Context: an optimization exercise on an open-source flow, tuned for small area, a short achievable clock period and few clock cycles. The choices shown serve that exercise and are no tape-out recipe. At most, simulation tests tie the RTL to the original design; equivalence was not proved. The series may have gaps, and a smaller design here may also do less where the tests do not look. For run 2, only the layout was checked, not whether the RTL still works.

## design/flow/run.sh

```bash
#!/bin/bash
# synth_recipe.tcl (not shown) runs the flow's synth.tcl, then flattens the netlist and writes it again
# the make line also repeats each setting of config.mk as NAME=value (left out here)
make -C /OpenROAD-flow-scripts/flow DESIGN_CONFIG=/design/flow/config.mk WORK_HOME=/design/flow/orfs CLKGATE_MAP_FILE= SYNTH_SCRIPT=/design/flow/synth_recipe.tcl finish
```

## design/flow/config.mk

```make
export PLATFORM = sky130hd
export DESIGN_NAME = sun
export DESIGN_NICKNAME = sun
export VERILOG_FILES = /design/flow/design.v
export SDC_FILE = /design/flow/constraint.sdc
export NUM_CORES = 4
export LEC_CHECK = 0
export CAP_MARGIN = 20
export CORE_MARGIN = 2
export CORE_UTILIZATION = 40
export PLACE_DENSITY = 0.6
export SLEW_MARGIN = 20
```

## design/flow/design.v

```verilog
module sun(
    pclk,
    presetn,
    psels,
    penables,
    pwrites,
    paddrs,
    pwdatas,
    prdatas,
    preadys
);
input pclk;
input presetn;
input psels;
input penables;
input pwrites;
input [31:0] paddrs;
input [31:0] pwdatas;
output [31:0] prdatas;
output preadys;
reg        pr0;           
reg        prd;           
reg  [7:0] thr;
reg  [7:0] xmax;
reg  [7:0] ymax;
reg  [7:0] x;
reg  [7:0] y;
reg  [7:0] p;             
reg [30:0] sx;            
reg [30:0] sy;            
reg [23:0] it;            
reg [23:0] rem;           
reg  [1:0] st;            
reg        go;            
reg        dv;            
reg  [3:0] dc;            
reg [30:0] rd;            
wire       acc  = psels & penables;
wire [7:0] a    = paddrs[7:0];
wire       wacc = acc & pwrites;
wire       racc = acc & ~pwrites;
wire [7:0] I    = (p > thr) ? p : 8'd0;
wire       xend = (x == xmax);
wire       yend = (y == ymax);
wire        dk    = dc[3];
wire        first = (dc[2:0] == 3'd0);
wire [23:0] ps    = first ? (dk ? {1'b0, sy[30:8]} : {1'b0, sx[30:8]}) : rem;
wire  [7:0] qs    = first ? (dk ? sy[7:0] : sx[7:0]) : (dk ? y : x);
wire [24:0] t     = {ps, qs[7]} - {1'b0, it};
wire        qb    = ~t[24] & (it != 24'd0);
wire [23:0] rn    = qb ? t[23:0] : {ps[22:0], qs[7]};
wire  [7:0] qn    = {qs[6:0], qb};
wire  [7:0] stb   = {1'b0, st == 2'b00, 2'b00, st == 2'b00, 1'b0, st};
always @(posedge pclk) begin
    go <= 1'b0;
    if (wacc) begin
        case (a)
            8'h00: if (pwdatas[7:0] == 8'h01) begin
                sx <= 31'd0;
                sy <= 31'd0;
                it <= 24'd0;
                x  <= 8'd1;
                y  <= 8'd1;
                st <= 2'b01;
            end
            8'h01: thr  <= pwdatas[7:0];
            8'h02: xmax <= pwdatas[7:0];
            8'h03: ymax <= pwdatas[7:0];
            8'h04: begin
                p  <= pwdatas[7:0];
                go <= 1'b1;
                st <= 2'b11;
            end
            default: ;
        endcase
    end
    if (racc) begin
        case (a)
            8'h01: rd[7:0] <= thr;
            8'h05: rd[7:0] <= stb;
            8'h06: rd <= sx;
            8'h07: rd <= sy;
            8'h08: rd <= {23'd0, x};
            8'h09: rd <= {23'd0, y};
            default: ;
        endcase
    end
    if (go) begin
        sx <= sx + I * x;
        sy <= sy + I * y;
        it <= it + I;
        if (xend) begin
            x <= 8'd1;
            if (yend) begin
                dv <= 1'b1;
                dc <= 4'd0;
            end else begin
                y  <= y + 8'd1;
                st <= 2'b10;
            end
        end else begin
            x  <= x + 8'd1;
            st <= 2'b10;
        end
    end
    if (dv) begin
        rem <= rn;
        if (dk) y <= qn; else x <= qn;
        dc <= dc + 4'd1;
        if (dc == 4'd15) begin
            dv <= 1'b0;
            st <= 2'b00;
        end
    end
    pr0 <= wacc & (a <= 8'h04);
    prd <= pr0;
    if (!presetn) begin
        pr0 <= 1'b0;
        prd <= 1'b0;
        go  <= 1'b0;
        dv  <= 1'b0;
    end
end
assign prdatas = {1'b0, rd};
assign preadys = prd;
endmodule
```

## design/flow/constraint.sdc

```tcl
create_clock -name core_clock -period 80.0 [get_ports {pclk}]
set_input_delay 16.0000 -clock core_clock [delete_from_list [all_inputs] [get_ports {pclk}]]
set_output_delay 16.0000 -clock core_clock [all_outputs]
set_load 0.01 [all_outputs]
```

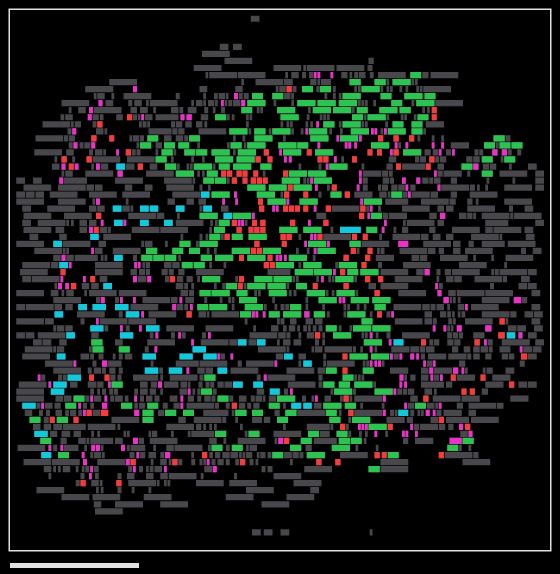
**Above:** run 1 (selected gate families).
Bar = 50 um.
legend:
  red:
    family: and/or cells
    cells: 136
  green:
    family: fa/ha/maj cells
    cells: 228
  magenta:
    family: nand cells
    cells: 217
  cyan:
    family: mux cells
    cells: 52
fraction of area in multi-input gates: 53.2%
most common cell after layout, fill and taps aside: inv_1
Non-Filler Instances: 2299

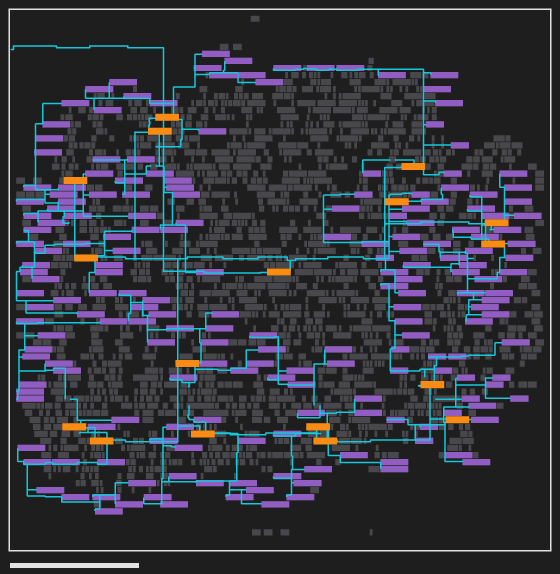
**Above:** run 1 (clock distribution).
Bar = 50 um.
legend:
  purple:
    item: flip-flops
    count: 199
  cyan:
    item: clock wires
    length: 2970 um
  orange:
    item: clock-net drivers
    count: 17
flops lie: spread over the die
routed clock nets: 18

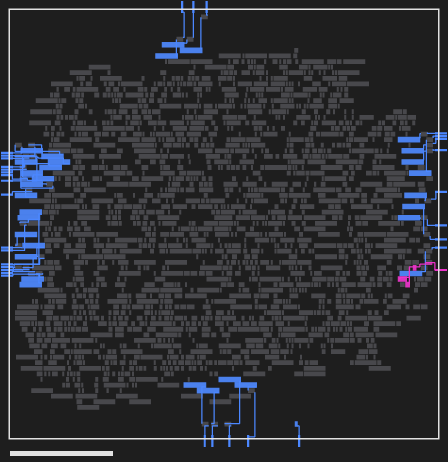
**Above:** run 1 (port wiring).
Bar = 50 um.
legend:
  magenta:
    port: pwrites
    bits: 1
    direction: input
    end_cells: 3
    buffers: 1
    wire: 36.0 um
  blue:
    port: prdatas
    bits: 32
    direction: output
    end_cells: 32
    buffers: 31
    wire: 743 um

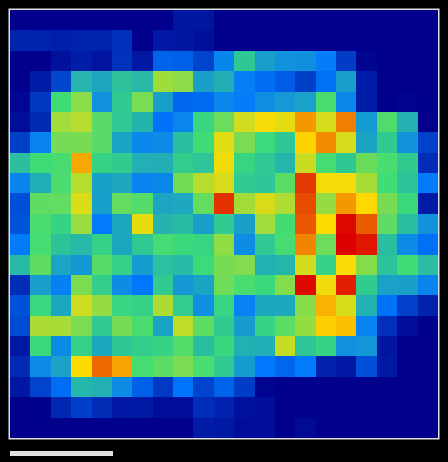
**Above:** run 1 (wire density map).
Bar = 50 um. The die is cut into 21 by 21 equal tiles; dark blue is low, red is high, scaled to the fullest tile. Values are wire area over tile area, all layers added.
fullest tile: 0.47
densest ninth of the die: east
mean over tiles: 0.16
nearly empty tiles: 20%

==> metrics.cfg, run 1 <==
[outcome]
outcome = no timing/DRC/antenna violations

[synthesis]
synth_xor_area_share_pct = 5.27
synth_top_family_by_area = adder cells
yosys.area_share.simple_pct = 15.5
synth_compound_gate_area_share_pct = 12.0
synth_adder_area_share_pct = 21.6
async_flop_share_pct = 0
syn_area_per_cell_um2 = 9.62

[layout]
layout_common_cells = inv_1, edfxtp_1, nand2_1, ha_1, nor2_1
dominant_cells = multi-input gates
diodes = 0
multiInputCombCellCount = 1213

[cts]
clock-root-buffer = clkbuf_16
insertion_delay_ns = 0.47

[floorplan]
die_x_um = 209

[drt]
drc = 0
ant_nets = 0

[placed_design]
dp.cells = 2267
placed_cell_area_mm2 = 0.0178
pre_cts_ws_ns = 60.17

[timing]
fmax_mhz = 52.6
fin_crit_ns = 19.02
finalCritPeriodShare_pct = 23.8

Testbench counts for the RTL of run 1, summed over its fixed seeds: cycles 19,824.
[run 1: synth_stat cells (22+ instances only)]
library cell / n / share of area (%)
a21oi_1: 67 / 2.0
a22o_1: 23 / 1.2
mux2i_1: 26 / 1.6
xor2_1: 49 / 2.6
a31oi_1: 23 / 0.86
nor3_1: 24 / 0.72
ha_1: 126 / 9.4
nand2_1: 157 / 3.5
clkbuf_1: 72 / 1.6
nand3_1: 40 / 1.2
and3_1: 91 / 3.4
dfxtp_1: 22 / 2.6
xnor2_1: 50 / 2.6
and2_1: 33 / 1.2
a21o_1: 33 / 1.5
o21ai_0: 65 / 1.9
fa_1: 102 / 12
nor2_1: 114 / 2.6
inv_1: 250 / 5.6
edfxtp_1: 177 / 32
[run 1: worst paths after layout]
path,startpoint,to,slack (ns),cells past startpoint
max,paddrs[4],x[0]$_DFF_P_,60.98,10
min,pr0$_SDFF_PN0_,prd$_SDFF_PN0_,0.44,1
max reg2reg,p[1]$_DFFE_PP_,sy[24]$_SDFFCE_PN0P_,72.13,26
min reg2reg,pr0$_SDFF_PN0_,prd$_SDFF_PN0_,0.44,1
==> inputs of run 2 (changes only) <==
==> design/flow/design.v (replaced) <==
module sun(
    pclk,
    presetn,
    psels,
    penables,
    pwrites,
    paddrs,
    pwdatas,
    prdatas,
    preadys
);
input pclk;
input presetn;
input psels;
input penables;
input pwrites;
input [31:0] paddrs;
input [31:0] pwdatas;
output [31:0] prdatas;
output preadys;
reg pready_temp;
reg [7:0] control;
reg [7:0] status;
reg [7:0] threshold;
reg [15:0] xmax;
reg [15:0] ymax;
reg [15:0] xcount;
reg [15:0] ycount;
reg [7:0] access_state;
reg [7:0] calc_state;
reg [31:0] op_temp;
reg[31:0] sum_accum_x;
reg[31:0] sum_accum_y;
reg[31:0] I_Data;
reg[31:0] I_Data_temp;
reg[31:0] I_total;
reg[31:0] ans;
reg[31:0] h;
reg[31:0] k;
always @(posedge pclk) begin
    if(psels == 1'b1) begin
        if(penables == 1'b1) begin
            if(access_state == 8'h02) begin
                if(paddrs[7:0] == 8'h00) begin
                    control <= pwdatas[7:0];
                    access_state <= 8'h61;
                    calc_state <= 8'h01;
                end
                else if(paddrs[7:0] == 8'h01) begin
                    threshold <= pwdatas[7:0];
                    access_state <= 8'h61;
                end
                else if(paddrs[7:0] == 8'h02) begin
                    xmax <= pwdatas[7:0];
                    access_state <= 8'h61;
                end
                else if(paddrs[7:0] == 8'h03) begin
                    ymax <= pwdatas[7:0];
                    access_state <= 8'h61;
                end
                else if(paddrs[7:0] == 8'h04) begin
                    I_Data_temp <= pwdatas[7:0];
                    access_state <= 8'h61;
                    calc_state <= 8'h04;
                    status <= 8'h03;
                end 
                else begin
                    access_state <= 8'h01;
                end
            end
            else if(access_state == 8'h03) begin
                if(paddrs[7:0] == 8'h05) begin
                    op_temp[7:0] <= status;
                end
                else if(paddrs[7:0] == 8'h06) begin
                    op_temp <= sum_accum_x;
                end
                else if(paddrs[7:0] == 8'h07) begin
                    op_temp <= sum_accum_y;
                end
                else if(paddrs[7:0] == 8'h08) begin
                    op_temp <= h;
                end
                else if(paddrs[7:0] == 8'h09) begin
                    op_temp <= k;
                end
                else if(paddrs[7:0] == 8'h01) begin
                    op_temp[7:0] <= threshold;
                end
                access_state <= 8'h01;
            end
        end
        else begin
            if(access_state == 8'h02)
                access_state <= 8'h01;
            else if(access_state == 8'h03)
                access_state <= 8'h01;
        end
        if(access_state == 8'h01) begin 
            if(psels == 1'b1) begin
                if(pwrites == 1'b1) begin
                    access_state <= 8'h02;
                end
                else begin
                    access_state <= 8'h03;
                end
            end
        end
    end
        if(access_state == 8'h61) begin
            pready_temp <= 1'b1;
            access_state <= 8'h62;
        end
        else if(access_state == 8'h62) begin
            pready_temp <= 1'b0;
            access_state <= 8'h01;
        end
        if(calc_state == 8'h01) begin
            if(control == 8'h01) begin
                sum_accum_x <= 32'h00000000;
                sum_accum_y <= 32'h00000000;
                xcount <= 16'h0000;
                ycount <= 16'h0000;
                status <= 8'h01;
                I_total <= 32'h00000000;
                calc_state <= 8'h00;
            end
        end
        else if(calc_state == 8'h04) begin
            I_Data <= (I_Data_temp > threshold) ? I_Data_temp: 8'h00;
            calc_state <= 8'h05;
        end
        else if(calc_state == 8'h05) begin
            sum_accum_x <= sum_accum_x + I_Data * (xcount+1);
            sum_accum_y <= sum_accum_y + I_Data * (ycount+1);
            I_total <= I_total + I_Data;
            calc_state <= 8'h06;
        end
        else if(calc_state == 8'h06) begin
            xcount <= xcount + 16'h0001;
            calc_state <= 8'h07;
        end
        else if(calc_state == 8'h07) begin
            if(xcount == xmax) begin
                calc_state <= 8'h03;
            end
            else begin
                status <= 8'h02;
                calc_state <= 8'h00;
            end
        end
        else if(calc_state == 8'h03) begin
            ycount <= ycount + 1;
            xcount <= 0;
            calc_state <= 8'h09;
        end
        else if(calc_state == 8'h09) begin
            if(ycount == ymax) begin
                calc_state <= 8'h08;
            end
            else begin
                status <= 8'h02;
                calc_state <= 8'h00;
            end
        end
        else if(calc_state == 8'h08) begin
            h <= (I_total == 32'h00000000) ? 32'h00000000 : sum_accum_x / I_total;
            k <= (I_total == 32'h00000000) ? 32'h00000000 : sum_accum_y / I_total;
            status <= 8'h48;
            calc_state <= 8'h00;
        end
        if(presetn == 1'b0) begin
            pready_temp <= 1'b0;
            control <= 8'h00;
            access_state <= 8'h01;
            calc_state <= 8'h00;
        end
end
assign prdatas = op_temp;
assign preadys = pready_temp;
endmodule
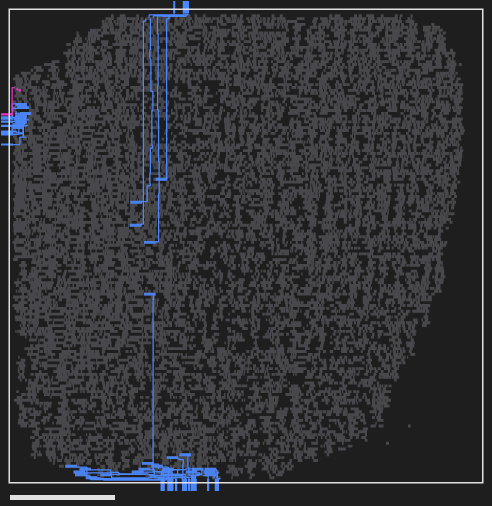
**Above:** run 2 (port wiring).
Bar = 100 um.
legend:
  magenta:
    port: pwrites
    bits: 1
    direction: input
    end_cells: 1
    buffers: 1
    wire: 34.2 um
  blue:
    port: prdatas
    bits: 32
    direction: output
    end_cells: 32
    buffers: 32
    wire: 2130 um
PortBufs: 53
number of I/O pins: 102

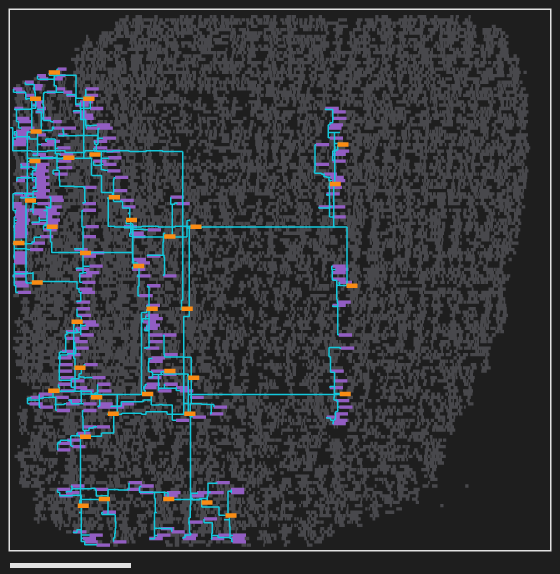
**Above:** run 2 (clock distribution).
Bar = 100 um.
legend:
  purple:
    item: flip-flops
    count: 297
  orange:
    item: clock-net drivers
    count: 38
  cyan:
    item: clock wires
    length: 5320 um
routed clock nets: 39
Clock Skew: 0.0179 ns
clk latency of the worst-skew pair: 0.60 ns

==> run 2 against run 1 <==
Still clean on timing, DRC and antenna. Final area increased to 5.5 times the previous value. Clock skew grew 0.0066 ns. Non-clock buffer count grew 2418. Sequential share of layout area fell by 23 points. Cell count grew to 6.6 times the previous value. Worst setup slack lost 57 ns. Critical path type is now flip-flop to flip-flop. Highest routed layer is now met5.
==> metrics.cfg, run 2 <==
[placed_design]
pre_cts_ws_ns = 1.13  ; -59.04 ns
place_congestion = 0.979
placed_cell_area_mm2 = 0.0998  ; +460%

[layout]
layout_common_cells = buf_4, ha_1, nand2_1, nor2_1, a21oi_1
multi_input_area_share_pct = 66.3  ; +13 points
fin_cells = 15269  ; +560%
diodes = 2  ; +2
final_common_cell = buf_4

[worst_setup_path]
r2r-start = I_total[27]$_SDFFCE_PP0P_
r2r_cells = 338  ; +1200%
endpoint = k[0]$_SDFFCE_PN0P_
rrSetupSlack_ns = 3.73  ; -68.40 ns
critPathLaunch = I_total[27]$_SDFFCE_PP0P_
cp.required_ns = 80.33
worstSetupPathDepth = 338  ; +328
reg2reg_to = k[0]$_SDFFCE_PN0P_

[cts]
clock-root-buffer = clkbuf_16
cts_tree = built
clockBufferDepth = 3
cts_inserted_buffers = 38

[synthesis]
syn_area_per_cell_um2 = 7.54  ; -22%
synth_commonest_cells = ha_1, nand2_1, nor2_1
yosys-top-cells-area = ha_1, edfxtp_1, fa_1
async_flop_share_pct = 0  ; unchanged
synth_top_area_cell = ha_1

[worst_hold_path]
hp-start = calc_state[7]$_SDFF_PN0_
hold_depth = 2  ; +1
whs_endpoint = calc_state[7]$_SDFF_PN0_

[outcome]
outcome = no timing/DRC/antenna violations

[timing]
finalCritPeriodShare_pct = 95.3  ; +72 points
fin_crit_ns = 76.27  ; +57.25 ns
fmax_mhz = 13.1  ; -75%

[floorplan]
num_tap_cells = 2624

[drt]
ant_nets = 0  ; unchanged

[global_routing]
grt.met1_usage_pct = 41.3

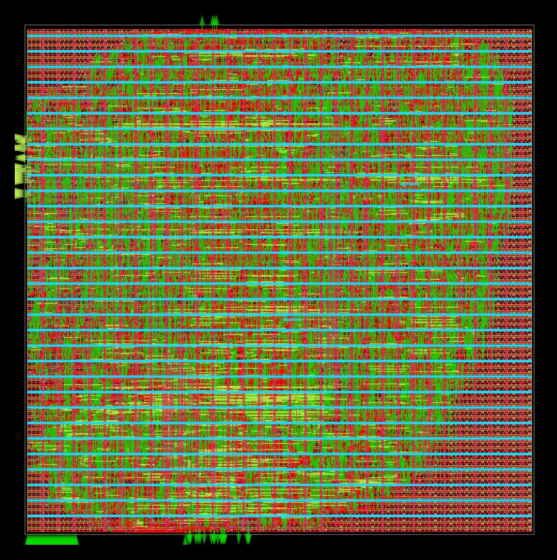
**Above:** run 2 (the whole layout, all layers).
routed wire length: 317 mm
DIE AREA: 0.200 mm2
Die X: 447 um
Final Cell Area: 0.102 mm2
Rows: 162

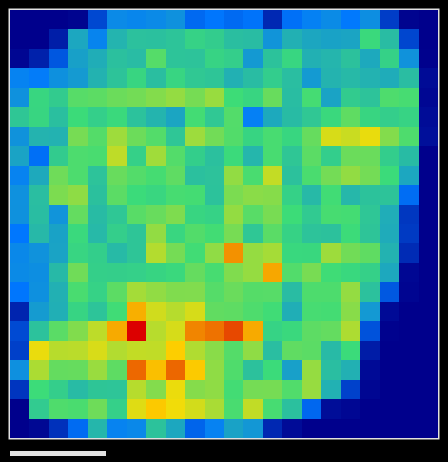
**Above:** run 2 (wire density map).
Bar = 100 um. The die is cut into 22 by 22 equal tiles; dark blue is low, red is high, scaled to the fullest tile. Values are wire area over tile area, all layers added.
nearly empty tiles: 11%
emptiest ninth of the die: south-east
tiles over half the peak: 38%
fullest tile: 0.62
mean over tiles: 0.26
vias: 88837
GRT Overall Usage: 30.6%
WL/cell: 20.8 um

==> run 2: cell types whose count changed after synthesis, sizes merged, moves of 213 or more <==
cell	before	now
a21o	33	320
a21oi	67	732
clkbuf	72	309
ha	126	1176
inv	250	576
nand2	157	1068
nand3	40	284
nor2	114	1043
nor3	25	306
o21a	6	229
o21ai	67	558
xnor2	51	503
xor2	49	262
==> run 2: timing repair <==
| action | in CTS | in global routing |
|---|---|---|
| hold endpoints to repair | 0 | 0 |
| setup endpoints to repair | 0 | 4 |
| hold buffers | 0 | 0 |
| resized for setup | 0 | 140 |
| buffers inserted | 0 | 10 |
==> run 2: logic make-up after synthesis <==
group | count (synthesis) | synth area share (%)
and+or+nand+nor | 3812 | 23.0
buffers and inverters | 918 | 4.40
DFF | 297 | 10.9
adders and majority gates | 1403 | 24.5
xor gates and xnor gates | 765 | 8.52
muxes | 228 | 3.21
AOI/OAI and AO/OA | 3010 | 25.4
--- run 3 (changed files replaced; the others as in run 2) ---
==> design/flow/design.v <==
module sun(
    pclk,
    presetn,
    psels,
    penables,
    pwrites,
    paddrs,
    pwdatas,
    prdatas,
    preadys
);
input pclk;
input presetn;
input psels;
input penables;
input pwrites;
input [31:0] paddrs;
input [31:0] pwdatas;
output [31:0] prdatas;
output preadys;
reg        sq;            
reg        wq;            
reg        zq;            
reg  [3:0] aq;            
reg        pr0;           
reg        prd;           
reg  [7:0] thr;
reg  [7:0] xmax;
reg  [7:0] ymax;
reg  [7:0] x;             
reg  [7:0] y;             
reg  [7:0] p;             
reg [30:0] r0;            
reg [30:0] r1;            
reg [23:0] it;            
reg [15:0] hk;            
reg  [1:0] st;            
reg        ac;            
reg        dv;            
reg        cl;            
reg  [3:0] c;             
reg [30:0] rd;            
wire       acc  = sq & zq;            
wire       wa   = acc & wq;
wire       ra   = acc & ~wq;
wire       a0   = (aq == 4'd0);
wire       a1   = (aq == 4'd1);
wire       a2   = (aq == 4'd2);
wire       a3   = (aq == 4'd3);
wire       a4   = (aq == 4'd4);
wire       pix  = wa & a4;
wire       ctl  = wa & a0 & (p == 8'h01);
wire       busy = ac | dv;
wire [8:0] gb;
assign gb[0] = 1'b0;
genvar i;
generate for (i = 0; i < 8; i = i + 1) begin : g_cmp
    assign gb[i+1] = (p[i] & ~thr[i]) | (~(p[i] ^ thr[i]) & gb[i]);
end endgenerate
wire [7:0] I    = p & {8{gb[8]}};
wire       xend = (x == xmax);
wire       yend = (y == ymax);
reg  [3:0] dig;
always @(*) begin
    case (c[1:0])
        2'd0: dig = y[3:0];
        2'd1: dig = x[3:0];
        2'd2: dig = y[7:4];
        default: dig = x[7:4];
    endcase
end
wire [7:0] pp0 = I & {8{dig[0]}};
wire [7:0] pp1 = I & {8{dig[1]}};
wire [7:0] pp2 = I & {8{dig[2]}};
wire [7:0] pp3 = I & {8{dig[3]}};
wire [8:0] m1c, m2c, m3c;
wire [7:0] m1s, m2s, m3s;
assign m1c[0] = 1'b0;
assign m2c[0] = 1'b0;
assign m3c[0] = 1'b0;
generate for (i = 0; i < 8; i = i + 1) begin : g_mul
    wire a1b = (i < 7) ? pp0[i+1] : 1'b0;
    assign m1s[i]   = a1b ^ pp1[i] ^ m1c[i];
    assign m1c[i+1] = (a1b & pp1[i]) | (m1c[i] & (a1b ^ pp1[i]));
    wire a2b = (i < 7) ? m1s[i+1] : m1c[8];
    assign m2s[i]   = a2b ^ pp2[i] ^ m2c[i];
    assign m2c[i+1] = (a2b & pp2[i]) | (m2c[i] & (a2b ^ pp2[i]));
    wire a3b = (i < 7) ? m2s[i+1] : m2c[8];
    assign m3s[i]   = a3b ^ pp3[i] ^ m3c[i];
    assign m3c[i+1] = (a3b & pp3[i]) | (m3c[i] & (a3b ^ pp3[i]));
end endgenerate
wire [11:0] pr   = {m3c[8], m3s, m2s[0], m1s[0], pp0[0]};
wire        stp  = pix | ac;
wire [15:0] addv = stp ? (c[1] ? {pr, 4'd0} : {4'd0, pr}) : 16'd0;
wire        ren  = ctl | cl | stp | (dv & (c[2:0] == 3'd7));
wire [30:0] ra_in = (ctl | cl) ? 31'd0 : r1;
wire [31:0] rc;
wire [30:0] rsum;
assign rc[0] = 1'b0;
generate for (i = 0; i < 31; i = i + 1) begin : g_ring
    wire b = (i < 16) ? addv[i] : 1'b0;
    assign rsum[i] = ra_in[i] ^ b ^ rc[i];
    assign rc[i+1] = (ra_in[i] & b) | (rc[i] & (ra_in[i] ^ b));
end endgenerate
wire [24:0] tc;
wire [23:0] itn;
assign tc[0] = 1'b0;
generate for (i = 0; i < 24; i = i + 1) begin : g_it
    wire b = (i < 8) ? I[i] : 1'b0;
    assign itn[i]  = it[i] ^ b ^ tc[i];
    assign tc[i+1] = (it[i] & b) | (tc[i] & (it[i] ^ b));
end endgenerate
wire [8:0] xc, yc;
wire [7:0] xn, yn;
assign xc[0] = 1'b1;
assign yc[0] = 1'b1;
generate for (i = 0; i < 8; i = i + 1) begin : g_inc
    assign xn[i]   = x[i] ^ xc[i];
    assign xc[i+1] = x[i] & xc[i];
    assign yn[i]   = y[i] ^ yc[i];
    assign yc[i+1] = y[i] & yc[i];
end endgenerate
wire [23:0] rem   = {x, y, p};
wire        first = (c[2:0] == 3'd0);
wire [23:0] ps    = first ? {1'b0, r0[30:8]} : rem;
wire        nb    = r0[~c[2:0]];
wire [24:0] da    = {ps, nb};
wire [24:0] db    = {1'b1, ~it};
wire [25:0] dcy;
wire [24:0] t;
assign dcy[0] = 1'b1;
generate for (i = 0; i < 25; i = i + 1) begin : g_div
    assign t[i]     = da[i] ^ db[i] ^ dcy[i];
    assign dcy[i+1] = (da[i] & db[i]) | (dcy[i] & (da[i] ^ db[i]));
end endgenerate
wire        qb    = dcy[25] & (it != 24'd0);
wire [23:0] rn    = qb ? t[23:0] : {ps[22:0], nb};
wire  [7:0] stb   = {1'b0, st == 2'b00, 2'b00, st == 2'b00, 1'b0, st};
always @(posedge pclk) begin
    sq <= psels & ~penables;
    wq <= pwrites;
    zq <= (paddrs[7:4] == 4'd0);
    aq <= paddrs[3:0];
    if (!busy)
        p <= pwdatas[7:0];
    if (wa & a1) thr  <= pwdatas[7:0];
    if (wa & a2) xmax <= pwdatas[7:0];
    if (wa & a3) ymax <= pwdatas[7:0];
    if (ctl) begin
        it <= 24'd0;
        x  <= 8'd1;
        y  <= 8'd1;
        st <= 2'b01;
        cl <= 1'b1;
    end
    if (ren) begin
        r0 <= rsum;
        r1 <= r0;
    end
    if (cl)
        cl <= 1'b0;
    if (ra) begin
        case (aq)
            4'h1: rd[7:0] <= thr;
            4'h5: rd[7:0] <= stb;
            4'h6: rd <= r0;
            4'h7: rd <= r1;
            4'h8: rd <= {23'd0, hk[15:8]};
            4'h9: rd <= {23'd0, hk[7:0]};
            default: ;
        endcase
    end
    if (stp) begin
        ac <= 1'b1;
        c  <= c + 4'd1;
        if (c[1:0] == 2'd0)
            it <= itn;
        if (c[1:0] == 2'd3) begin
            ac <= 1'b0;
            c  <= 4'd0;
            if (xend) begin
                x <= 8'd1;
                if (yend) begin
                    st <= 2'b11;
                    dv <= 1'b1;
                end else begin
                    y  <= yn;
                    st <= 2'b10;
                end
            end else begin
                x  <= xn;
                st <= 2'b10;
            end
        end
    end
    if (dv) begin
        {x, y, p} <= rn;
        hk <= {hk[14:0], qb};
        c  <= c + 4'd1;
        if (c == 4'd15) begin
            dv <= 1'b0;
            st <= 2'b00;
        end
    end
    pr0 <= wa & (aq <= 4'd4);
    prd <= pr0;
    if (!presetn) begin
        pr0 <= 1'b0;
        prd <= 1'b0;
        ac  <= 1'b0;
        dv  <= 1'b0;
        cl  <= 1'b0;
        c   <= 4'd0;
    end
end
assign prdatas = {1'b0, rd};
assign preadys = prd;
endmodule
==> design/flow/config.mk <==
export PLATFORM = sky130hd
export DESIGN_NAME = sun
export DESIGN_NICKNAME = sun
export VERILOG_FILES = /design/flow/design.v
export SDC_FILE = /design/flow/constraint.sdc
export NUM_CORES = 4
export LEC_CHECK = 0
export ABC_AREA = 1
export CAP_MARGIN = 20
export CORE_MARGIN = 2
export CORE_UTILIZATION = 40
export PLACE_DENSITY = 0.6
export SLEW_MARGIN = 20
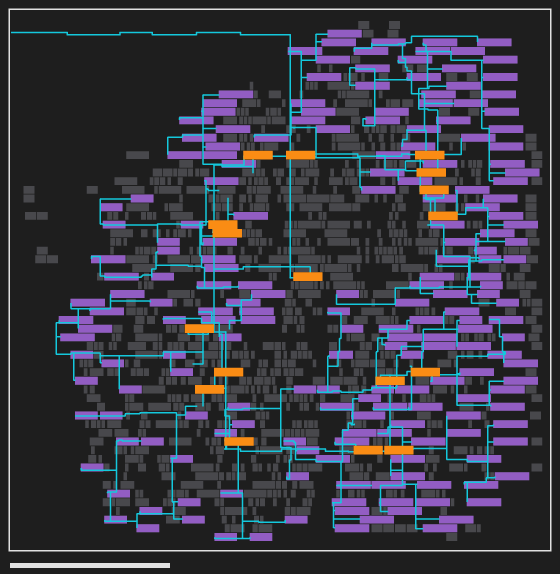
**Above:** run 3 (clock distribution).
Bar = 50 um.
legend:
  orange:
    item: clock-net drivers
    count: 17
  purple:
    item: flip-flops
    count: 199
  cyan:
    item: clock wires
    length: 2600 um
flops lie: spread over the die
Clock Skew: 0.0147 ns
clk latency of the worst-skew pair: 0.44 ns

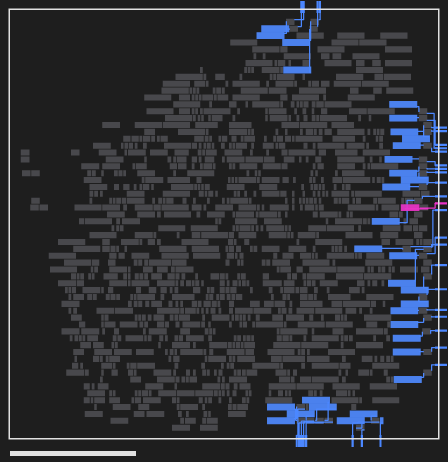
**Above:** run 3 (port wiring).
Bar = 50 um.
legend:
  blue:
    port: prdatas
    bits: 32
    direction: output
    end_cells: 32
    buffers: 31
    wire: 421 um
  magenta:
    port: pwrites
    bits: 1
    direction: input
    end_cells: 1
    buffers: 1
    wire: 17.8 um

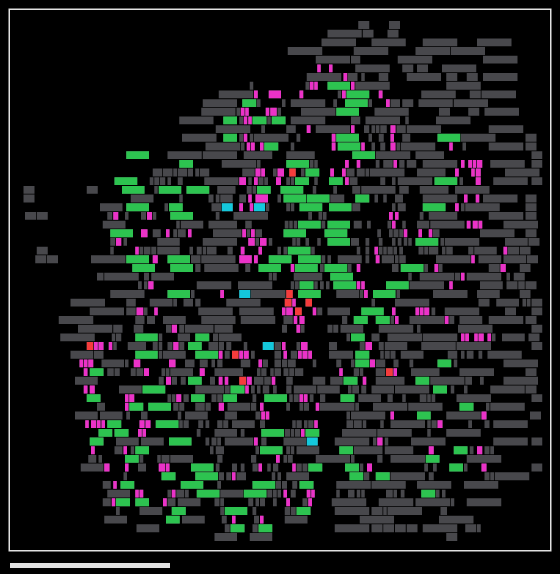
**Above:** run 3 (selected gate families).
Bar = 50 um.
legend:
  red:
    family: and/or cells
    cells: 9
    where: centre
  magenta:
    family: nand cells
    cells: 207
    where: spread over the die
  green:
    family: fa/ha/maj cells
    cells: 126
  cyan:
    family: mux cells
    cells: 5
    where: centre
fraction of area in multi-input gates: 39.5%
Non-Filler Instances: 1435
most common cell after layout, fill and taps aside: nand2_1

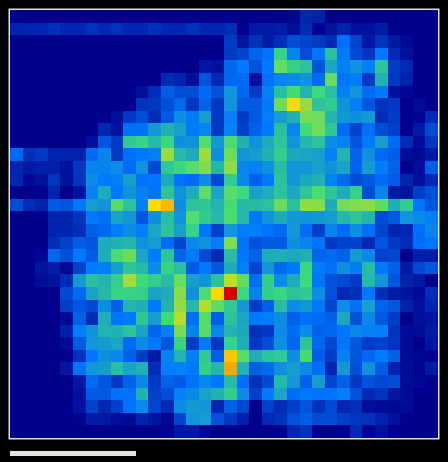
**Above:** run 3 (wire density map).
Bar = 50 um. The die is cut into 34 by 34 equal tiles; dark blue is low, red is high, scaled to the fullest tile. Values are wire area over tile area, all layers added.
densest ninth of the die: centre
mean over tiles: 0.14
emptiest ninth of the die: north-west
nearly empty tiles: 24%
WL/cell: 18.4 um
vias: 7594
routed wire length: 26.3 mm
GRT Overall Usage: 18.9%

==> run 3 against run 2 <==
Die area shrank 86%. Critical path type is now flip-flop to output port. Wire length fell by 92%. Clock skew shrank 0.0032 ns.
==> metrics.cfg, run 3 <==
[worst_setup_path]
r2r-start = c[0]$_SDFFE_PN0P_
reg2reg_to = p[6]$_DFFE_PP_
rrSetupSlack_ns = 66.47  ; +62.74 ns
cp.required_ns = 64.00  ; -16.33 ns
critPathLaunch = rd[14]$_DFFE_PP_

[floorplan]
num_tap_cells = 341  ; -87%
die_x_um = 169  ; -62%
io_pins = 102  ; unchanged
die_area_mm2 = 0.0286  ; -86%

[synthesis]
yosys-top-cells-area = edfxtp_1, fa_1, dfxtp_1
synth_top_family_by_area = adder cells
synth_top_area_cell = edfxtp_1
synth_commonest_cells = nand2_1, edfxtp_1, inv_1
synth_xor_area_share_pct = 1.04  ; -7.5 points
syn_area_per_cell_um2 = 10.5  ; +40%
yosys.area_share.simple_pct = 14.0  ; -9.1 points
synth_adder_area_share_pct = 18.9  ; -5.6 points

[cts]
cts_resized = 0  ; unchanged
post_cts_buffers = 0  ; unchanged
clock-root-buffer = clkbuf_16
hold_buffers = 0  ; unchanged
clockBufferDepth = 2  ; -1

[layout]
layout_common_cells = nand2_1, edfxtp_1, inv_1, nor2_1, o21ai_0

[timing]
finalCritPeriodShare_pct = 21.6  ; -74 points
fin_crit_ns = 17.32  ; -58.95 ns

[placed_design]
place_congestion = 0.876  ; -11%

[outcome]
outcome = no timing/DRC/antenna violations

Testbench counts for the RTL of run 3, summed over its fixed seeds: cycles 19,920.
-- run 3: changes by cell type after synthesis, sizes merged, moves of 241 or more --
cell	previous run	this run
xnor2	503	10
ha	1176	61
a21o	320	0
nor3	306	8
and2	245	0
xor2	262	3
nor2	1043	115
nand3	284	43
o21ai	558	71
inv	576	136
clkbuf	309	10
a21oi	732	42
nand2	1068	156
-- run 3: stage by stage --
stage          setup WS (ns)  instances  utilization [%]
2_1_floorplan          63.58       1038                -
6_report               62.68       1435             45.8
3_5_place_dp           62.69       1404             43.7
3_3_place_gp           62.72       1404             43.7
4_1_cts                62.66       1435             45.8
5_1_grt                62.63       1435             45.8
-- run 3: worst min-delay path by stage --
stage	startpoint	to	slack [ns]	cells after the start
finish	pr0$_SDFF_PN0_	prd$_SDFF_PN0_	0.42	2
global route	pr0$_SDFF_PN0_	prd$_SDFF_PN0_	0.44	2
CTS	pr0$_SDFF_PN0_	prd$_SDFF_PN0_	0.43	2
detailed placement	pr0$_SDFF_PN0_	prd$_SDFF_PN0_	0.41	2
global placement	pr0$_SDFF_PN0_	prd$_SDFF_PN0_	0.41	2
floorplan	pr0$_SDFF_PN0_	prd$_SDFF_PN0_	0.39	2
==> inputs of run 4 (changes only) <==
--- a/design/flow/config.mk
+++ b/design/flow/config.mk
@@ -10,4 +10,5 @@
 export CORE_MARGIN = 2
 export CORE_UTILIZATION = 40
+export CTS_BUF_LIST = sky130_fd_sc_hd__clkbuf_8
 export PLACE_DENSITY = 0.6
 export SLEW_MARGIN = 20
==> run 4 against run 3 <==
Hold slack gained 0.0036 ns. Area after synthesis is the same. First-iteration DRC count increased by 1.8%. Critical path type unchanged. Die area unchanged. Sequential share of layout area is 0.69 points higher. Utilization shrank 0.71 points. Highest routed layer unchanged.
==> metrics.cfg, run 4 <==
[worst_setup_path]
worst-path-buf-inv = 1
rrSetupSlack_ns = 66.52  ; +0.05 ns
r2r-start = c[0]$_SDFFE_PN0P_
critPathLaunch = rd[20]$_DFFE_PP_
cp.required_ns = 64.00  ; about the same
critPathMaxFanout = 1

[worst_hold_path]
hp-start = pr0$_SDFF_PN0_

[layout]
final_common_cell = nand2_1
multi_input_area_share_pct = 40.1  ; +0.62 points
seq_area_mm2 = 0.00540

[timing]
slew_viol_final = 0
finalCritPeriodShare_pct = 21.7  ; +0.081 points
fin_crit_ns = 17.38  ; +0.0648 ns
setup_ws_ns = 62.62  ; -0.0648 ns
rsz0062_at_grt = no
fin_skew_ns = 0.0202  ; +0.00556 ns

[cts]
clock-sinks = 199
clock-root-buffer = clkbuf_8
cts_resized = 0  ; unchanged
clockBufferDepth = 2  ; unchanged
hold_buffers = 0  ; unchanged
post_cts_buffers = 0  ; unchanged

[placed_design]
place_congestion = 0.876  ; unchanged
pre_cts_ws_ns = 62.69  ; unchanged
post-dp-hpwl_mm = 19.8
placed_cell_area_mm2 = 0.0117
dp.cells = 1404  ; unchanged

[synthesis]
syn_area_per_cell_um2 = 10.5  ; unchanged
synth_commonest_cells = nand2_1, edfxtp_1, inv_1
async_flop_share_pct = 0
synth_top_area_cell = edfxtp_1
yosys-top-cells-area = edfxtp_1, fa_1, dfxtp_1

[outcome]
outcome = no timing/DRC/antenna violations

[floorplan]
num_tap_cells = 341  ; unchanged
io_pins = 102  ; unchanged
start_util_pct = 40.6
die_x_um = 169  ; unchanged

==> run 4: cell counts after synthesis <==
Identical to the previous run, type by type.
==> run 4: worst reg2reg max path, delay by kind of cell (launching register included) <==
family,cells,cell delay [ns]
fa+ha+maj,24,9.99
simple gates,4,1.08
buf+inv,5,1.29
flops,1,0.44
compound gates,3,0.47
==> run 4: final timing paths <==
check,end,cells past startpoint
max reg2reg,p[6]$_DFFE_PP_,36
max,prdatas[20],1
min,prd$_SDFF_PN0_,2
min reg2reg,prd$_SDFF_PN0_,2
==> run 4: cell families after synthesis <==
| group | share of synthesized area (%) |
|---|---|
| AOI/OAI and AO/OA | 10.0 |
| xor gates and xnor gates | 1.04 |
| adders and majority gates | 18.9 |
| buffers and inverters | 6.17 |
| DFF | 49.4 |
| muxes | 0.458 |
| other | 0.0343 |
| and+or+nand+nor | 14.0 |
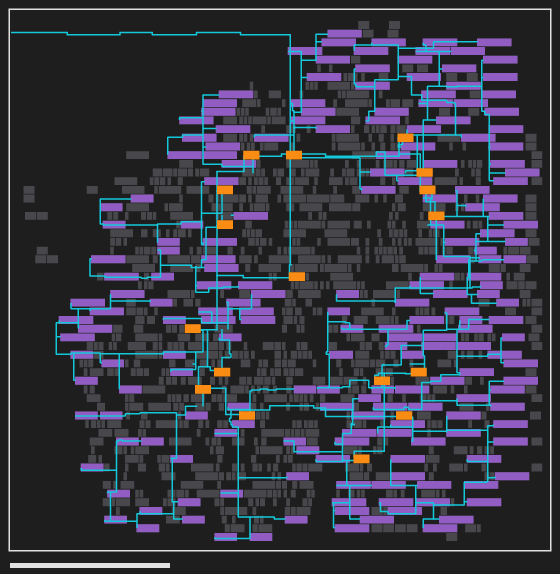
**Above:** run 4 (clock distribution).
Bar = 50 um.
legend:
  cyan:
    item: clock wires
    length: 2570 um
  orange:
    item: clock-net drivers
    count: 17
  purple:
    item: flip-flops
    count: 199
routed clock nets: 18
clk latency of the worst-skew pair: 0.49 ns

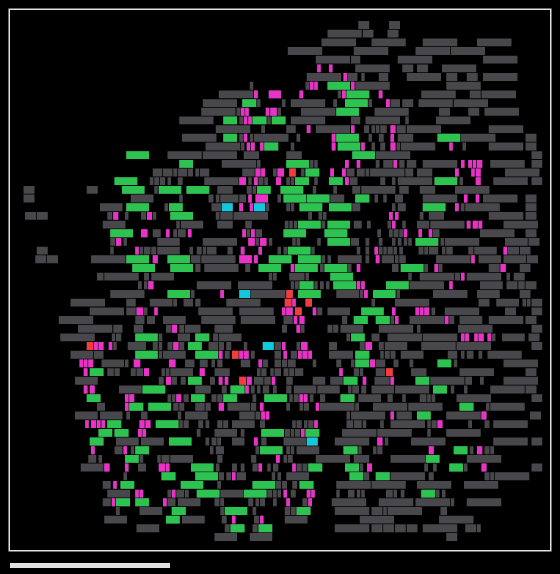
**Above:** run 4 (selected gate families).
Bar = 50 um.
legend:
  red:
    family: and/or cells
    cells: 9
    where: centre
  cyan:
    family: mux cells
    cells: 5
    where: centre
  green:
    family: fa/ha/maj cells
    cells: 126
  magenta:
    family: nand cells
    cells: 207
    where: spread over the die

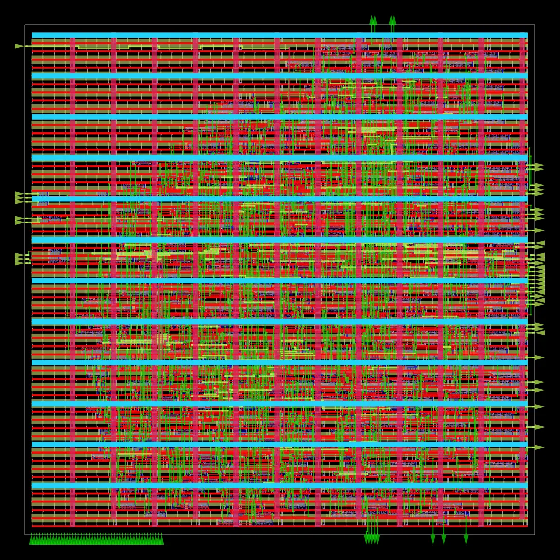
**Above:** run 4 (the whole layout, all layers).
DIE AREA: 0.0286 mm2
Rows: 60
Final Util: 45.1%
routed wire length: 26.2 mm
Final Cell Area: 0.0121 mm2

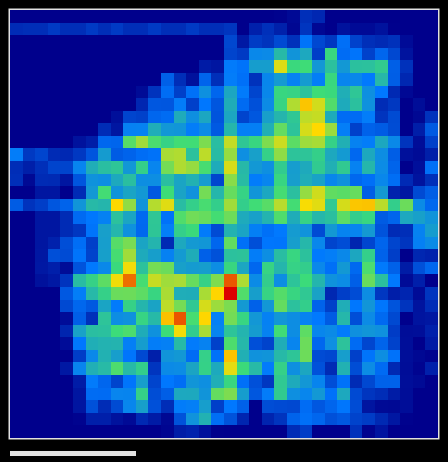
**Above:** run 4 (wire density map).
Bar = 50 um. The die is cut into 34 by 34 equal tiles; dark blue is low, red is high, scaled to the fullest tile. Values are wire area over tile area, all layers added.
emptiest ninth of the die: north-west
nearly empty tiles: 23%
tiles over half the peak: 11%
densest ninth of the die: centre
vias: 7622
GRT Overall Usage: 18.9%
WL/cell: 18.2 um

**Run 4: port wiring**

Bar = 50 um.
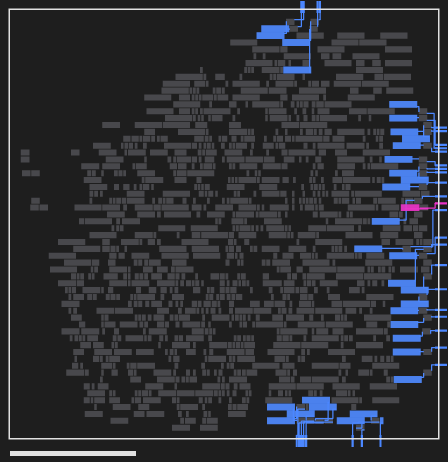

==> inputs of run 5 (changes only) <==
--- a/design/flow/config.mk
+++ b/design/flow/config.mk
@@ -6,9 +6,7 @@
 export NUM_CORES = 4
 export LEC_CHECK = 0
-export ABC_AREA = 1
 export CAP_MARGIN = 20
 export CORE_MARGIN = 2
 export CORE_UTILIZATION = 40
-export CTS_BUF_LIST = sky130_fd_sc_hd__clkbuf_8
 export PLACE_DENSITY = 0.6
 export SLEW_MARGIN = 20
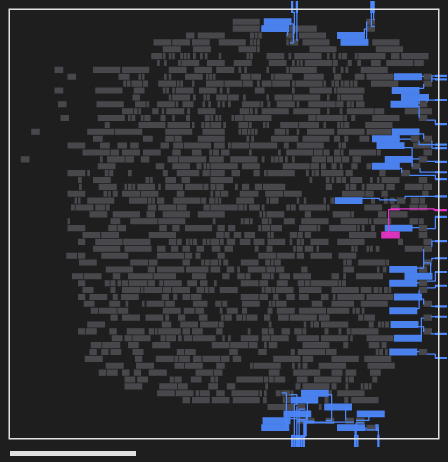
**Above:** run 5 (port wiring).
Bar = 50 um.
legend:
  magenta:
    port: pwrites
    bits: 1
    direction: input
    end_cells: 1
    buffers: 1
    wire: 34.8 um
  blue:
    port: prdatas
    bits: 32
    direction: output
    end_cells: 32
    buffers: 31
    wire: 470 um

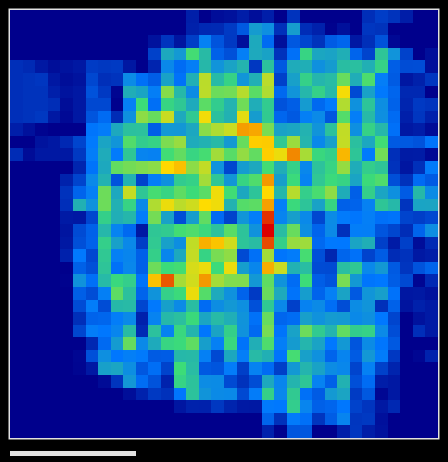
**Above:** run 5 (wire density map).
Bar = 50 um. The die is cut into 34 by 34 equal tiles; dark blue is low, red is high, scaled to the fullest tile. Values are wire area over tile area, all layers added.
nearly empty tiles: 23%
densest ninth of the die: centre
emptiest ninth of the die: south-west
tiles over half the peak: 12%
mean over tiles: 0.14

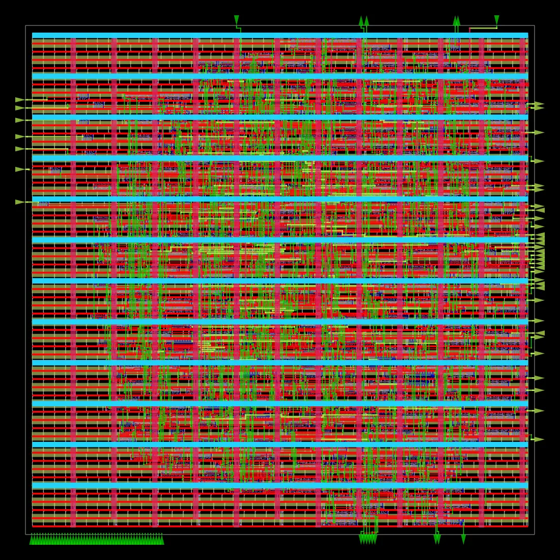
**Above:** run 5 (the whole layout, all layers).
Chip Height: 169 um
routed wire length: 25.0 mm
Die X: 169 um

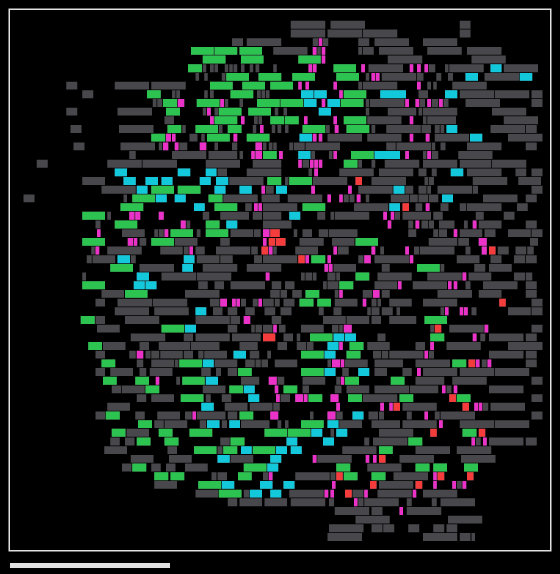
**Above:** run 5 (selected gate families).
Bar = 50 um.
legend:
  red:
    family: and/or cells
    cells: 24
  magenta:
    family: nand cells
    cells: 159
  cyan:
    family: mux cells
    cells: 75
  green:
    family: fa/ha/maj cells
    cells: 126
fraction of area in multi-input gates: 41.9%
most common cell after layout, fill and taps aside: edfxtp_1
Non-Filler Instances: 1298

==> run 5 against run 4 <==
Maximum frequency grew 0.33%. Largest cell class unchanged. Cell count is 9.5% lower. Sequential share of layout area fell by 1.0 points. Utilization rose by 1.1 points. Critical endpoint is now prdatas[22]. First-iteration DRC count is 21% higher.
==> metrics.cfg, run 5 <==
[timing]
fin_crit_ns = 17.32  ; -0.0565 ns
finalCritPeriodShare_pct = 21.7  ; -0.071 points
fin_skew_ns = 0.0171  ; -0.00314 ns
finalHoldViolCount = 0
rsz0062_at_grt = no

[layout]
layout_common_cells = edfxtp_1, nand2_1, fa_1, ha_1, nor2_1
utilization_pct = 46.1  ; +1.1 points
final_area_mm2 = 0.0124  ; +2.3%
drive_above_1_share_pct = 9.20

[synthesis]
yosys.area_share.simple_pct = 11.5  ; -2.5 points
synth_top_family_by_area = adder cells
synth_xor_area_share_pct = 1.60  ; +0.56 points
syn_area_per_cell_um2 = 12.1  ; +15%
synth_adder_area_share_pct = 18.9  ; about the same
yosys-top-cells-area = edfxtp_1, fa_1, dfxtp_1
synth_commonest_cells = edfxtp_1, nand2_1, fa_1
synthMuxAreaShare_pct = 7.43  ; +7.0 points
synth_top_area_cell = edfxtp_1
synth_compound_gate_area_share_pct = 7.82  ; -2.2 points

[floorplan]
start_util_pct = 40.6  ; about the same
num_rows = 60  ; unchanged
die_area_mm2 = 0.0286  ; about the same
io_pins = 102  ; unchanged

[placed_design]
dp.cells = 1265  ; -9.9%
post-dp-hpwl_mm = 18.8  ; -5.2%
place_congestion = 0.852  ; -2.8%
placed_cell_area_mm2 = 0.0118  ; +0.17%

[outcome]
outcome = no timing/DRC/antenna violations

[worst_setup_path]
cp_data_arrival_time_ns = 1.32
r2r-start = c[1]$_SDFFE_PN0P_
critPathLaunch = rd[22]$_DFFE_PP_
worst-path-buf-inv = 1  ; unchanged
cp.required_ns = 64.00  ; about the same
critPathMaxFanout = 1  ; unchanged

[cts]
clock-root-buffer = clkbuf_16
clock-sinks = 199  ; unchanged
hold_buffers = 0  ; unchanged
clockBufferDepth = 2  ; unchanged
insertion_delay_ns = 0.44  ; -0.05 ns
post_cts_buffers = 0  ; unchanged
cts_resized = 0  ; unchanged

[global_routing]
grt_usage_pct = 18.0  ; -0.86 points

[drt]
vias = 6961  ; -8.7%
routedWlPerCell_um = 19.3  ; +5.8%

[worst_hold_path]
hp-start = pr0$_SDFF_PN0_

## run 5: cell types whose count changed after synthesis, sizes merged, moves of 27 or more
cell,previous run,this run
mux2i,5,45
nand3,43,8
o21ai,71,44
nor2,115,62
mux2,0,28
inv,136,44
a21oi,42,13
## run 5: worst paths after layout
path | slack [ns] | cells after the start | endpoint
worst max-delay path | 62.68 | 1 | prdatas[22]
worst min-delay path | 0.44 | 1 | prd$_SDFF_PN0_
worst max register to register | 67.13 | 44 | r0[30]$_DFFE_PP_
worst min register to register | 0.44 | 1 | prd$_SDFF_PN0_
## run 5: area by class of cell
type	count	area, um2
clock inverters	15	170
repair buffers	62	616
multi-input cells	619	5190
fillers	2420	14500
clock buffers	17	425
inverters	45	169
well taps	341	427
flip-flops and latches	199	5400
## run 5: routing by layer
metal / global-route usage [%] / up-vias
met5: 0 / -
met4: 4.72 / 0
met3: 2.96 / 21
met2: 27.2 / 196
met1: 27.1 / 3450
li1: - / 3294
==> inputs of run 6 (changes only) <==
==> design/flow/flow/run.sh (new file) <==
#!/bin/bash
# Own layout flow: the standard flow (standard.sh) with two changes in how the
# layout is made:
#  - synthesis maps the logic with an area-oriented ABC script (flow/abc_area.script)
#    instead of ORFS's delay-oriented one; everything else in synthesis is unchanged,
#    so the registers (names, count, cells) are the standard synthesis's;
#  - the port buffers are sky130_fd_sc_hd__buf_2 cells.
# Each make run writes its full output to a log file in the work folder.
set -euo pipefail
W=$(pwd)
S="$W/scripts_area"
rm -rf "$S"
cp -r "$FLOW_HOME/scripts" "$S"
cp "$W/flow/abc_area.script" "$S/abc_speed.script"
bash standard.sh SCRIPTS_DIR="$S" synth > "$W/make_synth.log" 2>&1
bash standard.sh BUFFER_PORTS_ARGS="-buffer_cell sky130_fd_sc_hd__buf_2" finish > "$W/make_finish.log" 2>&1
==> design/flow/flow/abc_area.script (new file) <==
strash
dch -f
map -a
==> design/flow/standard.sh (new file) <==
#!/bin/bash
# synth_recipe.tcl (not shown) runs the flow's synth.tcl, then flattens the netlist and writes it again
# the make line also repeats each setting of config.mk as NAME=value (left out here)
make -C /OpenROAD-flow-scripts/flow DESIGN_CONFIG=/design/flow/config.mk WORK_HOME=/design/flow/orfs CLKGATE_MAP_FILE= SYNTH_SCRIPT=/design/flow/synth_recipe.tcl "${@:-finish}"
--- a/design/flow/config.mk
+++ b/design/flow/config.mk
@@ -9,4 +9,6 @@
 export CORE_MARGIN = 2
 export CORE_UTILIZATION = 40
+export CTS_CLUSTER_DIAMETER = 100
+export CTS_CLUSTER_SIZE = 50
 export PLACE_DENSITY = 0.6
 export SLEW_MARGIN = 20
removed: design/flow/run.sh
==> run 6 against run 5 <==
Synthesized cell count grew 7.8%. Maximum frequency rose by 1.7%. Clock skew shrank 0.0029 ns. Non-clock buffer count increased by 3. Still clean. Final area decreased by 3.6%. Area after synthesis down 3.3%. Largest cell class unchanged. Die area is 3.2% lower. Critical path depth did not move. First-iteration DRC count up 5.2%.
==> metrics.cfg, run 6 <==
[cts]
cts_resized = 0  ; unchanged
post_cts_buffers = 0  ; unchanged
clock-sinks = 199  ; unchanged
clock-root-buffer = clkbuf_16

[timing]
rsz0062_at_grt = no
fin_crit_ns = 17.04  ; -0.289 ns
finalCritPeriodShare_pct = 21.3  ; -0.36 points

[layout]
fin_cells = 1403  ; +8.1%
final_common_cell = nand2_1
drive_above_1_share_pct = 10.8  ; +1.6 points

[worst_setup_path]
critPathLaunch = rd[0]$_DFFE_PP_
reg2reg_to = p[1]$_DFFE_PP_
r2r-start = c[0]$_SDFFE_PN0P_
critPathMaxFanout = 1  ; unchanged
cp_data_arrival_time_ns = 1.04  ; -0.28 ns
r2r_cells = 37  ; -16%

[synthesis]
synth_compound_gate_area_share_pct = 12.5  ; +4.6 points
synth_commonest_cells = nand2_1, edfxtp_1, clkinv_1
synth_adder_area_share_pct = 19.6  ; +0.64 points
synthMuxAreaShare_pct = 0  ; -7.4 points
yosys-top-cells-area = edfxtp_1, fa_1, dfxtp_1

[floorplan]
die_x_um = 166  ; -1.6%
io_pins = 102  ; unchanged
start_util_pct = 40.6  ; about the same
fp.dieH_um = 166  ; -1.6%
num_rows = 59  ; -1.7%

[placed_design]
dp.cells = 1370  ; +8.3%
post-dp-hpwl_mm = 19.0  ; +1.4%
place_congestion = 0.873  ; +2.5%

[global_routing]
grtUsageMet2_pct = 29.1  ; +1.9 points

[outcome]
outcome = no timing/DRC/antenna violations

[drt]
vias = 7416  ; +6.5%

-- run 6: cell count changes after synthesis, sizes merged, moves of 28 or more --
cell / change
clkinv: +131
mux2: -28
o21ai: +32
a21oi: +37
mux2i: -45
inv: -44
nor2: +28
-- run 6: how the worst min path moves through the flow --
stage / start / depth (start not counted) / slack, ns / end
after global placement: cl$_SDFF_PP0_ / 1 / 0.41 / cl$_SDFF_PP0_
final: cl$_SDFF_PP0_ / 1 / 0.43 / cl$_SDFF_PP0_
after CTS: cl$_SDFF_PP0_ / 1 / 0.43 / cl$_SDFF_PP0_
after global routing: r0[15]$_DFFE_PP_ / 0 / 0.46 / r1[15]$_DFFE_PP_
after floorplan: pr0$_SDFF_PN0_ / 2 / 0.38 / prd$_SDFF_PN0_
after detailed placement: cl$_SDFF_PP0_ / 1 / 0.42 / cl$_SDFF_PP0_
-- run 6: cell type report --
class                           count  area [um2]
Antenna cell                        1        2.50
Tap cell                          335         419
Clock inverter                     15         181
Sequential cell                   199        5400
Fill cell                        2435       14000
Multi-Input combinational cell    639        4670
Timing Repair Buffer               65         358
Inverter                          132         495
Clock buffer                       17         425
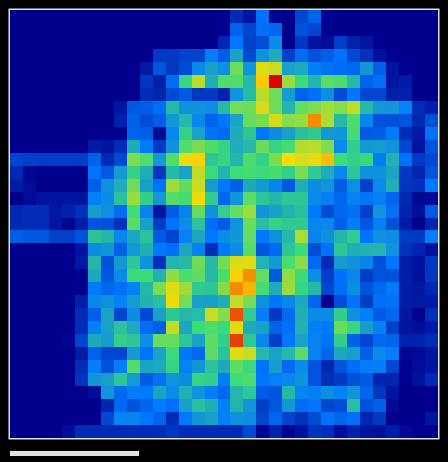
**Above:** run 6 (wire density map).
Bar = 50 um. The die is cut into 33 by 33 equal tiles; dark blue is low, red is high, scaled to the fullest tile. Values are wire area over tile area, all layers added.
nearly empty tiles: 25%
emptiest ninth of the die: north-west
densest ninth of the die: centre
tiles over half the peak: 11%
fullest tile: 0.65
mean over tiles: 0.15

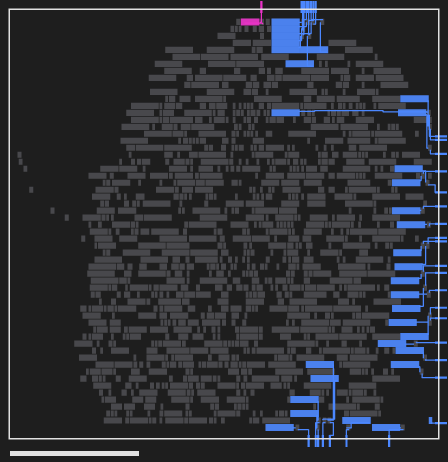
**Above:** run 6 (port wiring).
Bar = 50 um.
legend:
  magenta:
    port: pwrites
    bits: 1
    direction: input
    end_cells: 1
    buffers: 1
    wire: 12.3 um
  blue:
    port: prdatas
    bits: 32
    direction: output
    end_cells: 32
    buffers: 31
    wire: 461 um

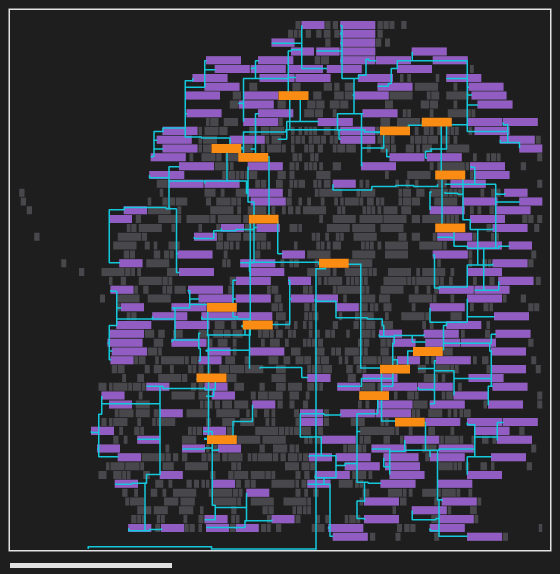
**Above:** run 6 (clock distribution).
Bar = 50 um.
legend:
  purple:
    item: flip-flops
    count: 199
  cyan:
    item: clock wires
    length: 2430 um
  orange:
    item: clock-net drivers
    count: 17
flops lie: spread over the die
Clock Skew: 0.0142 ns
clk latency of the worst-skew pair: 0.45 ns

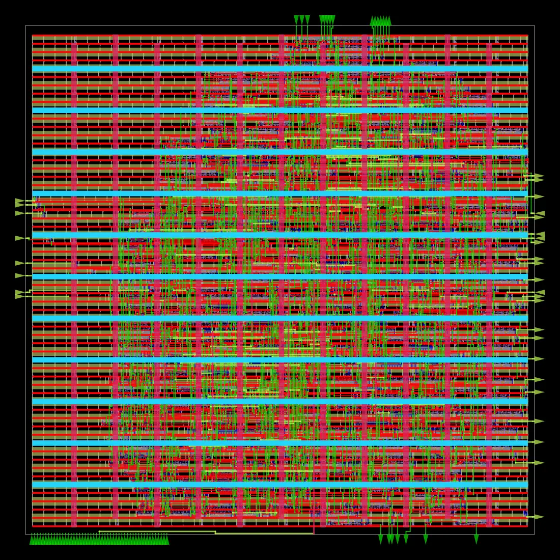
**Above:** run 6 (the whole layout, all layers).
routed wire length: 25.4 mm
DIE AREA: 0.0277 mm2

==> inputs of run 7 (changes only) <==
--- a/design/flow/config.mk
+++ b/design/flow/config.mk
@@ -9,6 +9,4 @@
 export CORE_MARGIN = 2
 export CORE_UTILIZATION = 40
-export CTS_CLUSTER_DIAMETER = 100
-export CTS_CLUSTER_SIZE = 50
 export PLACE_DENSITY = 0.6
 export SLEW_MARGIN = 20
==> run 7 against run 6 <==
Still clean. Cell count is the same. Count of clock-buffer cells in the layout is the same. First-iteration DRC count is the same. Worst setup slack is the same. Via count is the same. Register-to-register slack is essentially flat. Non-clock buffer count is the same. Die area is the same. Clock skew is the same.
==> metrics.cfg, run 7 <==
[outcome]
outcome = no timing/DRC/antenna violations

[cts]
cts_resized = 0  ; unchanged
clock-root-buffer = clkbuf_16
insertion_delay_ns = 0.45  ; about the same
h-tree-depth = 4
post_cts_buffers = 0  ; unchanged

[global_routing]
grt_max_degree = 63

[layout]
drive_above_1_share_pct = 10.8  ; unchanged
fin_cells = 1403  ; unchanged
utilization_pct = 46.0
final_common_cell = nand2_1

[synthesis]
synthMuxAreaShare_pct = 0  ; unchanged
synth_compound_gate_area_share_pct = 12.5  ; unchanged
synth.most_common_cell = nand2_1
synth_commonest_cells = nand2_1, edfxtp_1, clkinv_1
yosys-top-cells-area = edfxtp_1, fa_1, dfxtp_1
synth_adder_area_share_pct = 19.6  ; unchanged
yosys_warnings = 1

[drt]
vias = 7416  ; unchanged
drt-total-wl_mm = 25.4  ; unchanged

[worst_setup_path]
critPathMaxFanout = 1  ; unchanged
cp_data_arrival_time_ns = 1.04  ; about the same

[placed_design]
place_congestion = 0.873  ; unchanged
post-dp-hpwl_mm = 19.0  ; unchanged

[floorplan]
die_area_mm2 = 0.0277  ; unchanged
fp.dieH_um = 166  ; unchanged
die_x_um = 166  ; unchanged
io_pins = 102  ; unchanged
num_rows = 59  ; unchanged
start_util_pct = 40.6  ; unchanged

[timing]
finalCritPeriodShare_pct = 21.3  ; unchanged
rsz0062_at_grt = no

## run 7: cells by family after synthesis
group	count (synthesis)
other cells	1
flops	199
compound gates	214
simple gates	282
fa+ha+maj	126
buf+inv	133
xor+xnor	16
## run 7: final timing paths
check              endpoint  cells after the start  slack (ns)              start
max reg2reg  p[1]$_DFFE_PP_                     37       66.45  c[0]$_SDFFE_PN0P_
min reg2reg   cl$_SDFF_PP0_                      1        0.43      cl$_SDFF_PP0_
min           cl$_SDFF_PP0_                      1        0.43      cl$_SDFF_PP0_
max              prdatas[0]                      1       62.96    rd[0]$_DFFE_PP_
## run 7: layer usage
layer  GRT usage (%)  routed length [um]
met1            28.3               12000
met2            29.1               11500
met3            3.04                1470
met4            5.88                 451
met5               0                   0
## run 7: area by class of cell
class | instances | area [um2]
inverters | 132 | 495
well taps | 335 | 419
clock inverters | 15 | 181
repair buffers | 65 | 358
flip-flops and latches | 199 | 5400
diodes | 1 | 2.50
multi-input cells | 639 | 4670
clock buffers | 17 | 425
fillers | 2435 | 14000
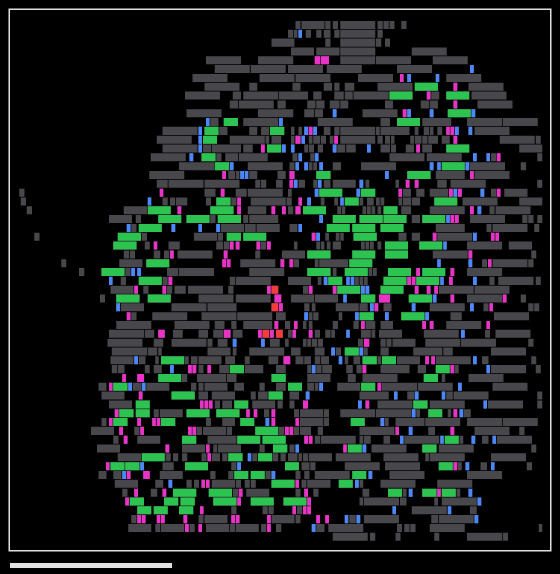
**Above:** run 7 (selected gate families).
Bar = 50 um.
legend:
  red:
    family: and/or cells
    cells: 4
    where: centre
  magenta:
    family: nand cells
    cells: 166
  green:
    family: fa/ha/maj cells
    cells: 126
  blue:
    family: inv cells
    cells: 132

==> inputs of run 8 (changes only) <==
--- a/design/flow/config.mk
+++ b/design/flow/config.mk
@@ -8,5 +8,5 @@
 export CAP_MARGIN = 20
 export CORE_MARGIN = 2
-export CORE_UTILIZATION = 40
-export PLACE_DENSITY = 0.6
+export CORE_UTILIZATION = 65
+export PLACE_DENSITY = 0.8
 export SLEW_MARGIN = 20
==> run 8 against run 7 <==
Area after synthesis unchanged. Largest cell class unchanged. Maximum frequency up 0.39%. Cell count down 8.6%. Still clean on timing, DRC and antenna. Final area down 1.0%. Via count up 5.7%. Sequential cell count unchanged. Clock skew down 0.0067 ns.
==> metrics.cfg, run 8 <==
[outcome]
outcome = no timing/DRC/antenna violations

[layout]
utilization_pct = 74.5  ; +28 points
diodes = 0  ; -1
clk_share_pct = 5.37  ; +0.30 points
seq_cells = 199  ; unchanged
drive_above_1_share_pct = 10.7  ; -0.094 points
inv_count = 132  ; unchanged
n_fill_cell = 1094  ; -55%
buffers = 65  ; unchanged

[drt]
met2_length_mm = 11.2  ; -2.4%
vias = 7838  ; +5.7%
wirelength_met1_mm = 10.4  ; -14%

[timing]
rsz0062_at_grt = no

[cts]
cts_resized = 0  ; unchanged
clock-root-buffer = clkbuf_16
insertion_delay_ns = 0.44  ; about the same

[placed_design]
place_congestion = 0.941  ; +7.8%

[global_routing]
grt.met1_usage_pct = 43.0  ; +15 points
grt_use_met3_pct = 6.94  ; +3.9 points
top_usage_layer = met2

[worst_setup_path]
worstSetupPathDepth = 1  ; unchanged
critPathMaxFanout = 1  ; unchanged
r2r_cells = 50  ; +35%
reg2reg_to = r0[29]$_DFFE_PP_

[floorplan]
die_x_um = 131  ; -21%
io_pins = 102  ; unchanged
die_area_mm2 = 0.0173  ; -38%
start_util_pct = 66.5  ; +26 points
num_tap_cells = 216  ; -36%

[synthesis]
yosys_warnings = 1  ; unchanged
synth_commonest_cells = nand2_1, edfxtp_1, clkinv_1
synth.most_common_cell = nand2_1
yosys-top-cells-area = edfxtp_1, fa_1, dfxtp_1

-- run 8: cell counts after synthesis --
No cell type changed its count.
-- run 8: kinds of logic after synthesis --
group / synth area share, %
XOR/XNOR: 1.33
flip-flops: 51.1
adder cells (fa/ha/maj): 19.6
other: 0.0355
AND/OR/NAND/NOR: 10.8
buffers and inverters: 4.76
AO/OA/AOI/OAI: 12.5
-- run 8: worst min-delay path by stage --
| stage | start | to | slack (ns) | cells past startpoint |
|---|---|---|---|---|
| floorplan | pr0$_SDFF_PN0_ | prd$_SDFF_PN0_ | 0.38 | 2 |
| global placement | pr0$_SDFF_PN0_ | prd$_SDFF_PN0_ | 0.39 | 2 |
| detailed placement | pr0$_SDFF_PN0_ | prd$_SDFF_PN0_ | 0.39 | 2 |
| CTS | pr0$_SDFF_PN0_ | prd$_SDFF_PN0_ | 0.40 | 2 |
| global route | pr0$_SDFF_PN0_ | prd$_SDFF_PN0_ | 0.42 | 2 |
| finish | pr0$_SDFF_PN0_ | prd$_SDFF_PN0_ | 0.40 | 2 |
-- run 8: worst min-delay path: stages (launching register included) --
cell	delay, ns
dfxtp_1	0.30
clkinv_1	0.03
nor2_1	0.03
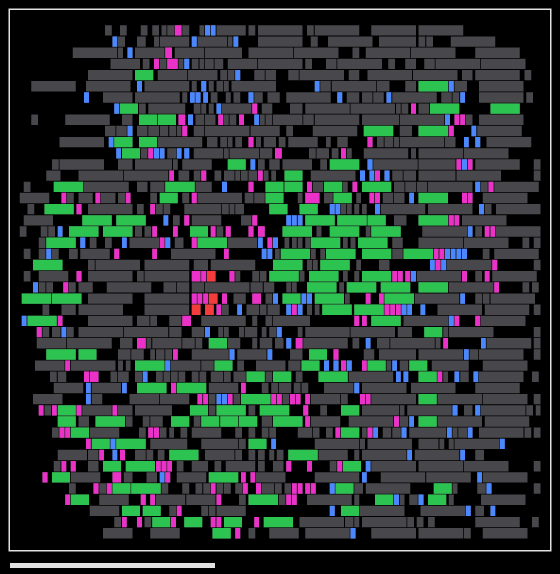
**Above:** run 8 (selected gate families).
Bar = 50 um.
legend:
  magenta:
    family: nand cells
    cells: 166
    where: spread over the die
  red:
    family: and/or cells
    cells: 4
  green:
    family: fa/ha/maj cells
    cells: 126
  blue:
    family: inv cells
    cells: 132
    where: spread over the die
fraction of area in multi-input gates: 39.5%
most common cell after layout, fill and taps aside: nand2_1
Non-Filler Instances: 1283

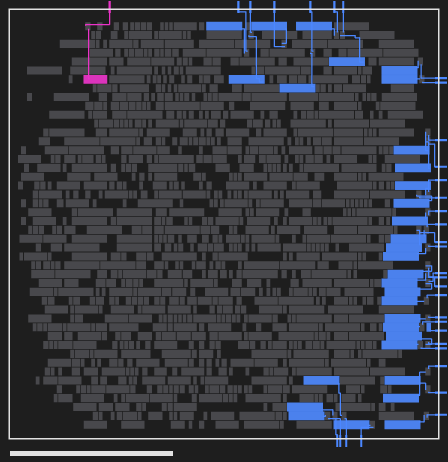
**Above:** run 8 (port wiring).
Bar = 50 um.
legend:
  magenta:
    port: pwrites
    bits: 1
    direction: input
    end_cells: 1
    buffers: 1
    wire: 27.3 um
  blue:
    port: prdatas
    bits: 32
    direction: output
    end_cells: 32
    buffers: 31
    wire: 371 um
PortBufs: 52

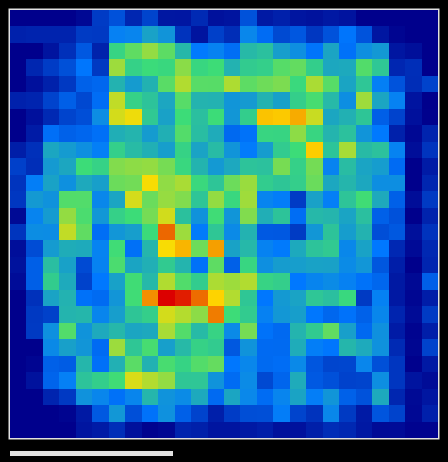
**Above:** run 8 (wire density map).
Bar = 50 um. The die is cut into 26 by 26 equal tiles; dark blue is low, red is high, scaled to the fullest tile. Values are wire area over tile area, all layers added.
densest ninth of the die: centre
emptiest ninth of the die: south-east
fullest tile: 0.81
mean over tiles: 0.24
nearly empty tiles: 8.3%
tiles over half the peak: 16%
WL/cell: 19.4 um
GRT Overall Usage: 30.0%

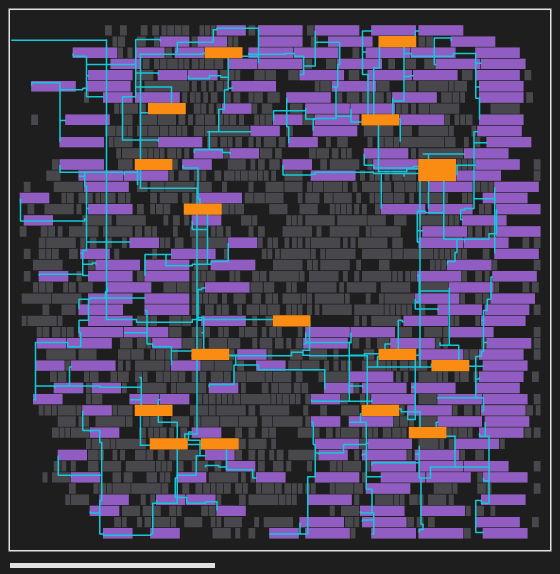
**Above:** run 8 (clock distribution).
Bar = 50 um.
legend:
  purple:
    item: flip-flops
    count: 199
  orange:
    item: clock-net drivers
    count: 17
  cyan:
    item: clock wires
    length: 2160 um
flops lie: spread over the die
routed clock nets: 18

==> run 9: a larger rewrite; changed files in full <==
==> design/flow/design.v <==
module sun(
    pclk,
    presetn,
    psels,
    penables,
    pwrites,
    paddrs,
    pwdatas,
    prdatas,
    preadys
);
input pclk;
input presetn;
input psels;
input penables;
input pwrites;
input [31:0] paddrs;
input [31:0] pwdatas;
output [31:0] prdatas;
output preadys;
reg        ws;            
reg        rs;            
reg  [3:0] aq;            
reg        pr0;           
reg        prd;           
reg  [7:0] thr;
reg  [7:0] xmax;
reg  [7:0] ymax;
reg  [7:0] x;             
reg  [7:0] y;             
reg  [7:0] p;             
reg [30:0] r0;            
reg [30:0] r1;
reg        ph;            
reg [23:0] nit;           
reg  [7:0] hq;            
reg  [7:0] kq;            
reg  [1:0] st;            
reg        ac;            
reg        dv;            
reg        cl;            
reg  [4:0] c;             
reg [30:0] rd;            
wire       wa   = ws;                 
wire       ra   = rs;                 
wire       a0   = (aq == 4'd0);
wire       a1   = (aq == 4'd1);
wire       a2   = (aq == 4'd2);
wire       a3   = (aq == 4'd3);
wire       a4   = (aq == 4'd4);
wire       pix  = wa & a4;
wire       ctl  = wa & a0 & (p == 8'h01);
wire       busy = ac | dv;
wire [8:0] gb;
assign gb[0] = 1'b0;
genvar i;
generate for (i = 0; i < 8; i = i + 1) begin : g_cmp
    assign gb[i+1] = (p[i] & ~thr[i]) | (~(p[i] ^ thr[i]) & gb[i]);
end endgenerate
wire [7:0] I    = p & {8{gb[8]}};
wire       xend = (x == xmax);
wire       yend = (y == ymax);
reg  [3:0] dig;
always @(*) begin
    case ({ph, c[1]})
        2'b00: dig = y[3:0];
        2'b01: dig = y[7:4];
        2'b10: dig = x[3:0];
        default: dig = x[7:4];
    endcase
end
wire [7:0] pp0 = I & {8{dig[0]}};
wire [7:0] pp1 = I & {8{dig[1]}};
wire [7:0] pp2 = I & {8{dig[2]}};
wire [7:0] pp3 = I & {8{dig[3]}};
wire [8:0] m1c, m2c, m3c;
wire [7:0] m1s, m2s, m3s;
assign m1c[0] = 1'b0;
assign m2c[0] = 1'b0;
assign m3c[0] = 1'b0;
generate for (i = 0; i < 8; i = i + 1) begin : g_mul
    wire a1b = (i < 7) ? pp0[i+1] : 1'b0;
    assign m1s[i]   = a1b ^ pp1[i] ^ m1c[i];
    assign m1c[i+1] = (a1b & pp1[i]) | (m1c[i] & (a1b ^ pp1[i]));
    wire a2b = (i < 7) ? m1s[i+1] : m1c[8];
    assign m2s[i]   = a2b ^ pp2[i] ^ m2c[i];
    assign m2c[i+1] = (a2b & pp2[i]) | (m2c[i] & (a2b ^ pp2[i]));
    wire a3b = (i < 7) ? m2s[i+1] : m2c[8];
    assign m3s[i]   = a3b ^ pp3[i] ^ m3c[i];
    assign m3c[i+1] = (a3b & pp3[i]) | (m3c[i] & (a3b ^ pp3[i]));
end endgenerate
wire [11:0] pr   = {m3c[8], m3s, m2s[0], m1s[0], pp0[0]};
wire        stp  = pix | ac;
wire [15:0] addv = stp ? (c[1] ? {pr, 4'd0} : {4'd0, pr}) : 16'd0;
wire [30:0] ra_in = (ctl | cl) ? 31'd0 : r1;
wire [31:0] rc;
wire [30:0] rsum;
assign rc[0] = 1'b0;
generate for (i = 0; i < 31; i = i + 1) begin : g_ring
    wire b = (i < 16) ? addv[i] : 1'b0;
    assign rsum[i] = ra_in[i] ^ b ^ rc[i];
    assign rc[i+1] = (ra_in[i] & b) | (rc[i] & (ra_in[i] ^ b));
end endgenerate
wire [23:0] rem   = {x, y, p};
wire        first = dv & ((c == 5'd0) | (c == 5'd9));
wire [23:0] ps    = first ? {1'b0, r0[30:8]} : rem;
wire        nb    = first ? r0[7] : kq[7];
wire [24:0] da    = dv ? {ps, nb} : {17'h1ffff, ~I};
wire [24:0] db    = {1'b1, nit};
wire [25:0] dcy;
wire [24:0] t;
assign dcy[0] = 1'b1;
generate for (i = 0; i < 25; i = i + 1) begin : g_div
    assign t[i]     = da[i] ^ db[i] ^ dcy[i];
    assign dcy[i+1] = (da[i] & db[i]) | (dcy[i] & (da[i] ^ db[i]));
end endgenerate
wire        qb    = dcy[25] & ~(&nit);
wire [23:0] rn    = qb ? t[23:0] : {ps[22:0], nb};
wire        dstep = dv & (c != 5'd8) & ((c != 5'd0) | ~ph);
wire  [7:0] stb   = {1'b0, st == 2'b00, 2'b00, st == 2'b00, 1'b0, st};
always @(posedge pclk) begin
    ws <= psels & ~penables & pwrites & (paddrs[7:4] == 4'd0);
    rs <= psels & ~penables & ~pwrites & (paddrs[7:4] == 4'd0);
    aq <= paddrs[3:0];
    if (!busy)
        p <= pwdatas[7:0];
    if (wa & a1) thr  <= pwdatas[7:0];
    if (wa & a2) xmax <= pwdatas[7:0];
    if (wa & a3) ymax <= pwdatas[7:0];
    r0 <= rsum;
    r1 <= r0;
    ph <= ~ph;
    if (ctl) begin
        nit <= 24'hffffff;
        x   <= 8'd1;
        y   <= 8'd1;
        st  <= 2'b01;
        cl  <= 1'b1;
    end
    if (cl)
        cl <= 1'b0;
    if (ra) begin
        case (aq)
            4'h1: rd[7:0] <= thr;
            4'h5: rd[7:0] <= stb;
            4'h6, 4'h7: rd <= (r0 & {31{aq[0] ^ ~ph}}) | (r1 & {31{aq[0] ^ ph}});
            4'h8: rd <= {23'd0, hq};
            4'h9: rd <= {23'd0, kq};
            default: ;
        endcase
    end
    if (stp) begin
        ac <= 1'b1;
        c  <= c + 5'd1;
        if (c[1:0] == 2'd0)
            nit <= t[23:0];
        if (c[1:0] == 2'd3) begin
            ac <= 1'b0;
            c  <= 5'd0;
            if (xend) begin
                x <= 8'd1;
                if (yend) begin
                    st <= 2'b11;
                    dv <= 1'b1;
                end else begin
                    y  <= y + 8'd1;
                    st <= 2'b10;
                end
            end else begin
                x  <= x + 8'd1;
                st <= 2'b10;
            end
        end
    end
    if (dv) begin
        if ((c != 5'd0) | ~ph)
            c <= c + 5'd1;
        if (dstep) begin
            {x, y, p} <= rn;
            kq <= first ? {r0[6:0], qb} : {kq[6:0], qb};
        end
        if (c == 5'd8)
            hq <= kq;
        if (c == 5'd16) begin
            dv <= 1'b0;
            c  <= 5'd0;
            st <= 2'b00;
        end
    end
    pr0 <= wa & (aq <= 4'd4);
    prd <= pr0;
    if (!presetn) begin
        pr0 <= 1'b0;
        prd <= 1'b0;
        ac  <= 1'b0;
        dv  <= 1'b0;
        cl  <= 1'b0;
        c   <= 5'd0;
        ph  <= 1'b0;
    end
end
assign prdatas = {1'b0, rd};
assign preadys = prd;
endmodule
==> design/flow/flow/abc_area.script <==
strash
dch -f
amap
==> design/flow/config.mk <==
export PLATFORM = sky130hd
export DESIGN_NAME = sun
export DESIGN_NICKNAME = sun
export VERILOG_FILES = /design/flow/design.v
export SDC_FILE = /design/flow/constraint.sdc
export NUM_CORES = 4
export LEC_CHECK = 0
export CAP_MARGIN = 0
export CORE_MARGIN = 2
export CORE_UTILIZATION = 40
export PLACE_DENSITY = 0.6
export SLEW_MARGIN = 0
==> run 9 against run 8 <==
Maximum frequency about the same. Sequential share of layout area down 3.8 points. Highest routed layer unchanged. Wire length up 2.5%. Via count down 3.1%. Still clean on timing, DRC and antenna. Critical path type unchanged.
==> metrics.cfg, run 9 <==
[outcome]
outcome = no timing/DRC/antenna violations

[synthesis]
synth_commonest_cells = dfxtp_1, clkinv_1, nor2_1
yosys_warnings = 1  ; unchanged
synth_adder_area_share_pct = 15.9  ; -3.7 points
synth_top_family_by_area = compound AO/OA/AOI/OAI gates
yosys-top-cells-area = dfxtp_1, edfxtp_1, fa_1
synth_compound_gate_area_share_pct = 18.2  ; +5.7 points
synthMuxAreaShare_pct = 0  ; unchanged
yosys.area_share.simple_pct = 13.4  ; +2.6 points
synth.most_common_cell = dfxtp_1

[floorplan]
io_pins = 102  ; unchanged
start_util_pct = 40.7  ; -26 points
die_area_mm2 = 0.0260  ; +51%

[drt]
vias = 7595  ; -3.1%
wirelength_met1_mm = 12.5  ; +21%
met2_length_mm = 11.3  ; +0.85%

[worst_setup_path]
critPathSlowestCell = edfxtp_1
critPathMaxFanout = 1  ; unchanged

[layout]
n_fill_cell = 2273  ; +110%
drive_above_1_share_pct = 10.0  ; -0.67 points
diodes = 0  ; unchanged
final_common_cell = dfxtp_1
fin_cells = 1383  ; +7.8%

[timing]
slew-limit-headroom_pct = 30.5
rsz0062_at_grt = no

[placed_design]
place.port_buffers = 52  ; unchanged
place_congestion = 0.880  ; -6.5%

[cts]
hold_buffers = 0
insertion_delay_ns = 0.44  ; about the same
cts_resized = 0  ; unchanged

[global_routing]
grt_usage_pct = 20.3  ; -9.7 points
top_usage_layer = met2
grt_use_met3_pct = 2.93  ; -4.0 points
grt.met1_usage_pct = 30.2  ; -13 points

Testbench counts for the RTL of run 9, summed over its fixed seeds: cycles 20,016.
## run 9: cell types whose count changed after synthesis, moves of 16 or more
cell / previous run / this run
o221a_1: 0 / 30
nor2_1: 90 / 120
ha_1: 61 / 33
nand2_1: 152 / 52
dfxtp_1: 58 / 129
edfxtp_1: 141 / 71
o22a_1: 0 / 18
a22oi_1: 22 / 3
o22ai_1: 18 / 34
nor2b_1: 0 / 32
o21ai_0: 76 / 40
## run 9: final timing paths
check,start,endpoint,slack (ns),cells after the start
min reg2reg,r0[2]$_DFF_P_,r1[2]$_DFF_P_,0.36,0
min,r0[2]$_DFF_P_,r1[2]$_DFF_P_,0.36,0
max,rd[10]$_SDFFCE_PN0P_,prdatas[10],63.04,1
max reg2reg,c[1]$_SDFF_PN0_,p[6]$_DFF_P_,66.16,46
## run 9: layout make-up
class / count / share of cell area (%)
flip-flops and latches: 200 / 41.8
multi-input cells: 633 / 42.0
inverters: 124 / 4.13
well taps: 324 / 3.60
repair buffers: 70 / 3.51
clock buffers: 17 / 3.77
clock inverters: 15 / 1.17
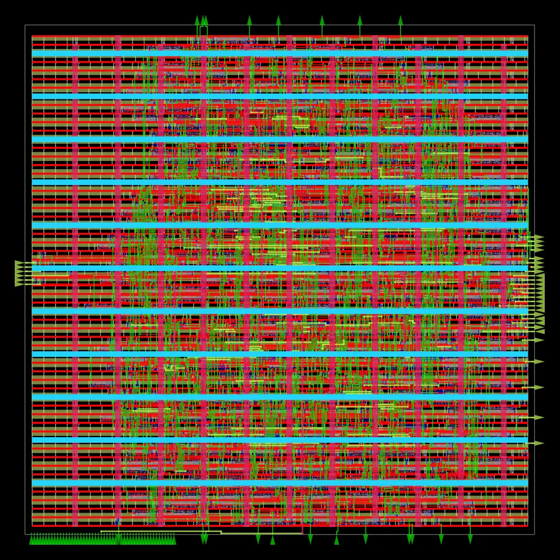
**Above:** run 9 (the whole layout, all layers).
routed wire length: 25.4 mm
Chip Height: 161 um
Die X: 161 um

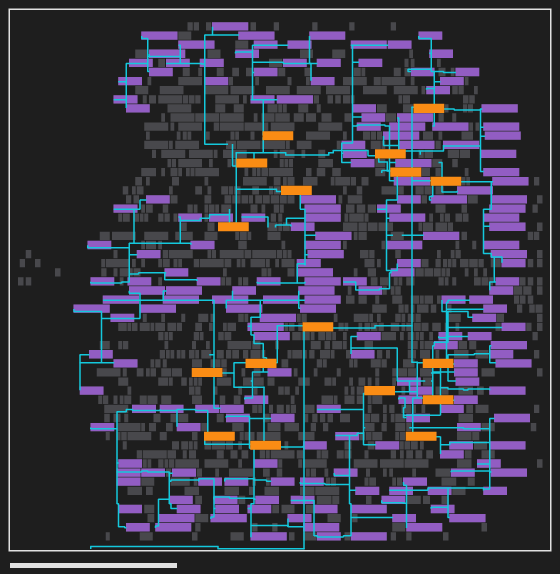
**Above:** run 9 (clock distribution).
Bar = 50 um.
legend:
  cyan:
    item: clock wires
    length: 2390 um
  purple:
    item: flip-flops
    count: 200
  orange:
    item: clock-net drivers
    count: 17
flops lie: spread over the die
routed clock nets: 18

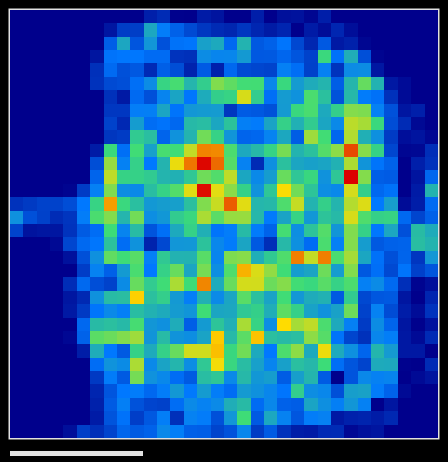
**Above:** run 9 (wire density map).
Bar = 50 um. The die is cut into 32 by 32 equal tiles; dark blue is low, red is high, scaled to the fullest tile. Values are wire area over tile area, all layers added.
mean over tiles: 0.15
nearly empty tiles: 23%
densest ninth of the die: centre
tiles over half the peak: 14%

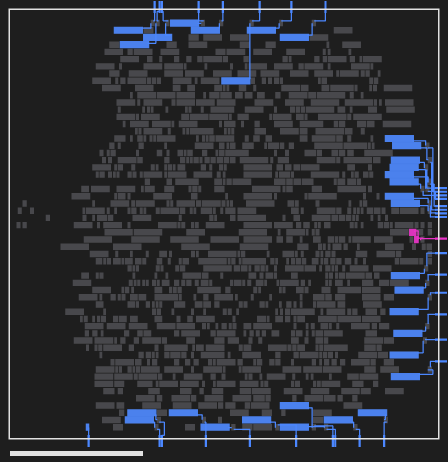
**Above:** run 9 (port wiring).
Bar = 50 um.
legend:
  magenta:
    port: pwrites
    bits: 1
    direction: input
    end_cells: 2
    buffers: 1
    wire: 13.2 um
  blue:
    port: prdatas
    bits: 32
    direction: output
    end_cells: 32
    buffers: 31
    wire: 406 um

==> inputs of run 10 (changes only) <==
--- a/design/flow/config.mk
+++ b/design/flow/config.mk
@@ -6,7 +6,7 @@
 export NUM_CORES = 4
 export LEC_CHECK = 0
-export CAP_MARGIN = 0
+export CAP_MARGIN = 20
 export CORE_MARGIN = 2
 export CORE_UTILIZATION = 40
 export PLACE_DENSITY = 0.6
-export SLEW_MARGIN = 0
+export SLEW_MARGIN = 20
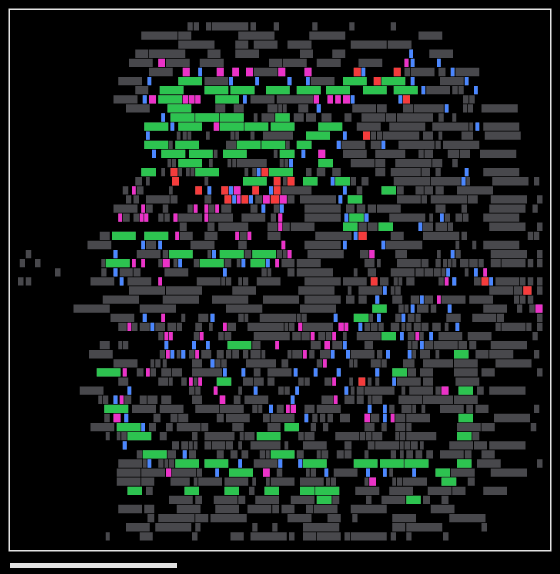
**Above:** run 10 (selected gate families).
Bar = 50 um.
legend:
  red:
    family: and/or cells
    cells: 22
  magenta:
    family: nand cells
    cells: 85
  blue:
    family: inv cells
    cells: 124
  green:
    family: fa/ha/maj cells
    cells: 91

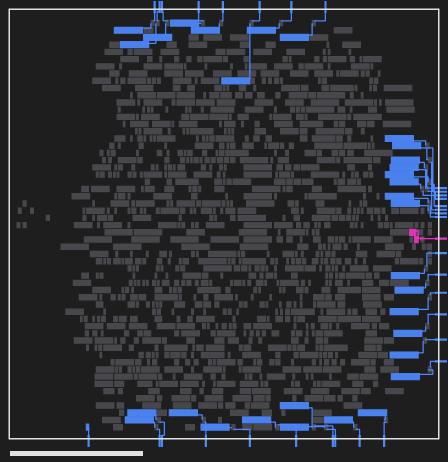
**Above:** run 10 (port wiring).
Bar = 50 um.
legend:
  magenta:
    port: pwrites
    bits: 1
    direction: input
    end_cells: 2
    buffers: 1
    wire: 13.2 um
  blue:
    port: prdatas
    bits: 32
    direction: output
    end_cells: 32
    buffers: 31
    wire: 406 um

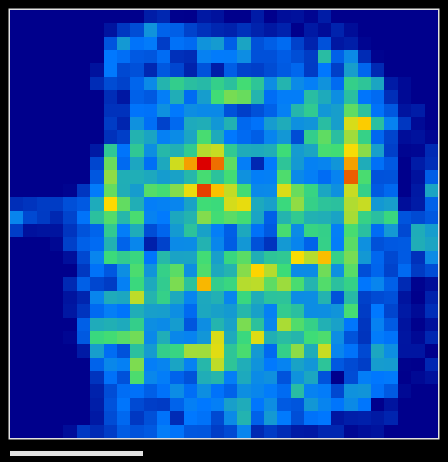
**Above:** run 10 (wire density map).
Bar = 50 um. The die is cut into 32 by 32 equal tiles; dark blue is low, red is high, scaled to the fullest tile. Values are wire area over tile area, all layers added.
fullest tile: 0.67
emptiest ninth of the die: north-west
tiles over half the peak: 10%
mean over tiles: 0.15
densest ninth of the die: centre
GRT Overall Usage: 20.3%
vias: 7625
WL/cell: 18.4 um

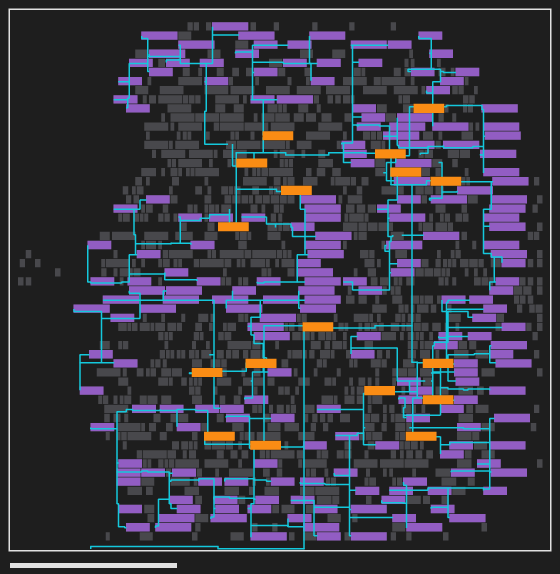
**Above:** run 10 (clock distribution).
Bar = 50 um.
legend:
  cyan:
    item: clock wires
    length: 2390 um
  orange:
    item: clock-net drivers
    count: 17
  purple:
    item: flip-flops
    count: 200
routed clock nets: 18
flops lie: spread over the die

==> run 10 against run 9 <==
Maximum frequency about the same. Wire length about the same. Die area did not move. Register-to-register slack worse by 0.03 ns. Hold slack worse by 0.0017 ns. Critical endpoint unchanged. Highest routed layer unchanged.
==> metrics.cfg, run 10 <==
[synthesis]
synth.most_common_cell = dfxtp_1
synth_commonest_cells = dfxtp_1, clkinv_1, nor2_1
yosys-top-cells-area = dfxtp_1, edfxtp_1, fa_1
synth_top_area_cell = dfxtp_1
syn-cell-area_mm2 = 0.00990
yosys_warnings = 1  ; unchanged

[global_routing]
grt.met1_usage_pct = 30.2  ; unchanged
grt_max_degree = 35
top_usage_layer = met2
grt_use_met3_pct = 2.93  ; unchanged

[placed_design]
place_congestion = 0.880  ; unchanged
place.port_buffers = 52  ; unchanged

[layout]
diodes = 0  ; unchanged
multiInputCombCellCount = 633  ; unchanged
seq_area_share_pct = 41.8  ; about the same
n_fill_cell = 2272  ; -0.044%
clock_buffers = 17  ; unchanged
inv_count = 124  ; unchanged
buffers = 70  ; unchanged
clk_share_pct = 4.94  ; about the same
dominant_cells = multi-input gates
fin_cells = 1383  ; unchanged
final-nonclk-buf-share_pct = 3.51  ; about the same
seq_cells = 200  ; unchanged
multi_input_area_share_pct = 42.0  ; about the same

[drt]
met2_length_mm = 11.3  ; -0.12%
wirelength_met1_mm = 12.3  ; -1.3%
dr.pass1.iters = 6
drt-total-wl_mm = 25.4  ; about the same

[floorplan]
fp.dieH_um = 161  ; unchanged
die_area_mm2 = 0.0260  ; unchanged
die_x_um = 161  ; unchanged
io_pins = 102  ; unchanged
start_util_pct = 40.7  ; unchanged

[cts]
cts_resized = 0  ; unchanged
hold_buffers = 0  ; unchanged
post_cts_buffers = 0
insertion_delay_ns = 0.44  ; about the same

[timing]
rsz0062_at_grt = no
finalHoldViolCount = 0
slew-limit-headroom_pct = 34.5  ; +4.0 points

[worst_setup_path]
r2r_cells = 46  ; unchanged
worstSetupPathDepth = 1  ; unchanged
critPathMaxFanout = 1  ; unchanged

[outcome]
outcome = no timing/DRC/antenna violations

[worst_hold_path]
hold_depth = 0  ; unchanged

## run 10: cell count changes in the layout (fill, tap and decap cells not counted)
cell	previous run	this run
nor3_1	17	16
nor3_2	1	2
## run 10: cells by family after synthesis
logic type / share of synthesized area, %
buffers and inverters: 4.78
other: 0.0379
AND/OR/NAND/NOR: 13.4
AO/OA/AOI/OAI: 18.2
XOR/XNOR: 0.0885
flip-flops: 47.6
adder cells (fa/ha/maj): 15.9
## run 10: worst paths after layout
check                                     end  slack [ns]            startpoint
worst max-delay path              prdatas[10]       63.04  rd[10]$_SDFFCE_PN0P_
worst min-delay path            r1[2]$_DFF_P_        0.36         r0[2]$_DFF_P_
worst max register to register   p[6]$_DFF_P_       66.13       c[1]$_SDFF_PN0_
worst min register to register  r1[2]$_DFF_P_        0.36         r0[2]$_DFF_P_
==> inputs of run 11 (changes only) <==
==> design/flow/flow/run.sh (replaced) <==
#!/bin/bash
# Own layout flow: the standard flow (standard.sh) with two changes in how the
# layout is made:
#  - synthesis maps the logic with an area-oriented ABC script (flow/abc_area.script)
#    instead of ORFS's delay-oriented one; everything else in synthesis is unchanged,
#    so the registers (names, count, cells) are the standard synthesis's;
#  - the port buffers are sky130_fd_sc_hd__buf_2 cells;
#  - clock tree synthesis adds no dummy loads (same tree otherwise).
# Each make run writes its full output to a log file in the work folder.
set -euo pipefail
W=$(pwd)
S="$W/scripts_area"
rm -rf "$S"
cp -r "$FLOW_HOME/scripts" "$S"
cp "$W/flow/abc_area.script" "$S/abc_speed.script"
bash standard.sh SCRIPTS_DIR="$S" synth > "$W/make_synth.log" 2>&1
bash standard.sh BUFFER_PORTS_ARGS="-buffer_cell sky130_fd_sc_hd__buf_2" \
    CTS_ARGS="-sink_clustering_enable -repair_clock_nets -dont_use_dummy_load" finish > "$W/make_finish.log" 2>&1
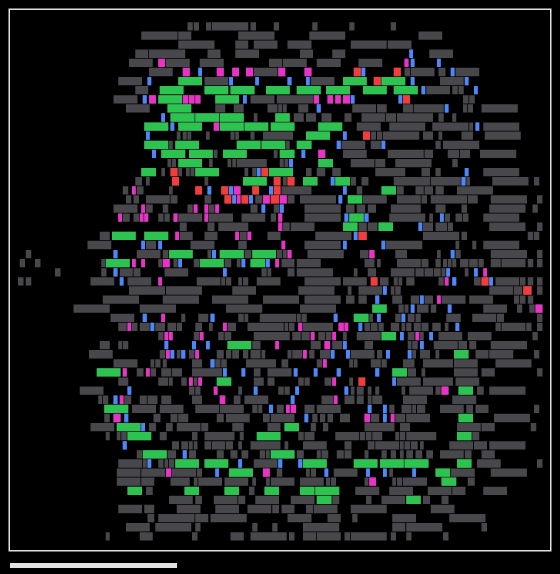
**Above:** run 11 (selected gate families).
Bar = 50 um.
legend:
  magenta:
    family: nand cells
    cells: 85
  blue:
    family: inv cells
    cells: 124
  red:
    family: and/or cells
    cells: 22
  green:
    family: fa/ha/maj cells
    cells: 91

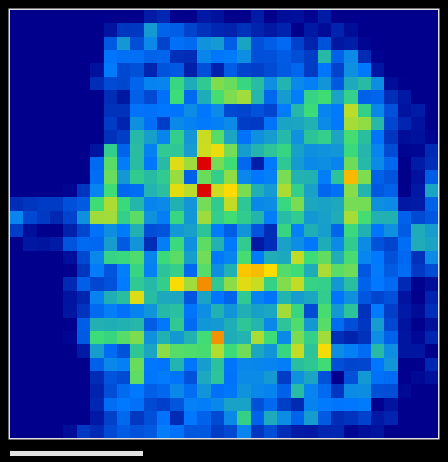
**Above:** run 11 (wire density map).
Bar = 50 um. The die is cut into 32 by 32 equal tiles; dark blue is low, red is high, scaled to the fullest tile. Values are wire area over tile area, all layers added.
tiles over half the peak: 10%
densest ninth of the die: centre
nearly empty tiles: 24%
GRT Overall Usage: 20.2%
routed wire length: 25.4 mm
vias: 7555
WL/cell: 18.6 um

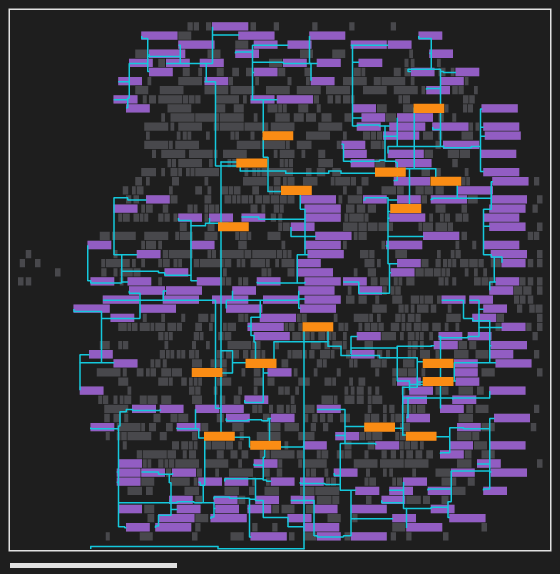
**Above:** run 11 (clock distribution).
Bar = 50 um.
legend:
  cyan:
    item: clock wires
    length: 2300 um
  orange:
    item: clock-net drivers
    count: 17
  purple:
    item: flip-flops
    count: 200
flops lie: spread over the die

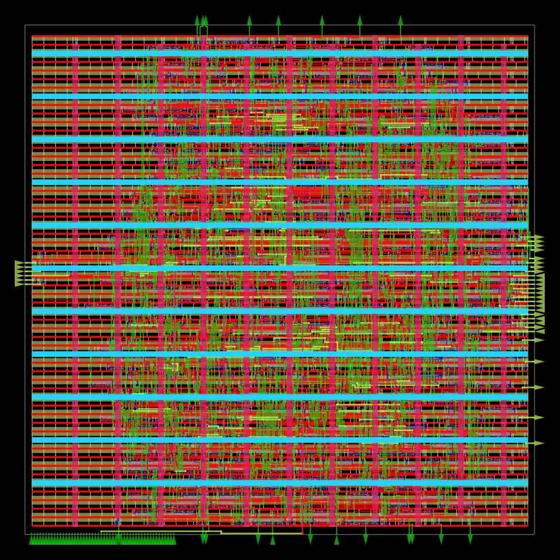
**Above:** run 11 (the whole layout, all layers).
Rows: 57
Non-Filler Instances: 1368
DIE AREA: 0.0260 mm2

==> run 11 against run 10 <==
Area after synthesis unchanged. Via count fell by 0.92%. Critical path type unchanged. Synthesized cell count unchanged. Highest routed layer unchanged. Critical endpoint is now prdatas[5]. Clock skew up 0.016 ns. Sequential cell count did not move.
==> metrics.cfg, run 11 <==
[floorplan]
io_pins = 102  ; unchanged
die_x_um = 161  ; unchanged
fp.dieH_um = 161  ; unchanged
start_util_pct = 40.7  ; unchanged

[synthesis]
yosys_warnings = 1  ; unchanged
yosys.area_share.simple_pct = 13.4  ; unchanged
yosys-top-cells-area = dfxtp_1, edfxtp_1, fa_1
syn-cell-area_mm2 = 0.00990  ; unchanged
synth_top_family_by_area = compound AO/OA/AOI/OAI gates
synthMuxAreaShare_pct = 0  ; unchanged
synth.most_common_cell = dfxtp_1
synth_xor_area_share_pct = 0.0885  ; unchanged
synth_top_area_cell = dfxtp_1
synth_adder_area_share_pct = 15.9  ; unchanged

[worst_setup_path]
r2r-start = c[1]$_SDFF_PN0_
endpoint = prdatas[5]
worstSetupPathDepth = 1  ; unchanged
critPathMaxFanout = 1  ; unchanged
rrSetupSlack_ns = 66.14  ; about the same
critPathLaunch = rd[5]$_DFFE_PP_
cp_data_arrival_time_ns = 0.95

[timing]
slew-limit-headroom_pct = 34.0  ; -0.49 points
finalHoldViolCount = 0  ; unchanged

[global_routing]
grt_max_degree = 35  ; unchanged

[cts]
insertion_delay_ns = 0.45  ; about the same
hold_buffers = 0  ; unchanged
cts_resized = 0  ; unchanged

[drt]
dr.pass1.iters = 5  ; -1

[outcome]
outcome = no timing/DRC/antenna violations

[layout]
diodes = 0  ; unchanged

[worst_hold_path]
hold_depth = 0  ; unchanged
hp-start = r0[2]$_DFF_P_
whs_endpoint = r1[2]$_DFF_P_

[placed_design]
place.port_buffers = 52  ; unchanged

-- run 11: changes by cell type in the layout (fill, tap and decap cells not counted), sizes merged --
cell,previous run,this run
inv,11,0
clkinv,128,124
-- run 11: cell type report --
type                    count  area (um2)
clock buffers              17         425
fillers                  2282       13200
inverters                 124         465
multi-input cells         633        4740
flip-flops and latches    200        4710
well taps                 324         405
repair buffers             70         395
-- run 11: stage by stage --
stage	setup slack (ns)
6_report	63.05
5_1_grt	62.99
4_1_cts	63.04
3_5_place_dp	63.10
3_3_place_gp	63.08
2_1_floorplan	63.22
-- run 11: routing by layer --
metal | up-vias | share of wire, % | global-route usage (%)
met5 | - | 0 | 0
met4 | 0 | 1.7 | 5.93
met3 | 19 | 5.1 | 2.72
met2 | 227 | 44 | 30.7
met1 | 3674 | 49 | 30.1
li1 | 3635 | - | -
**Run 11: port wiring**

Bar = 50 um.
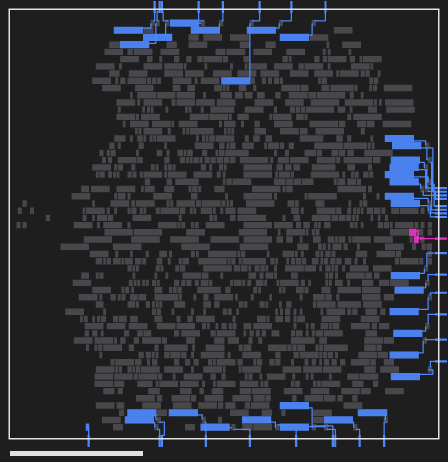

==> inputs of run 12 (changes only) <==
--- a/design/flow/flow/run.sh
+++ b/design/flow/flow/run.sh
@@ -5,5 +5,5 @@
 #    instead of ORFS's delay-oriented one; everything else in synthesis is unchanged,
 #    so the registers (names, count, cells) are the standard synthesis's;
-#  - the port buffers are sky130_fd_sc_hd__buf_2 cells;
+#  - the port buffers are sky130_fd_sc_hd__buf_1 cells;
 #  - clock tree synthesis adds no dummy loads (same tree otherwise).
 # Each make run writes its full output to a log file in the work folder.
@@ -15,4 +15,4 @@
 cp "$W/flow/abc_area.script" "$S/abc_speed.script"
 bash standard.sh SCRIPTS_DIR="$S" synth > "$W/make_synth.log" 2>&1
-bash standard.sh BUFFER_PORTS_ARGS="-buffer_cell sky130_fd_sc_hd__buf_2" \
+bash standard.sh BUFFER_PORTS_ARGS="-buffer_cell sky130_fd_sc_hd__buf_1" \
     CTS_ARGS="-sink_clustering_enable -repair_clock_nets -dont_use_dummy_load" finish > "$W/make_finish.log" 2>&1
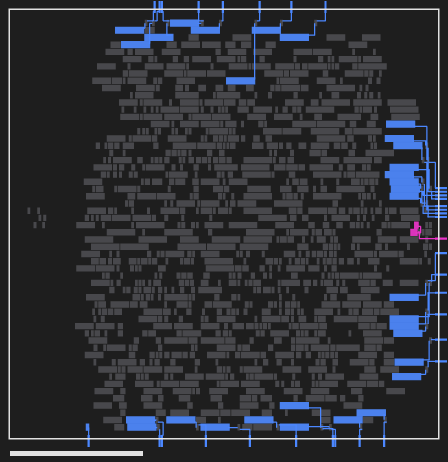
**Above:** run 12 (port wiring).
Bar = 50 um.
legend:
  blue:
    port: prdatas
    bits: 32
    direction: output
    end_cells: 32
    buffers: 31
    wire: 436 um
  magenta:
    port: pwrites
    bits: 1
    direction: input
    end_cells: 2
    buffers: 1
    wire: 14.4 um

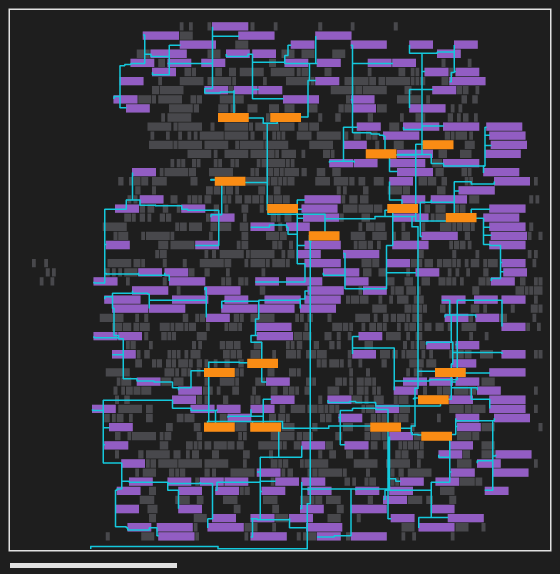
**Above:** run 12 (clock distribution).
Bar = 50 um.
legend:
  purple:
    item: flip-flops
    count: 200
  cyan:
    item: clock wires
    length: 2300 um
  orange:
    item: clock-net drivers
    count: 17
flops lie: spread over the die
routed clock nets: 18

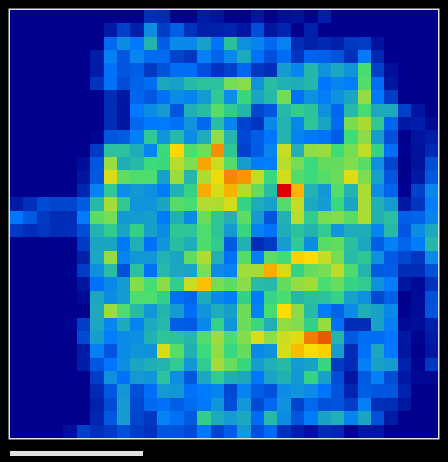
**Above:** run 12 (wire density map).
Bar = 50 um. The die is cut into 32 by 32 equal tiles; dark blue is low, red is high, scaled to the fullest tile. Values are wire area over tile area, all layers added.
densest ninth of the die: centre
nearly empty tiles: 23%
tiles over half the peak: 14%
fullest tile: 0.61
WL/cell: 18.4 um
GRT Overall Usage: 20.2%

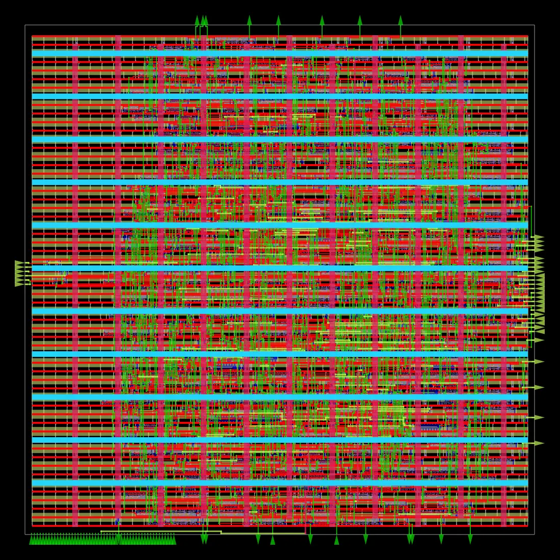
**Above:** run 12 (the whole layout, all layers).
Final Util: 45.6%
Final Cell Area: 0.0111 mm2
routed wire length: 25.2 mm

==> run 12 against run 11 <==
Count of clock-buffer cells in the layout unchanged. Critical path depth unchanged. Maximum frequency about the same. Sequential share of layout area grew 0.25 points. Register-to-register slack gained 0.03 ns. Clock skew fell by 0.0033 ns. Worst setup slack worse by 0.0019 ns. Sequential cell count stayed put.
==> metrics.cfg, run 12 <==
[outcome]
outcome = no timing/DRC/antenna violations

[worst_setup_path]
rrSetupSlack_ns = 66.17  ; +0.03 ns
crit_chain = buf_1
endpoint = prdatas[7]
worstSetupPathType = flip-flop to output port
worst-path-buf-inv = 1
cp_data_arrival_time_ns = 0.95  ; about the same
critPathLaunch = rd[7]$_DFFE_PP_
r2r-start = c[1]$_SDFF_PN0_
critPathMaxFanout = 1  ; unchanged
worstSetupPathDepth = 1  ; unchanged

[floorplan]
die_x_um = 161  ; unchanged
num_tap_cells = 324  ; unchanged
start_util_pct = 40.7  ; unchanged
io_pins = 102  ; unchanged
num_rows = 57  ; unchanged
fp.dieH_um = 161  ; unchanged
die_area_mm2 = 0.0260  ; unchanged

[layout]
multi_input_area_mm2 = 0.00474  ; unchanged
inv_count = 124  ; unchanged
multi_input_area_share_pct = 42.8  ; +0.25 points
n_fill_cell = 2321  ; +1.7%
seq_area_share_pct = 42.6  ; +0.25 points
final-nonclk-buf-share_pct = 2.98  ; -0.57 points
clock_buffers = 17  ; unchanged
multiInputCombCellCount = 633  ; unchanged
clk_share_pct = 3.84  ; +0.022 points
fin_cells = 1368  ; unchanged
buffers = 70  ; unchanged
seq_area_mm2 = 0.00471  ; unchanged
diodes = 0  ; unchanged
seq_cells = 200  ; unchanged
dominant_cells = multi-input gates

[timing]
finalHoldViolCount = 0  ; unchanged
setup_ws_ns = 63.05  ; -0.00190 ns
fin_crit_ns = 16.95
slew-limit-headroom_pct = 36.8  ; +2.8 points
fin_skew_ns = 0.0269

[cts]
hold_buffers = 0  ; unchanged
insertion_delay_ns = 0.44  ; about the same
cts_tree = built
cts_resized = 0  ; unchanged

[global_routing]
grt_max_degree = 35  ; unchanged
grt_pass1_vias = 7317

[placed_design]
pre_cts_ws_ns = 63.07  ; -0.0326 ns
place.port_buffers = 52  ; unchanged

[synthesis]
syn-cell-area_mm2 = 0.00990  ; unchanged
synth.most_common_cell = dfxtp_1
synth_top_area_cell = dfxtp_1
yosys-top-cells-area = dfxtp_1, edfxtp_1, fa_1
yosys_warnings = 1  ; unchanged

[drt]
dr.pass1.iters = 5  ; unchanged

[worst_hold_path]
hold_depth = 0  ; unchanged

## run 12: worst min-delay path by stage
stage | start | endpoint
3_3_place_gp | r0[2]$_DFF_P_ | r1[2]$_DFF_P_
2_1_floorplan | r0[2]$_DFF_P_ | r1[2]$_DFF_P_
6_report | r0[2]$_DFF_P_ | r1[2]$_DFF_P_
3_5_place_dp | r0[2]$_DFF_P_ | r1[2]$_DFF_P_
5_1_grt | r0[2]$_DFF_P_ | r1[2]$_DFF_P_
4_1_cts | r0[2]$_DFF_P_ | r1[2]$_DFF_P_
## run 12: kinds of logic after synthesis
logic type,synth area share [%]
flip-flops,47.6
XOR/XNOR,0.0885
AND/OR/NAND/NOR,13.4
AO/OA/AOI/OAI,18.2
other,0.0379
adder cells (fa/ha/maj),15.9
buffers and inverters,4.78
## run 12: per-layer routing
metal  track usage [%]  routed length, um  up-vias
met5                 0                  0        -
met4              5.52                422        0
met3              3.08               1430       20
met2              31.6              11200      221
met1              29.4              12200     3699
li1                  -                  -     3622
==> inputs of run 13 (changes only) <==
--- a/design/flow/flow/run.sh
+++ b/design/flow/flow/run.sh
@@ -1,4 +1,4 @@
 #!/bin/bash
-# Own layout flow: the standard flow (standard.sh) with two changes in how the
+# Own layout flow: the standard flow (standard.sh) with these changes in how the
 # layout is made:
 #  - synthesis maps the logic with an area-oriented ABC script (flow/abc_area.script)
==> run 13 against run 12 <==
Maximum frequency unchanged. Critical endpoint unchanged. Wire length unchanged. Still clean on timing, DRC and antenna. Via count unchanged. Count of clock-buffer cells in the layout unchanged. Hold slack unchanged. Sequential cell count unchanged. Cell count unchanged.
==> metrics.cfg, run 13 <==
[outcome]
outcome = no timing/DRC/antenna violations

[drt]
wl_met3_mm = 1.43  ; unchanged
top_layer_used = met4
drt-total-wl_mm = 25.2  ; unchanged
wirelength_met1_mm = 12.2  ; unchanged

[layout]
utilization_pct = 45.6  ; unchanged
inv_count = 124  ; unchanged
dominant_cells = multi-input gates
clock_buffers = 17  ; unchanged
seq_cells = 200  ; unchanged
diodes = 0  ; unchanged
buffers = 70  ; unchanged
clk_share_pct = 3.84  ; unchanged
multiInputCombCellCount = 633  ; unchanged
seq_area_share_pct = 42.6  ; unchanged
n_fill_cell = 2321  ; unchanged
final_area_mm2 = 0.0111  ; unchanged

[worst_setup_path]
worst-path-buf-inv = 1  ; unchanged
crit_chain = buf_1
cp_data_arrival_time_ns = 0.95  ; about the same
critPathMaxFanout = 1  ; unchanged

[timing]
fin_skew_ns = 0.0269  ; unchanged
slew-limit-headroom_pct = 36.8  ; unchanged
finalHoldViolCount = 0  ; unchanged
fin_crit_ns = 16.95  ; unchanged
setup_ws_ns = 63.05  ; unchanged

[floorplan]
die_area_mm2 = 0.0260  ; unchanged
io_pins = 102  ; unchanged
die_x_um = 161  ; unchanged
num_rows = 57  ; unchanged
fp.dieH_um = 161  ; unchanged
num_tap_cells = 324  ; unchanged

[worst_hold_path]
whs_endpoint = r1[2]$_DFF_P_
hp-start = r0[2]$_DFF_P_

[global_routing]
grtUsageMet2_pct = 31.6  ; unchanged
grt_use_met3_pct = 3.08  ; unchanged
grt_max_degree = 35  ; unchanged
grt_pass1_vias = 7317  ; unchanged
grt.met1_usage_pct = 29.4  ; unchanged
grt_usage_pct = 20.2  ; unchanged
top_usage_layer = met2

[synthesis]
synth_top_area_cell = dfxtp_1
yosys_warnings = 1  ; unchanged
syn-cell-area_mm2 = 0.00990  ; unchanged

[placed_design]
place.port_buffers = 52  ; unchanged

[cts]
cts_tree = built
hold_buffers = 0  ; unchanged
insertion_delay_ns = 0.44  ; about the same

run 13: cell counts after synthesis:
No cell type changed its count.
run 13: logic make-up (layout without fill, tap and decap cells):
logic type | count (synthesis) | after routing | synth area share, %
and+or+nand+nor | 286 | 286 | 13.4
AOI/OAI and AO/OA | 254 | 254 | 18.2
DFF | 200 | 200 | 47.6
buffers and inverters | 125 | 211 | 4.78
adders and majority gates | 91 | 91 | 15.9
other | 1 | 1 | 0.0379
xor gates and xnor gates | 1 | 1 | 0.0885
run 13: worst max-delay path by stage:
stage / start / to / slack, ns / depth (start not counted)
6_report: rd[7]$_DFFE_PP_ / prdatas[7] / 63.05 / 1
5_1_grt: rd[7]$_DFFE_PP_ / prdatas[7] / 63.00 / 1
4_1_cts: rd[7]$_DFFE_PP_ / prdatas[7] / 63.02 / 1
3_5_place_dp: presetn / c[0]$_SDFF_PN0_ / 63.07 / 3
3_3_place_gp: presetn / c[0]$_SDFF_PN0_ / 63.06 / 3
2_1_floorplan: paddrs[4] / ws$_DFF_P_ / 63.22 / 2
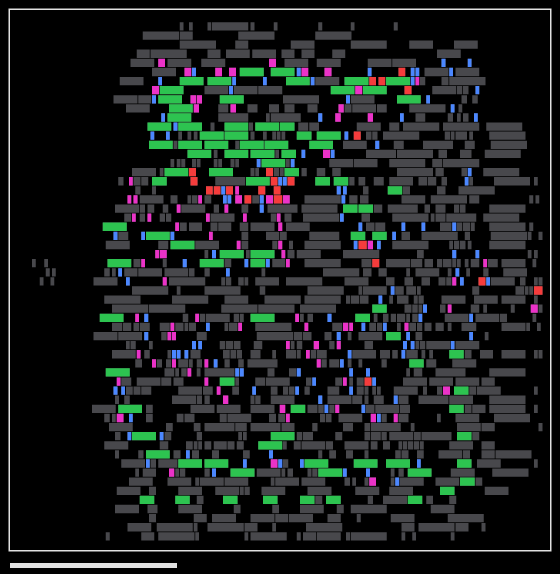
**Above:** run 13 (selected gate families).
Bar = 50 um.
legend:
  blue:
    family: inv cells
    cells: 124
  magenta:
    family: nand cells
    cells: 85
  green:
    family: fa/ha/maj cells
    cells: 91
  red:
    family: and/or cells
    cells: 22
fraction of area in multi-input gates: 42.8%
most common cell after layout, fill and taps aside: dfxtp_1


==> gallery <==
The whole layout, all layers.
panel A
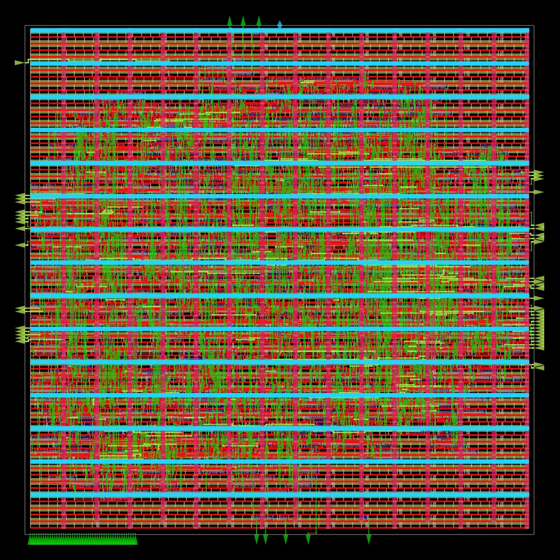
panel B
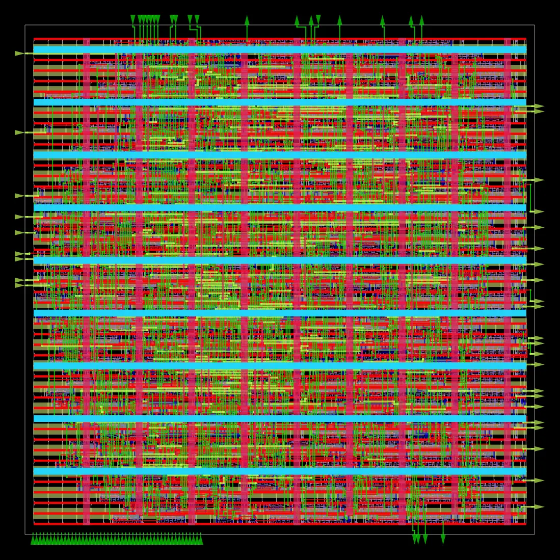
panel C
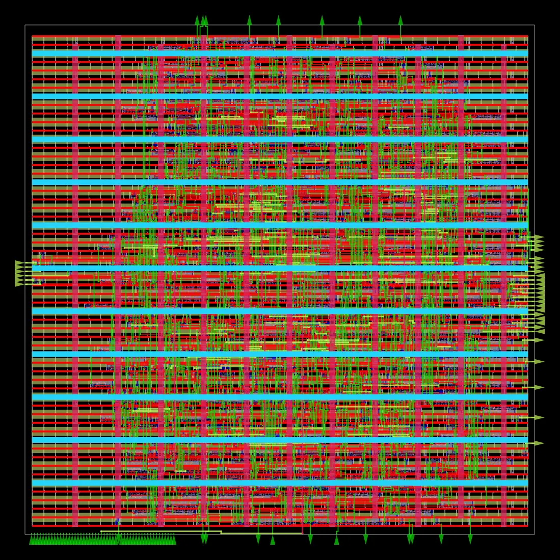
Run 1 is panel A.
Run 8 is panel B.
Run 10 is panel C.
- most cells: panel A

-- what the ideal ports hide --
In the flow no input, the clock included, has a driving cell. The finished layouts below were timed again as built, in two steps.
Step 1 (the two cells are an assumption about what drives the block):
set clk [get_ports {pclk}]
set_driving_cell -lib_cell sky130_fd_sc_hd__clkbuf_16 $clk
set_driving_cell -lib_cell sky130_fd_sc_hd__buf_2 [delete_from_list [all_inputs] $clk]
Step 2 times the ports against the registers' clock, not the clock port: input delays grow and output delays shrink by t, the midpoint of the rising clock arrivals with the driver on.
Slacks: no drivers / after step 1 / after step 2; pairs: no drivers / after step 1.
run | t (ns) | slack for setup (ns) | worst data-port slew with drivers (ns)
run 1 | 0.521 | 60.983 / 61.008 / 60.487 | 0.04
run 2 | 0.665 | 3.732 / 3.732 / 3.732 | 0.04
run 3 | 0.485 | 62.684 / 62.635 / 62.653 | 0.04
run 4 | 0.518 | 62.619 / 62.576 / 62.695 | 0.04
run 5 | 0.480 | 62.675 / 62.631 / 62.882 | 0.04
run 6 | 0.486 | 62.964 / 62.918 / 63.171 | 0.05
run 7 | 0.486 | 62.964 / 62.918 / 63.171 | 0.05
run 8 | 0.485 | 63.030 / 62.984 / 63.253 | 0.04
run 9 | 0.481 | 63.036 / 62.993 / 63.064 | 0.03
run 10 | 0.479 | 63.036 / 62.993 / 63.064 | 0.03
run 11 | 0.475 | 63.052 / 63.009 / 63.060 | 0.03
run 12 | 0.476 | 63.050 / 63.003 / 63.069 | 0.03
run 13 | 0.476 | 63.050 / 63.003 / 63.069 | 0.03
After both steps every run listed still meets setup and hold. For run 1, which loses most, drivers alone change the setup slack by +0.025 ns; drivers and shift together by -0.496 ns.
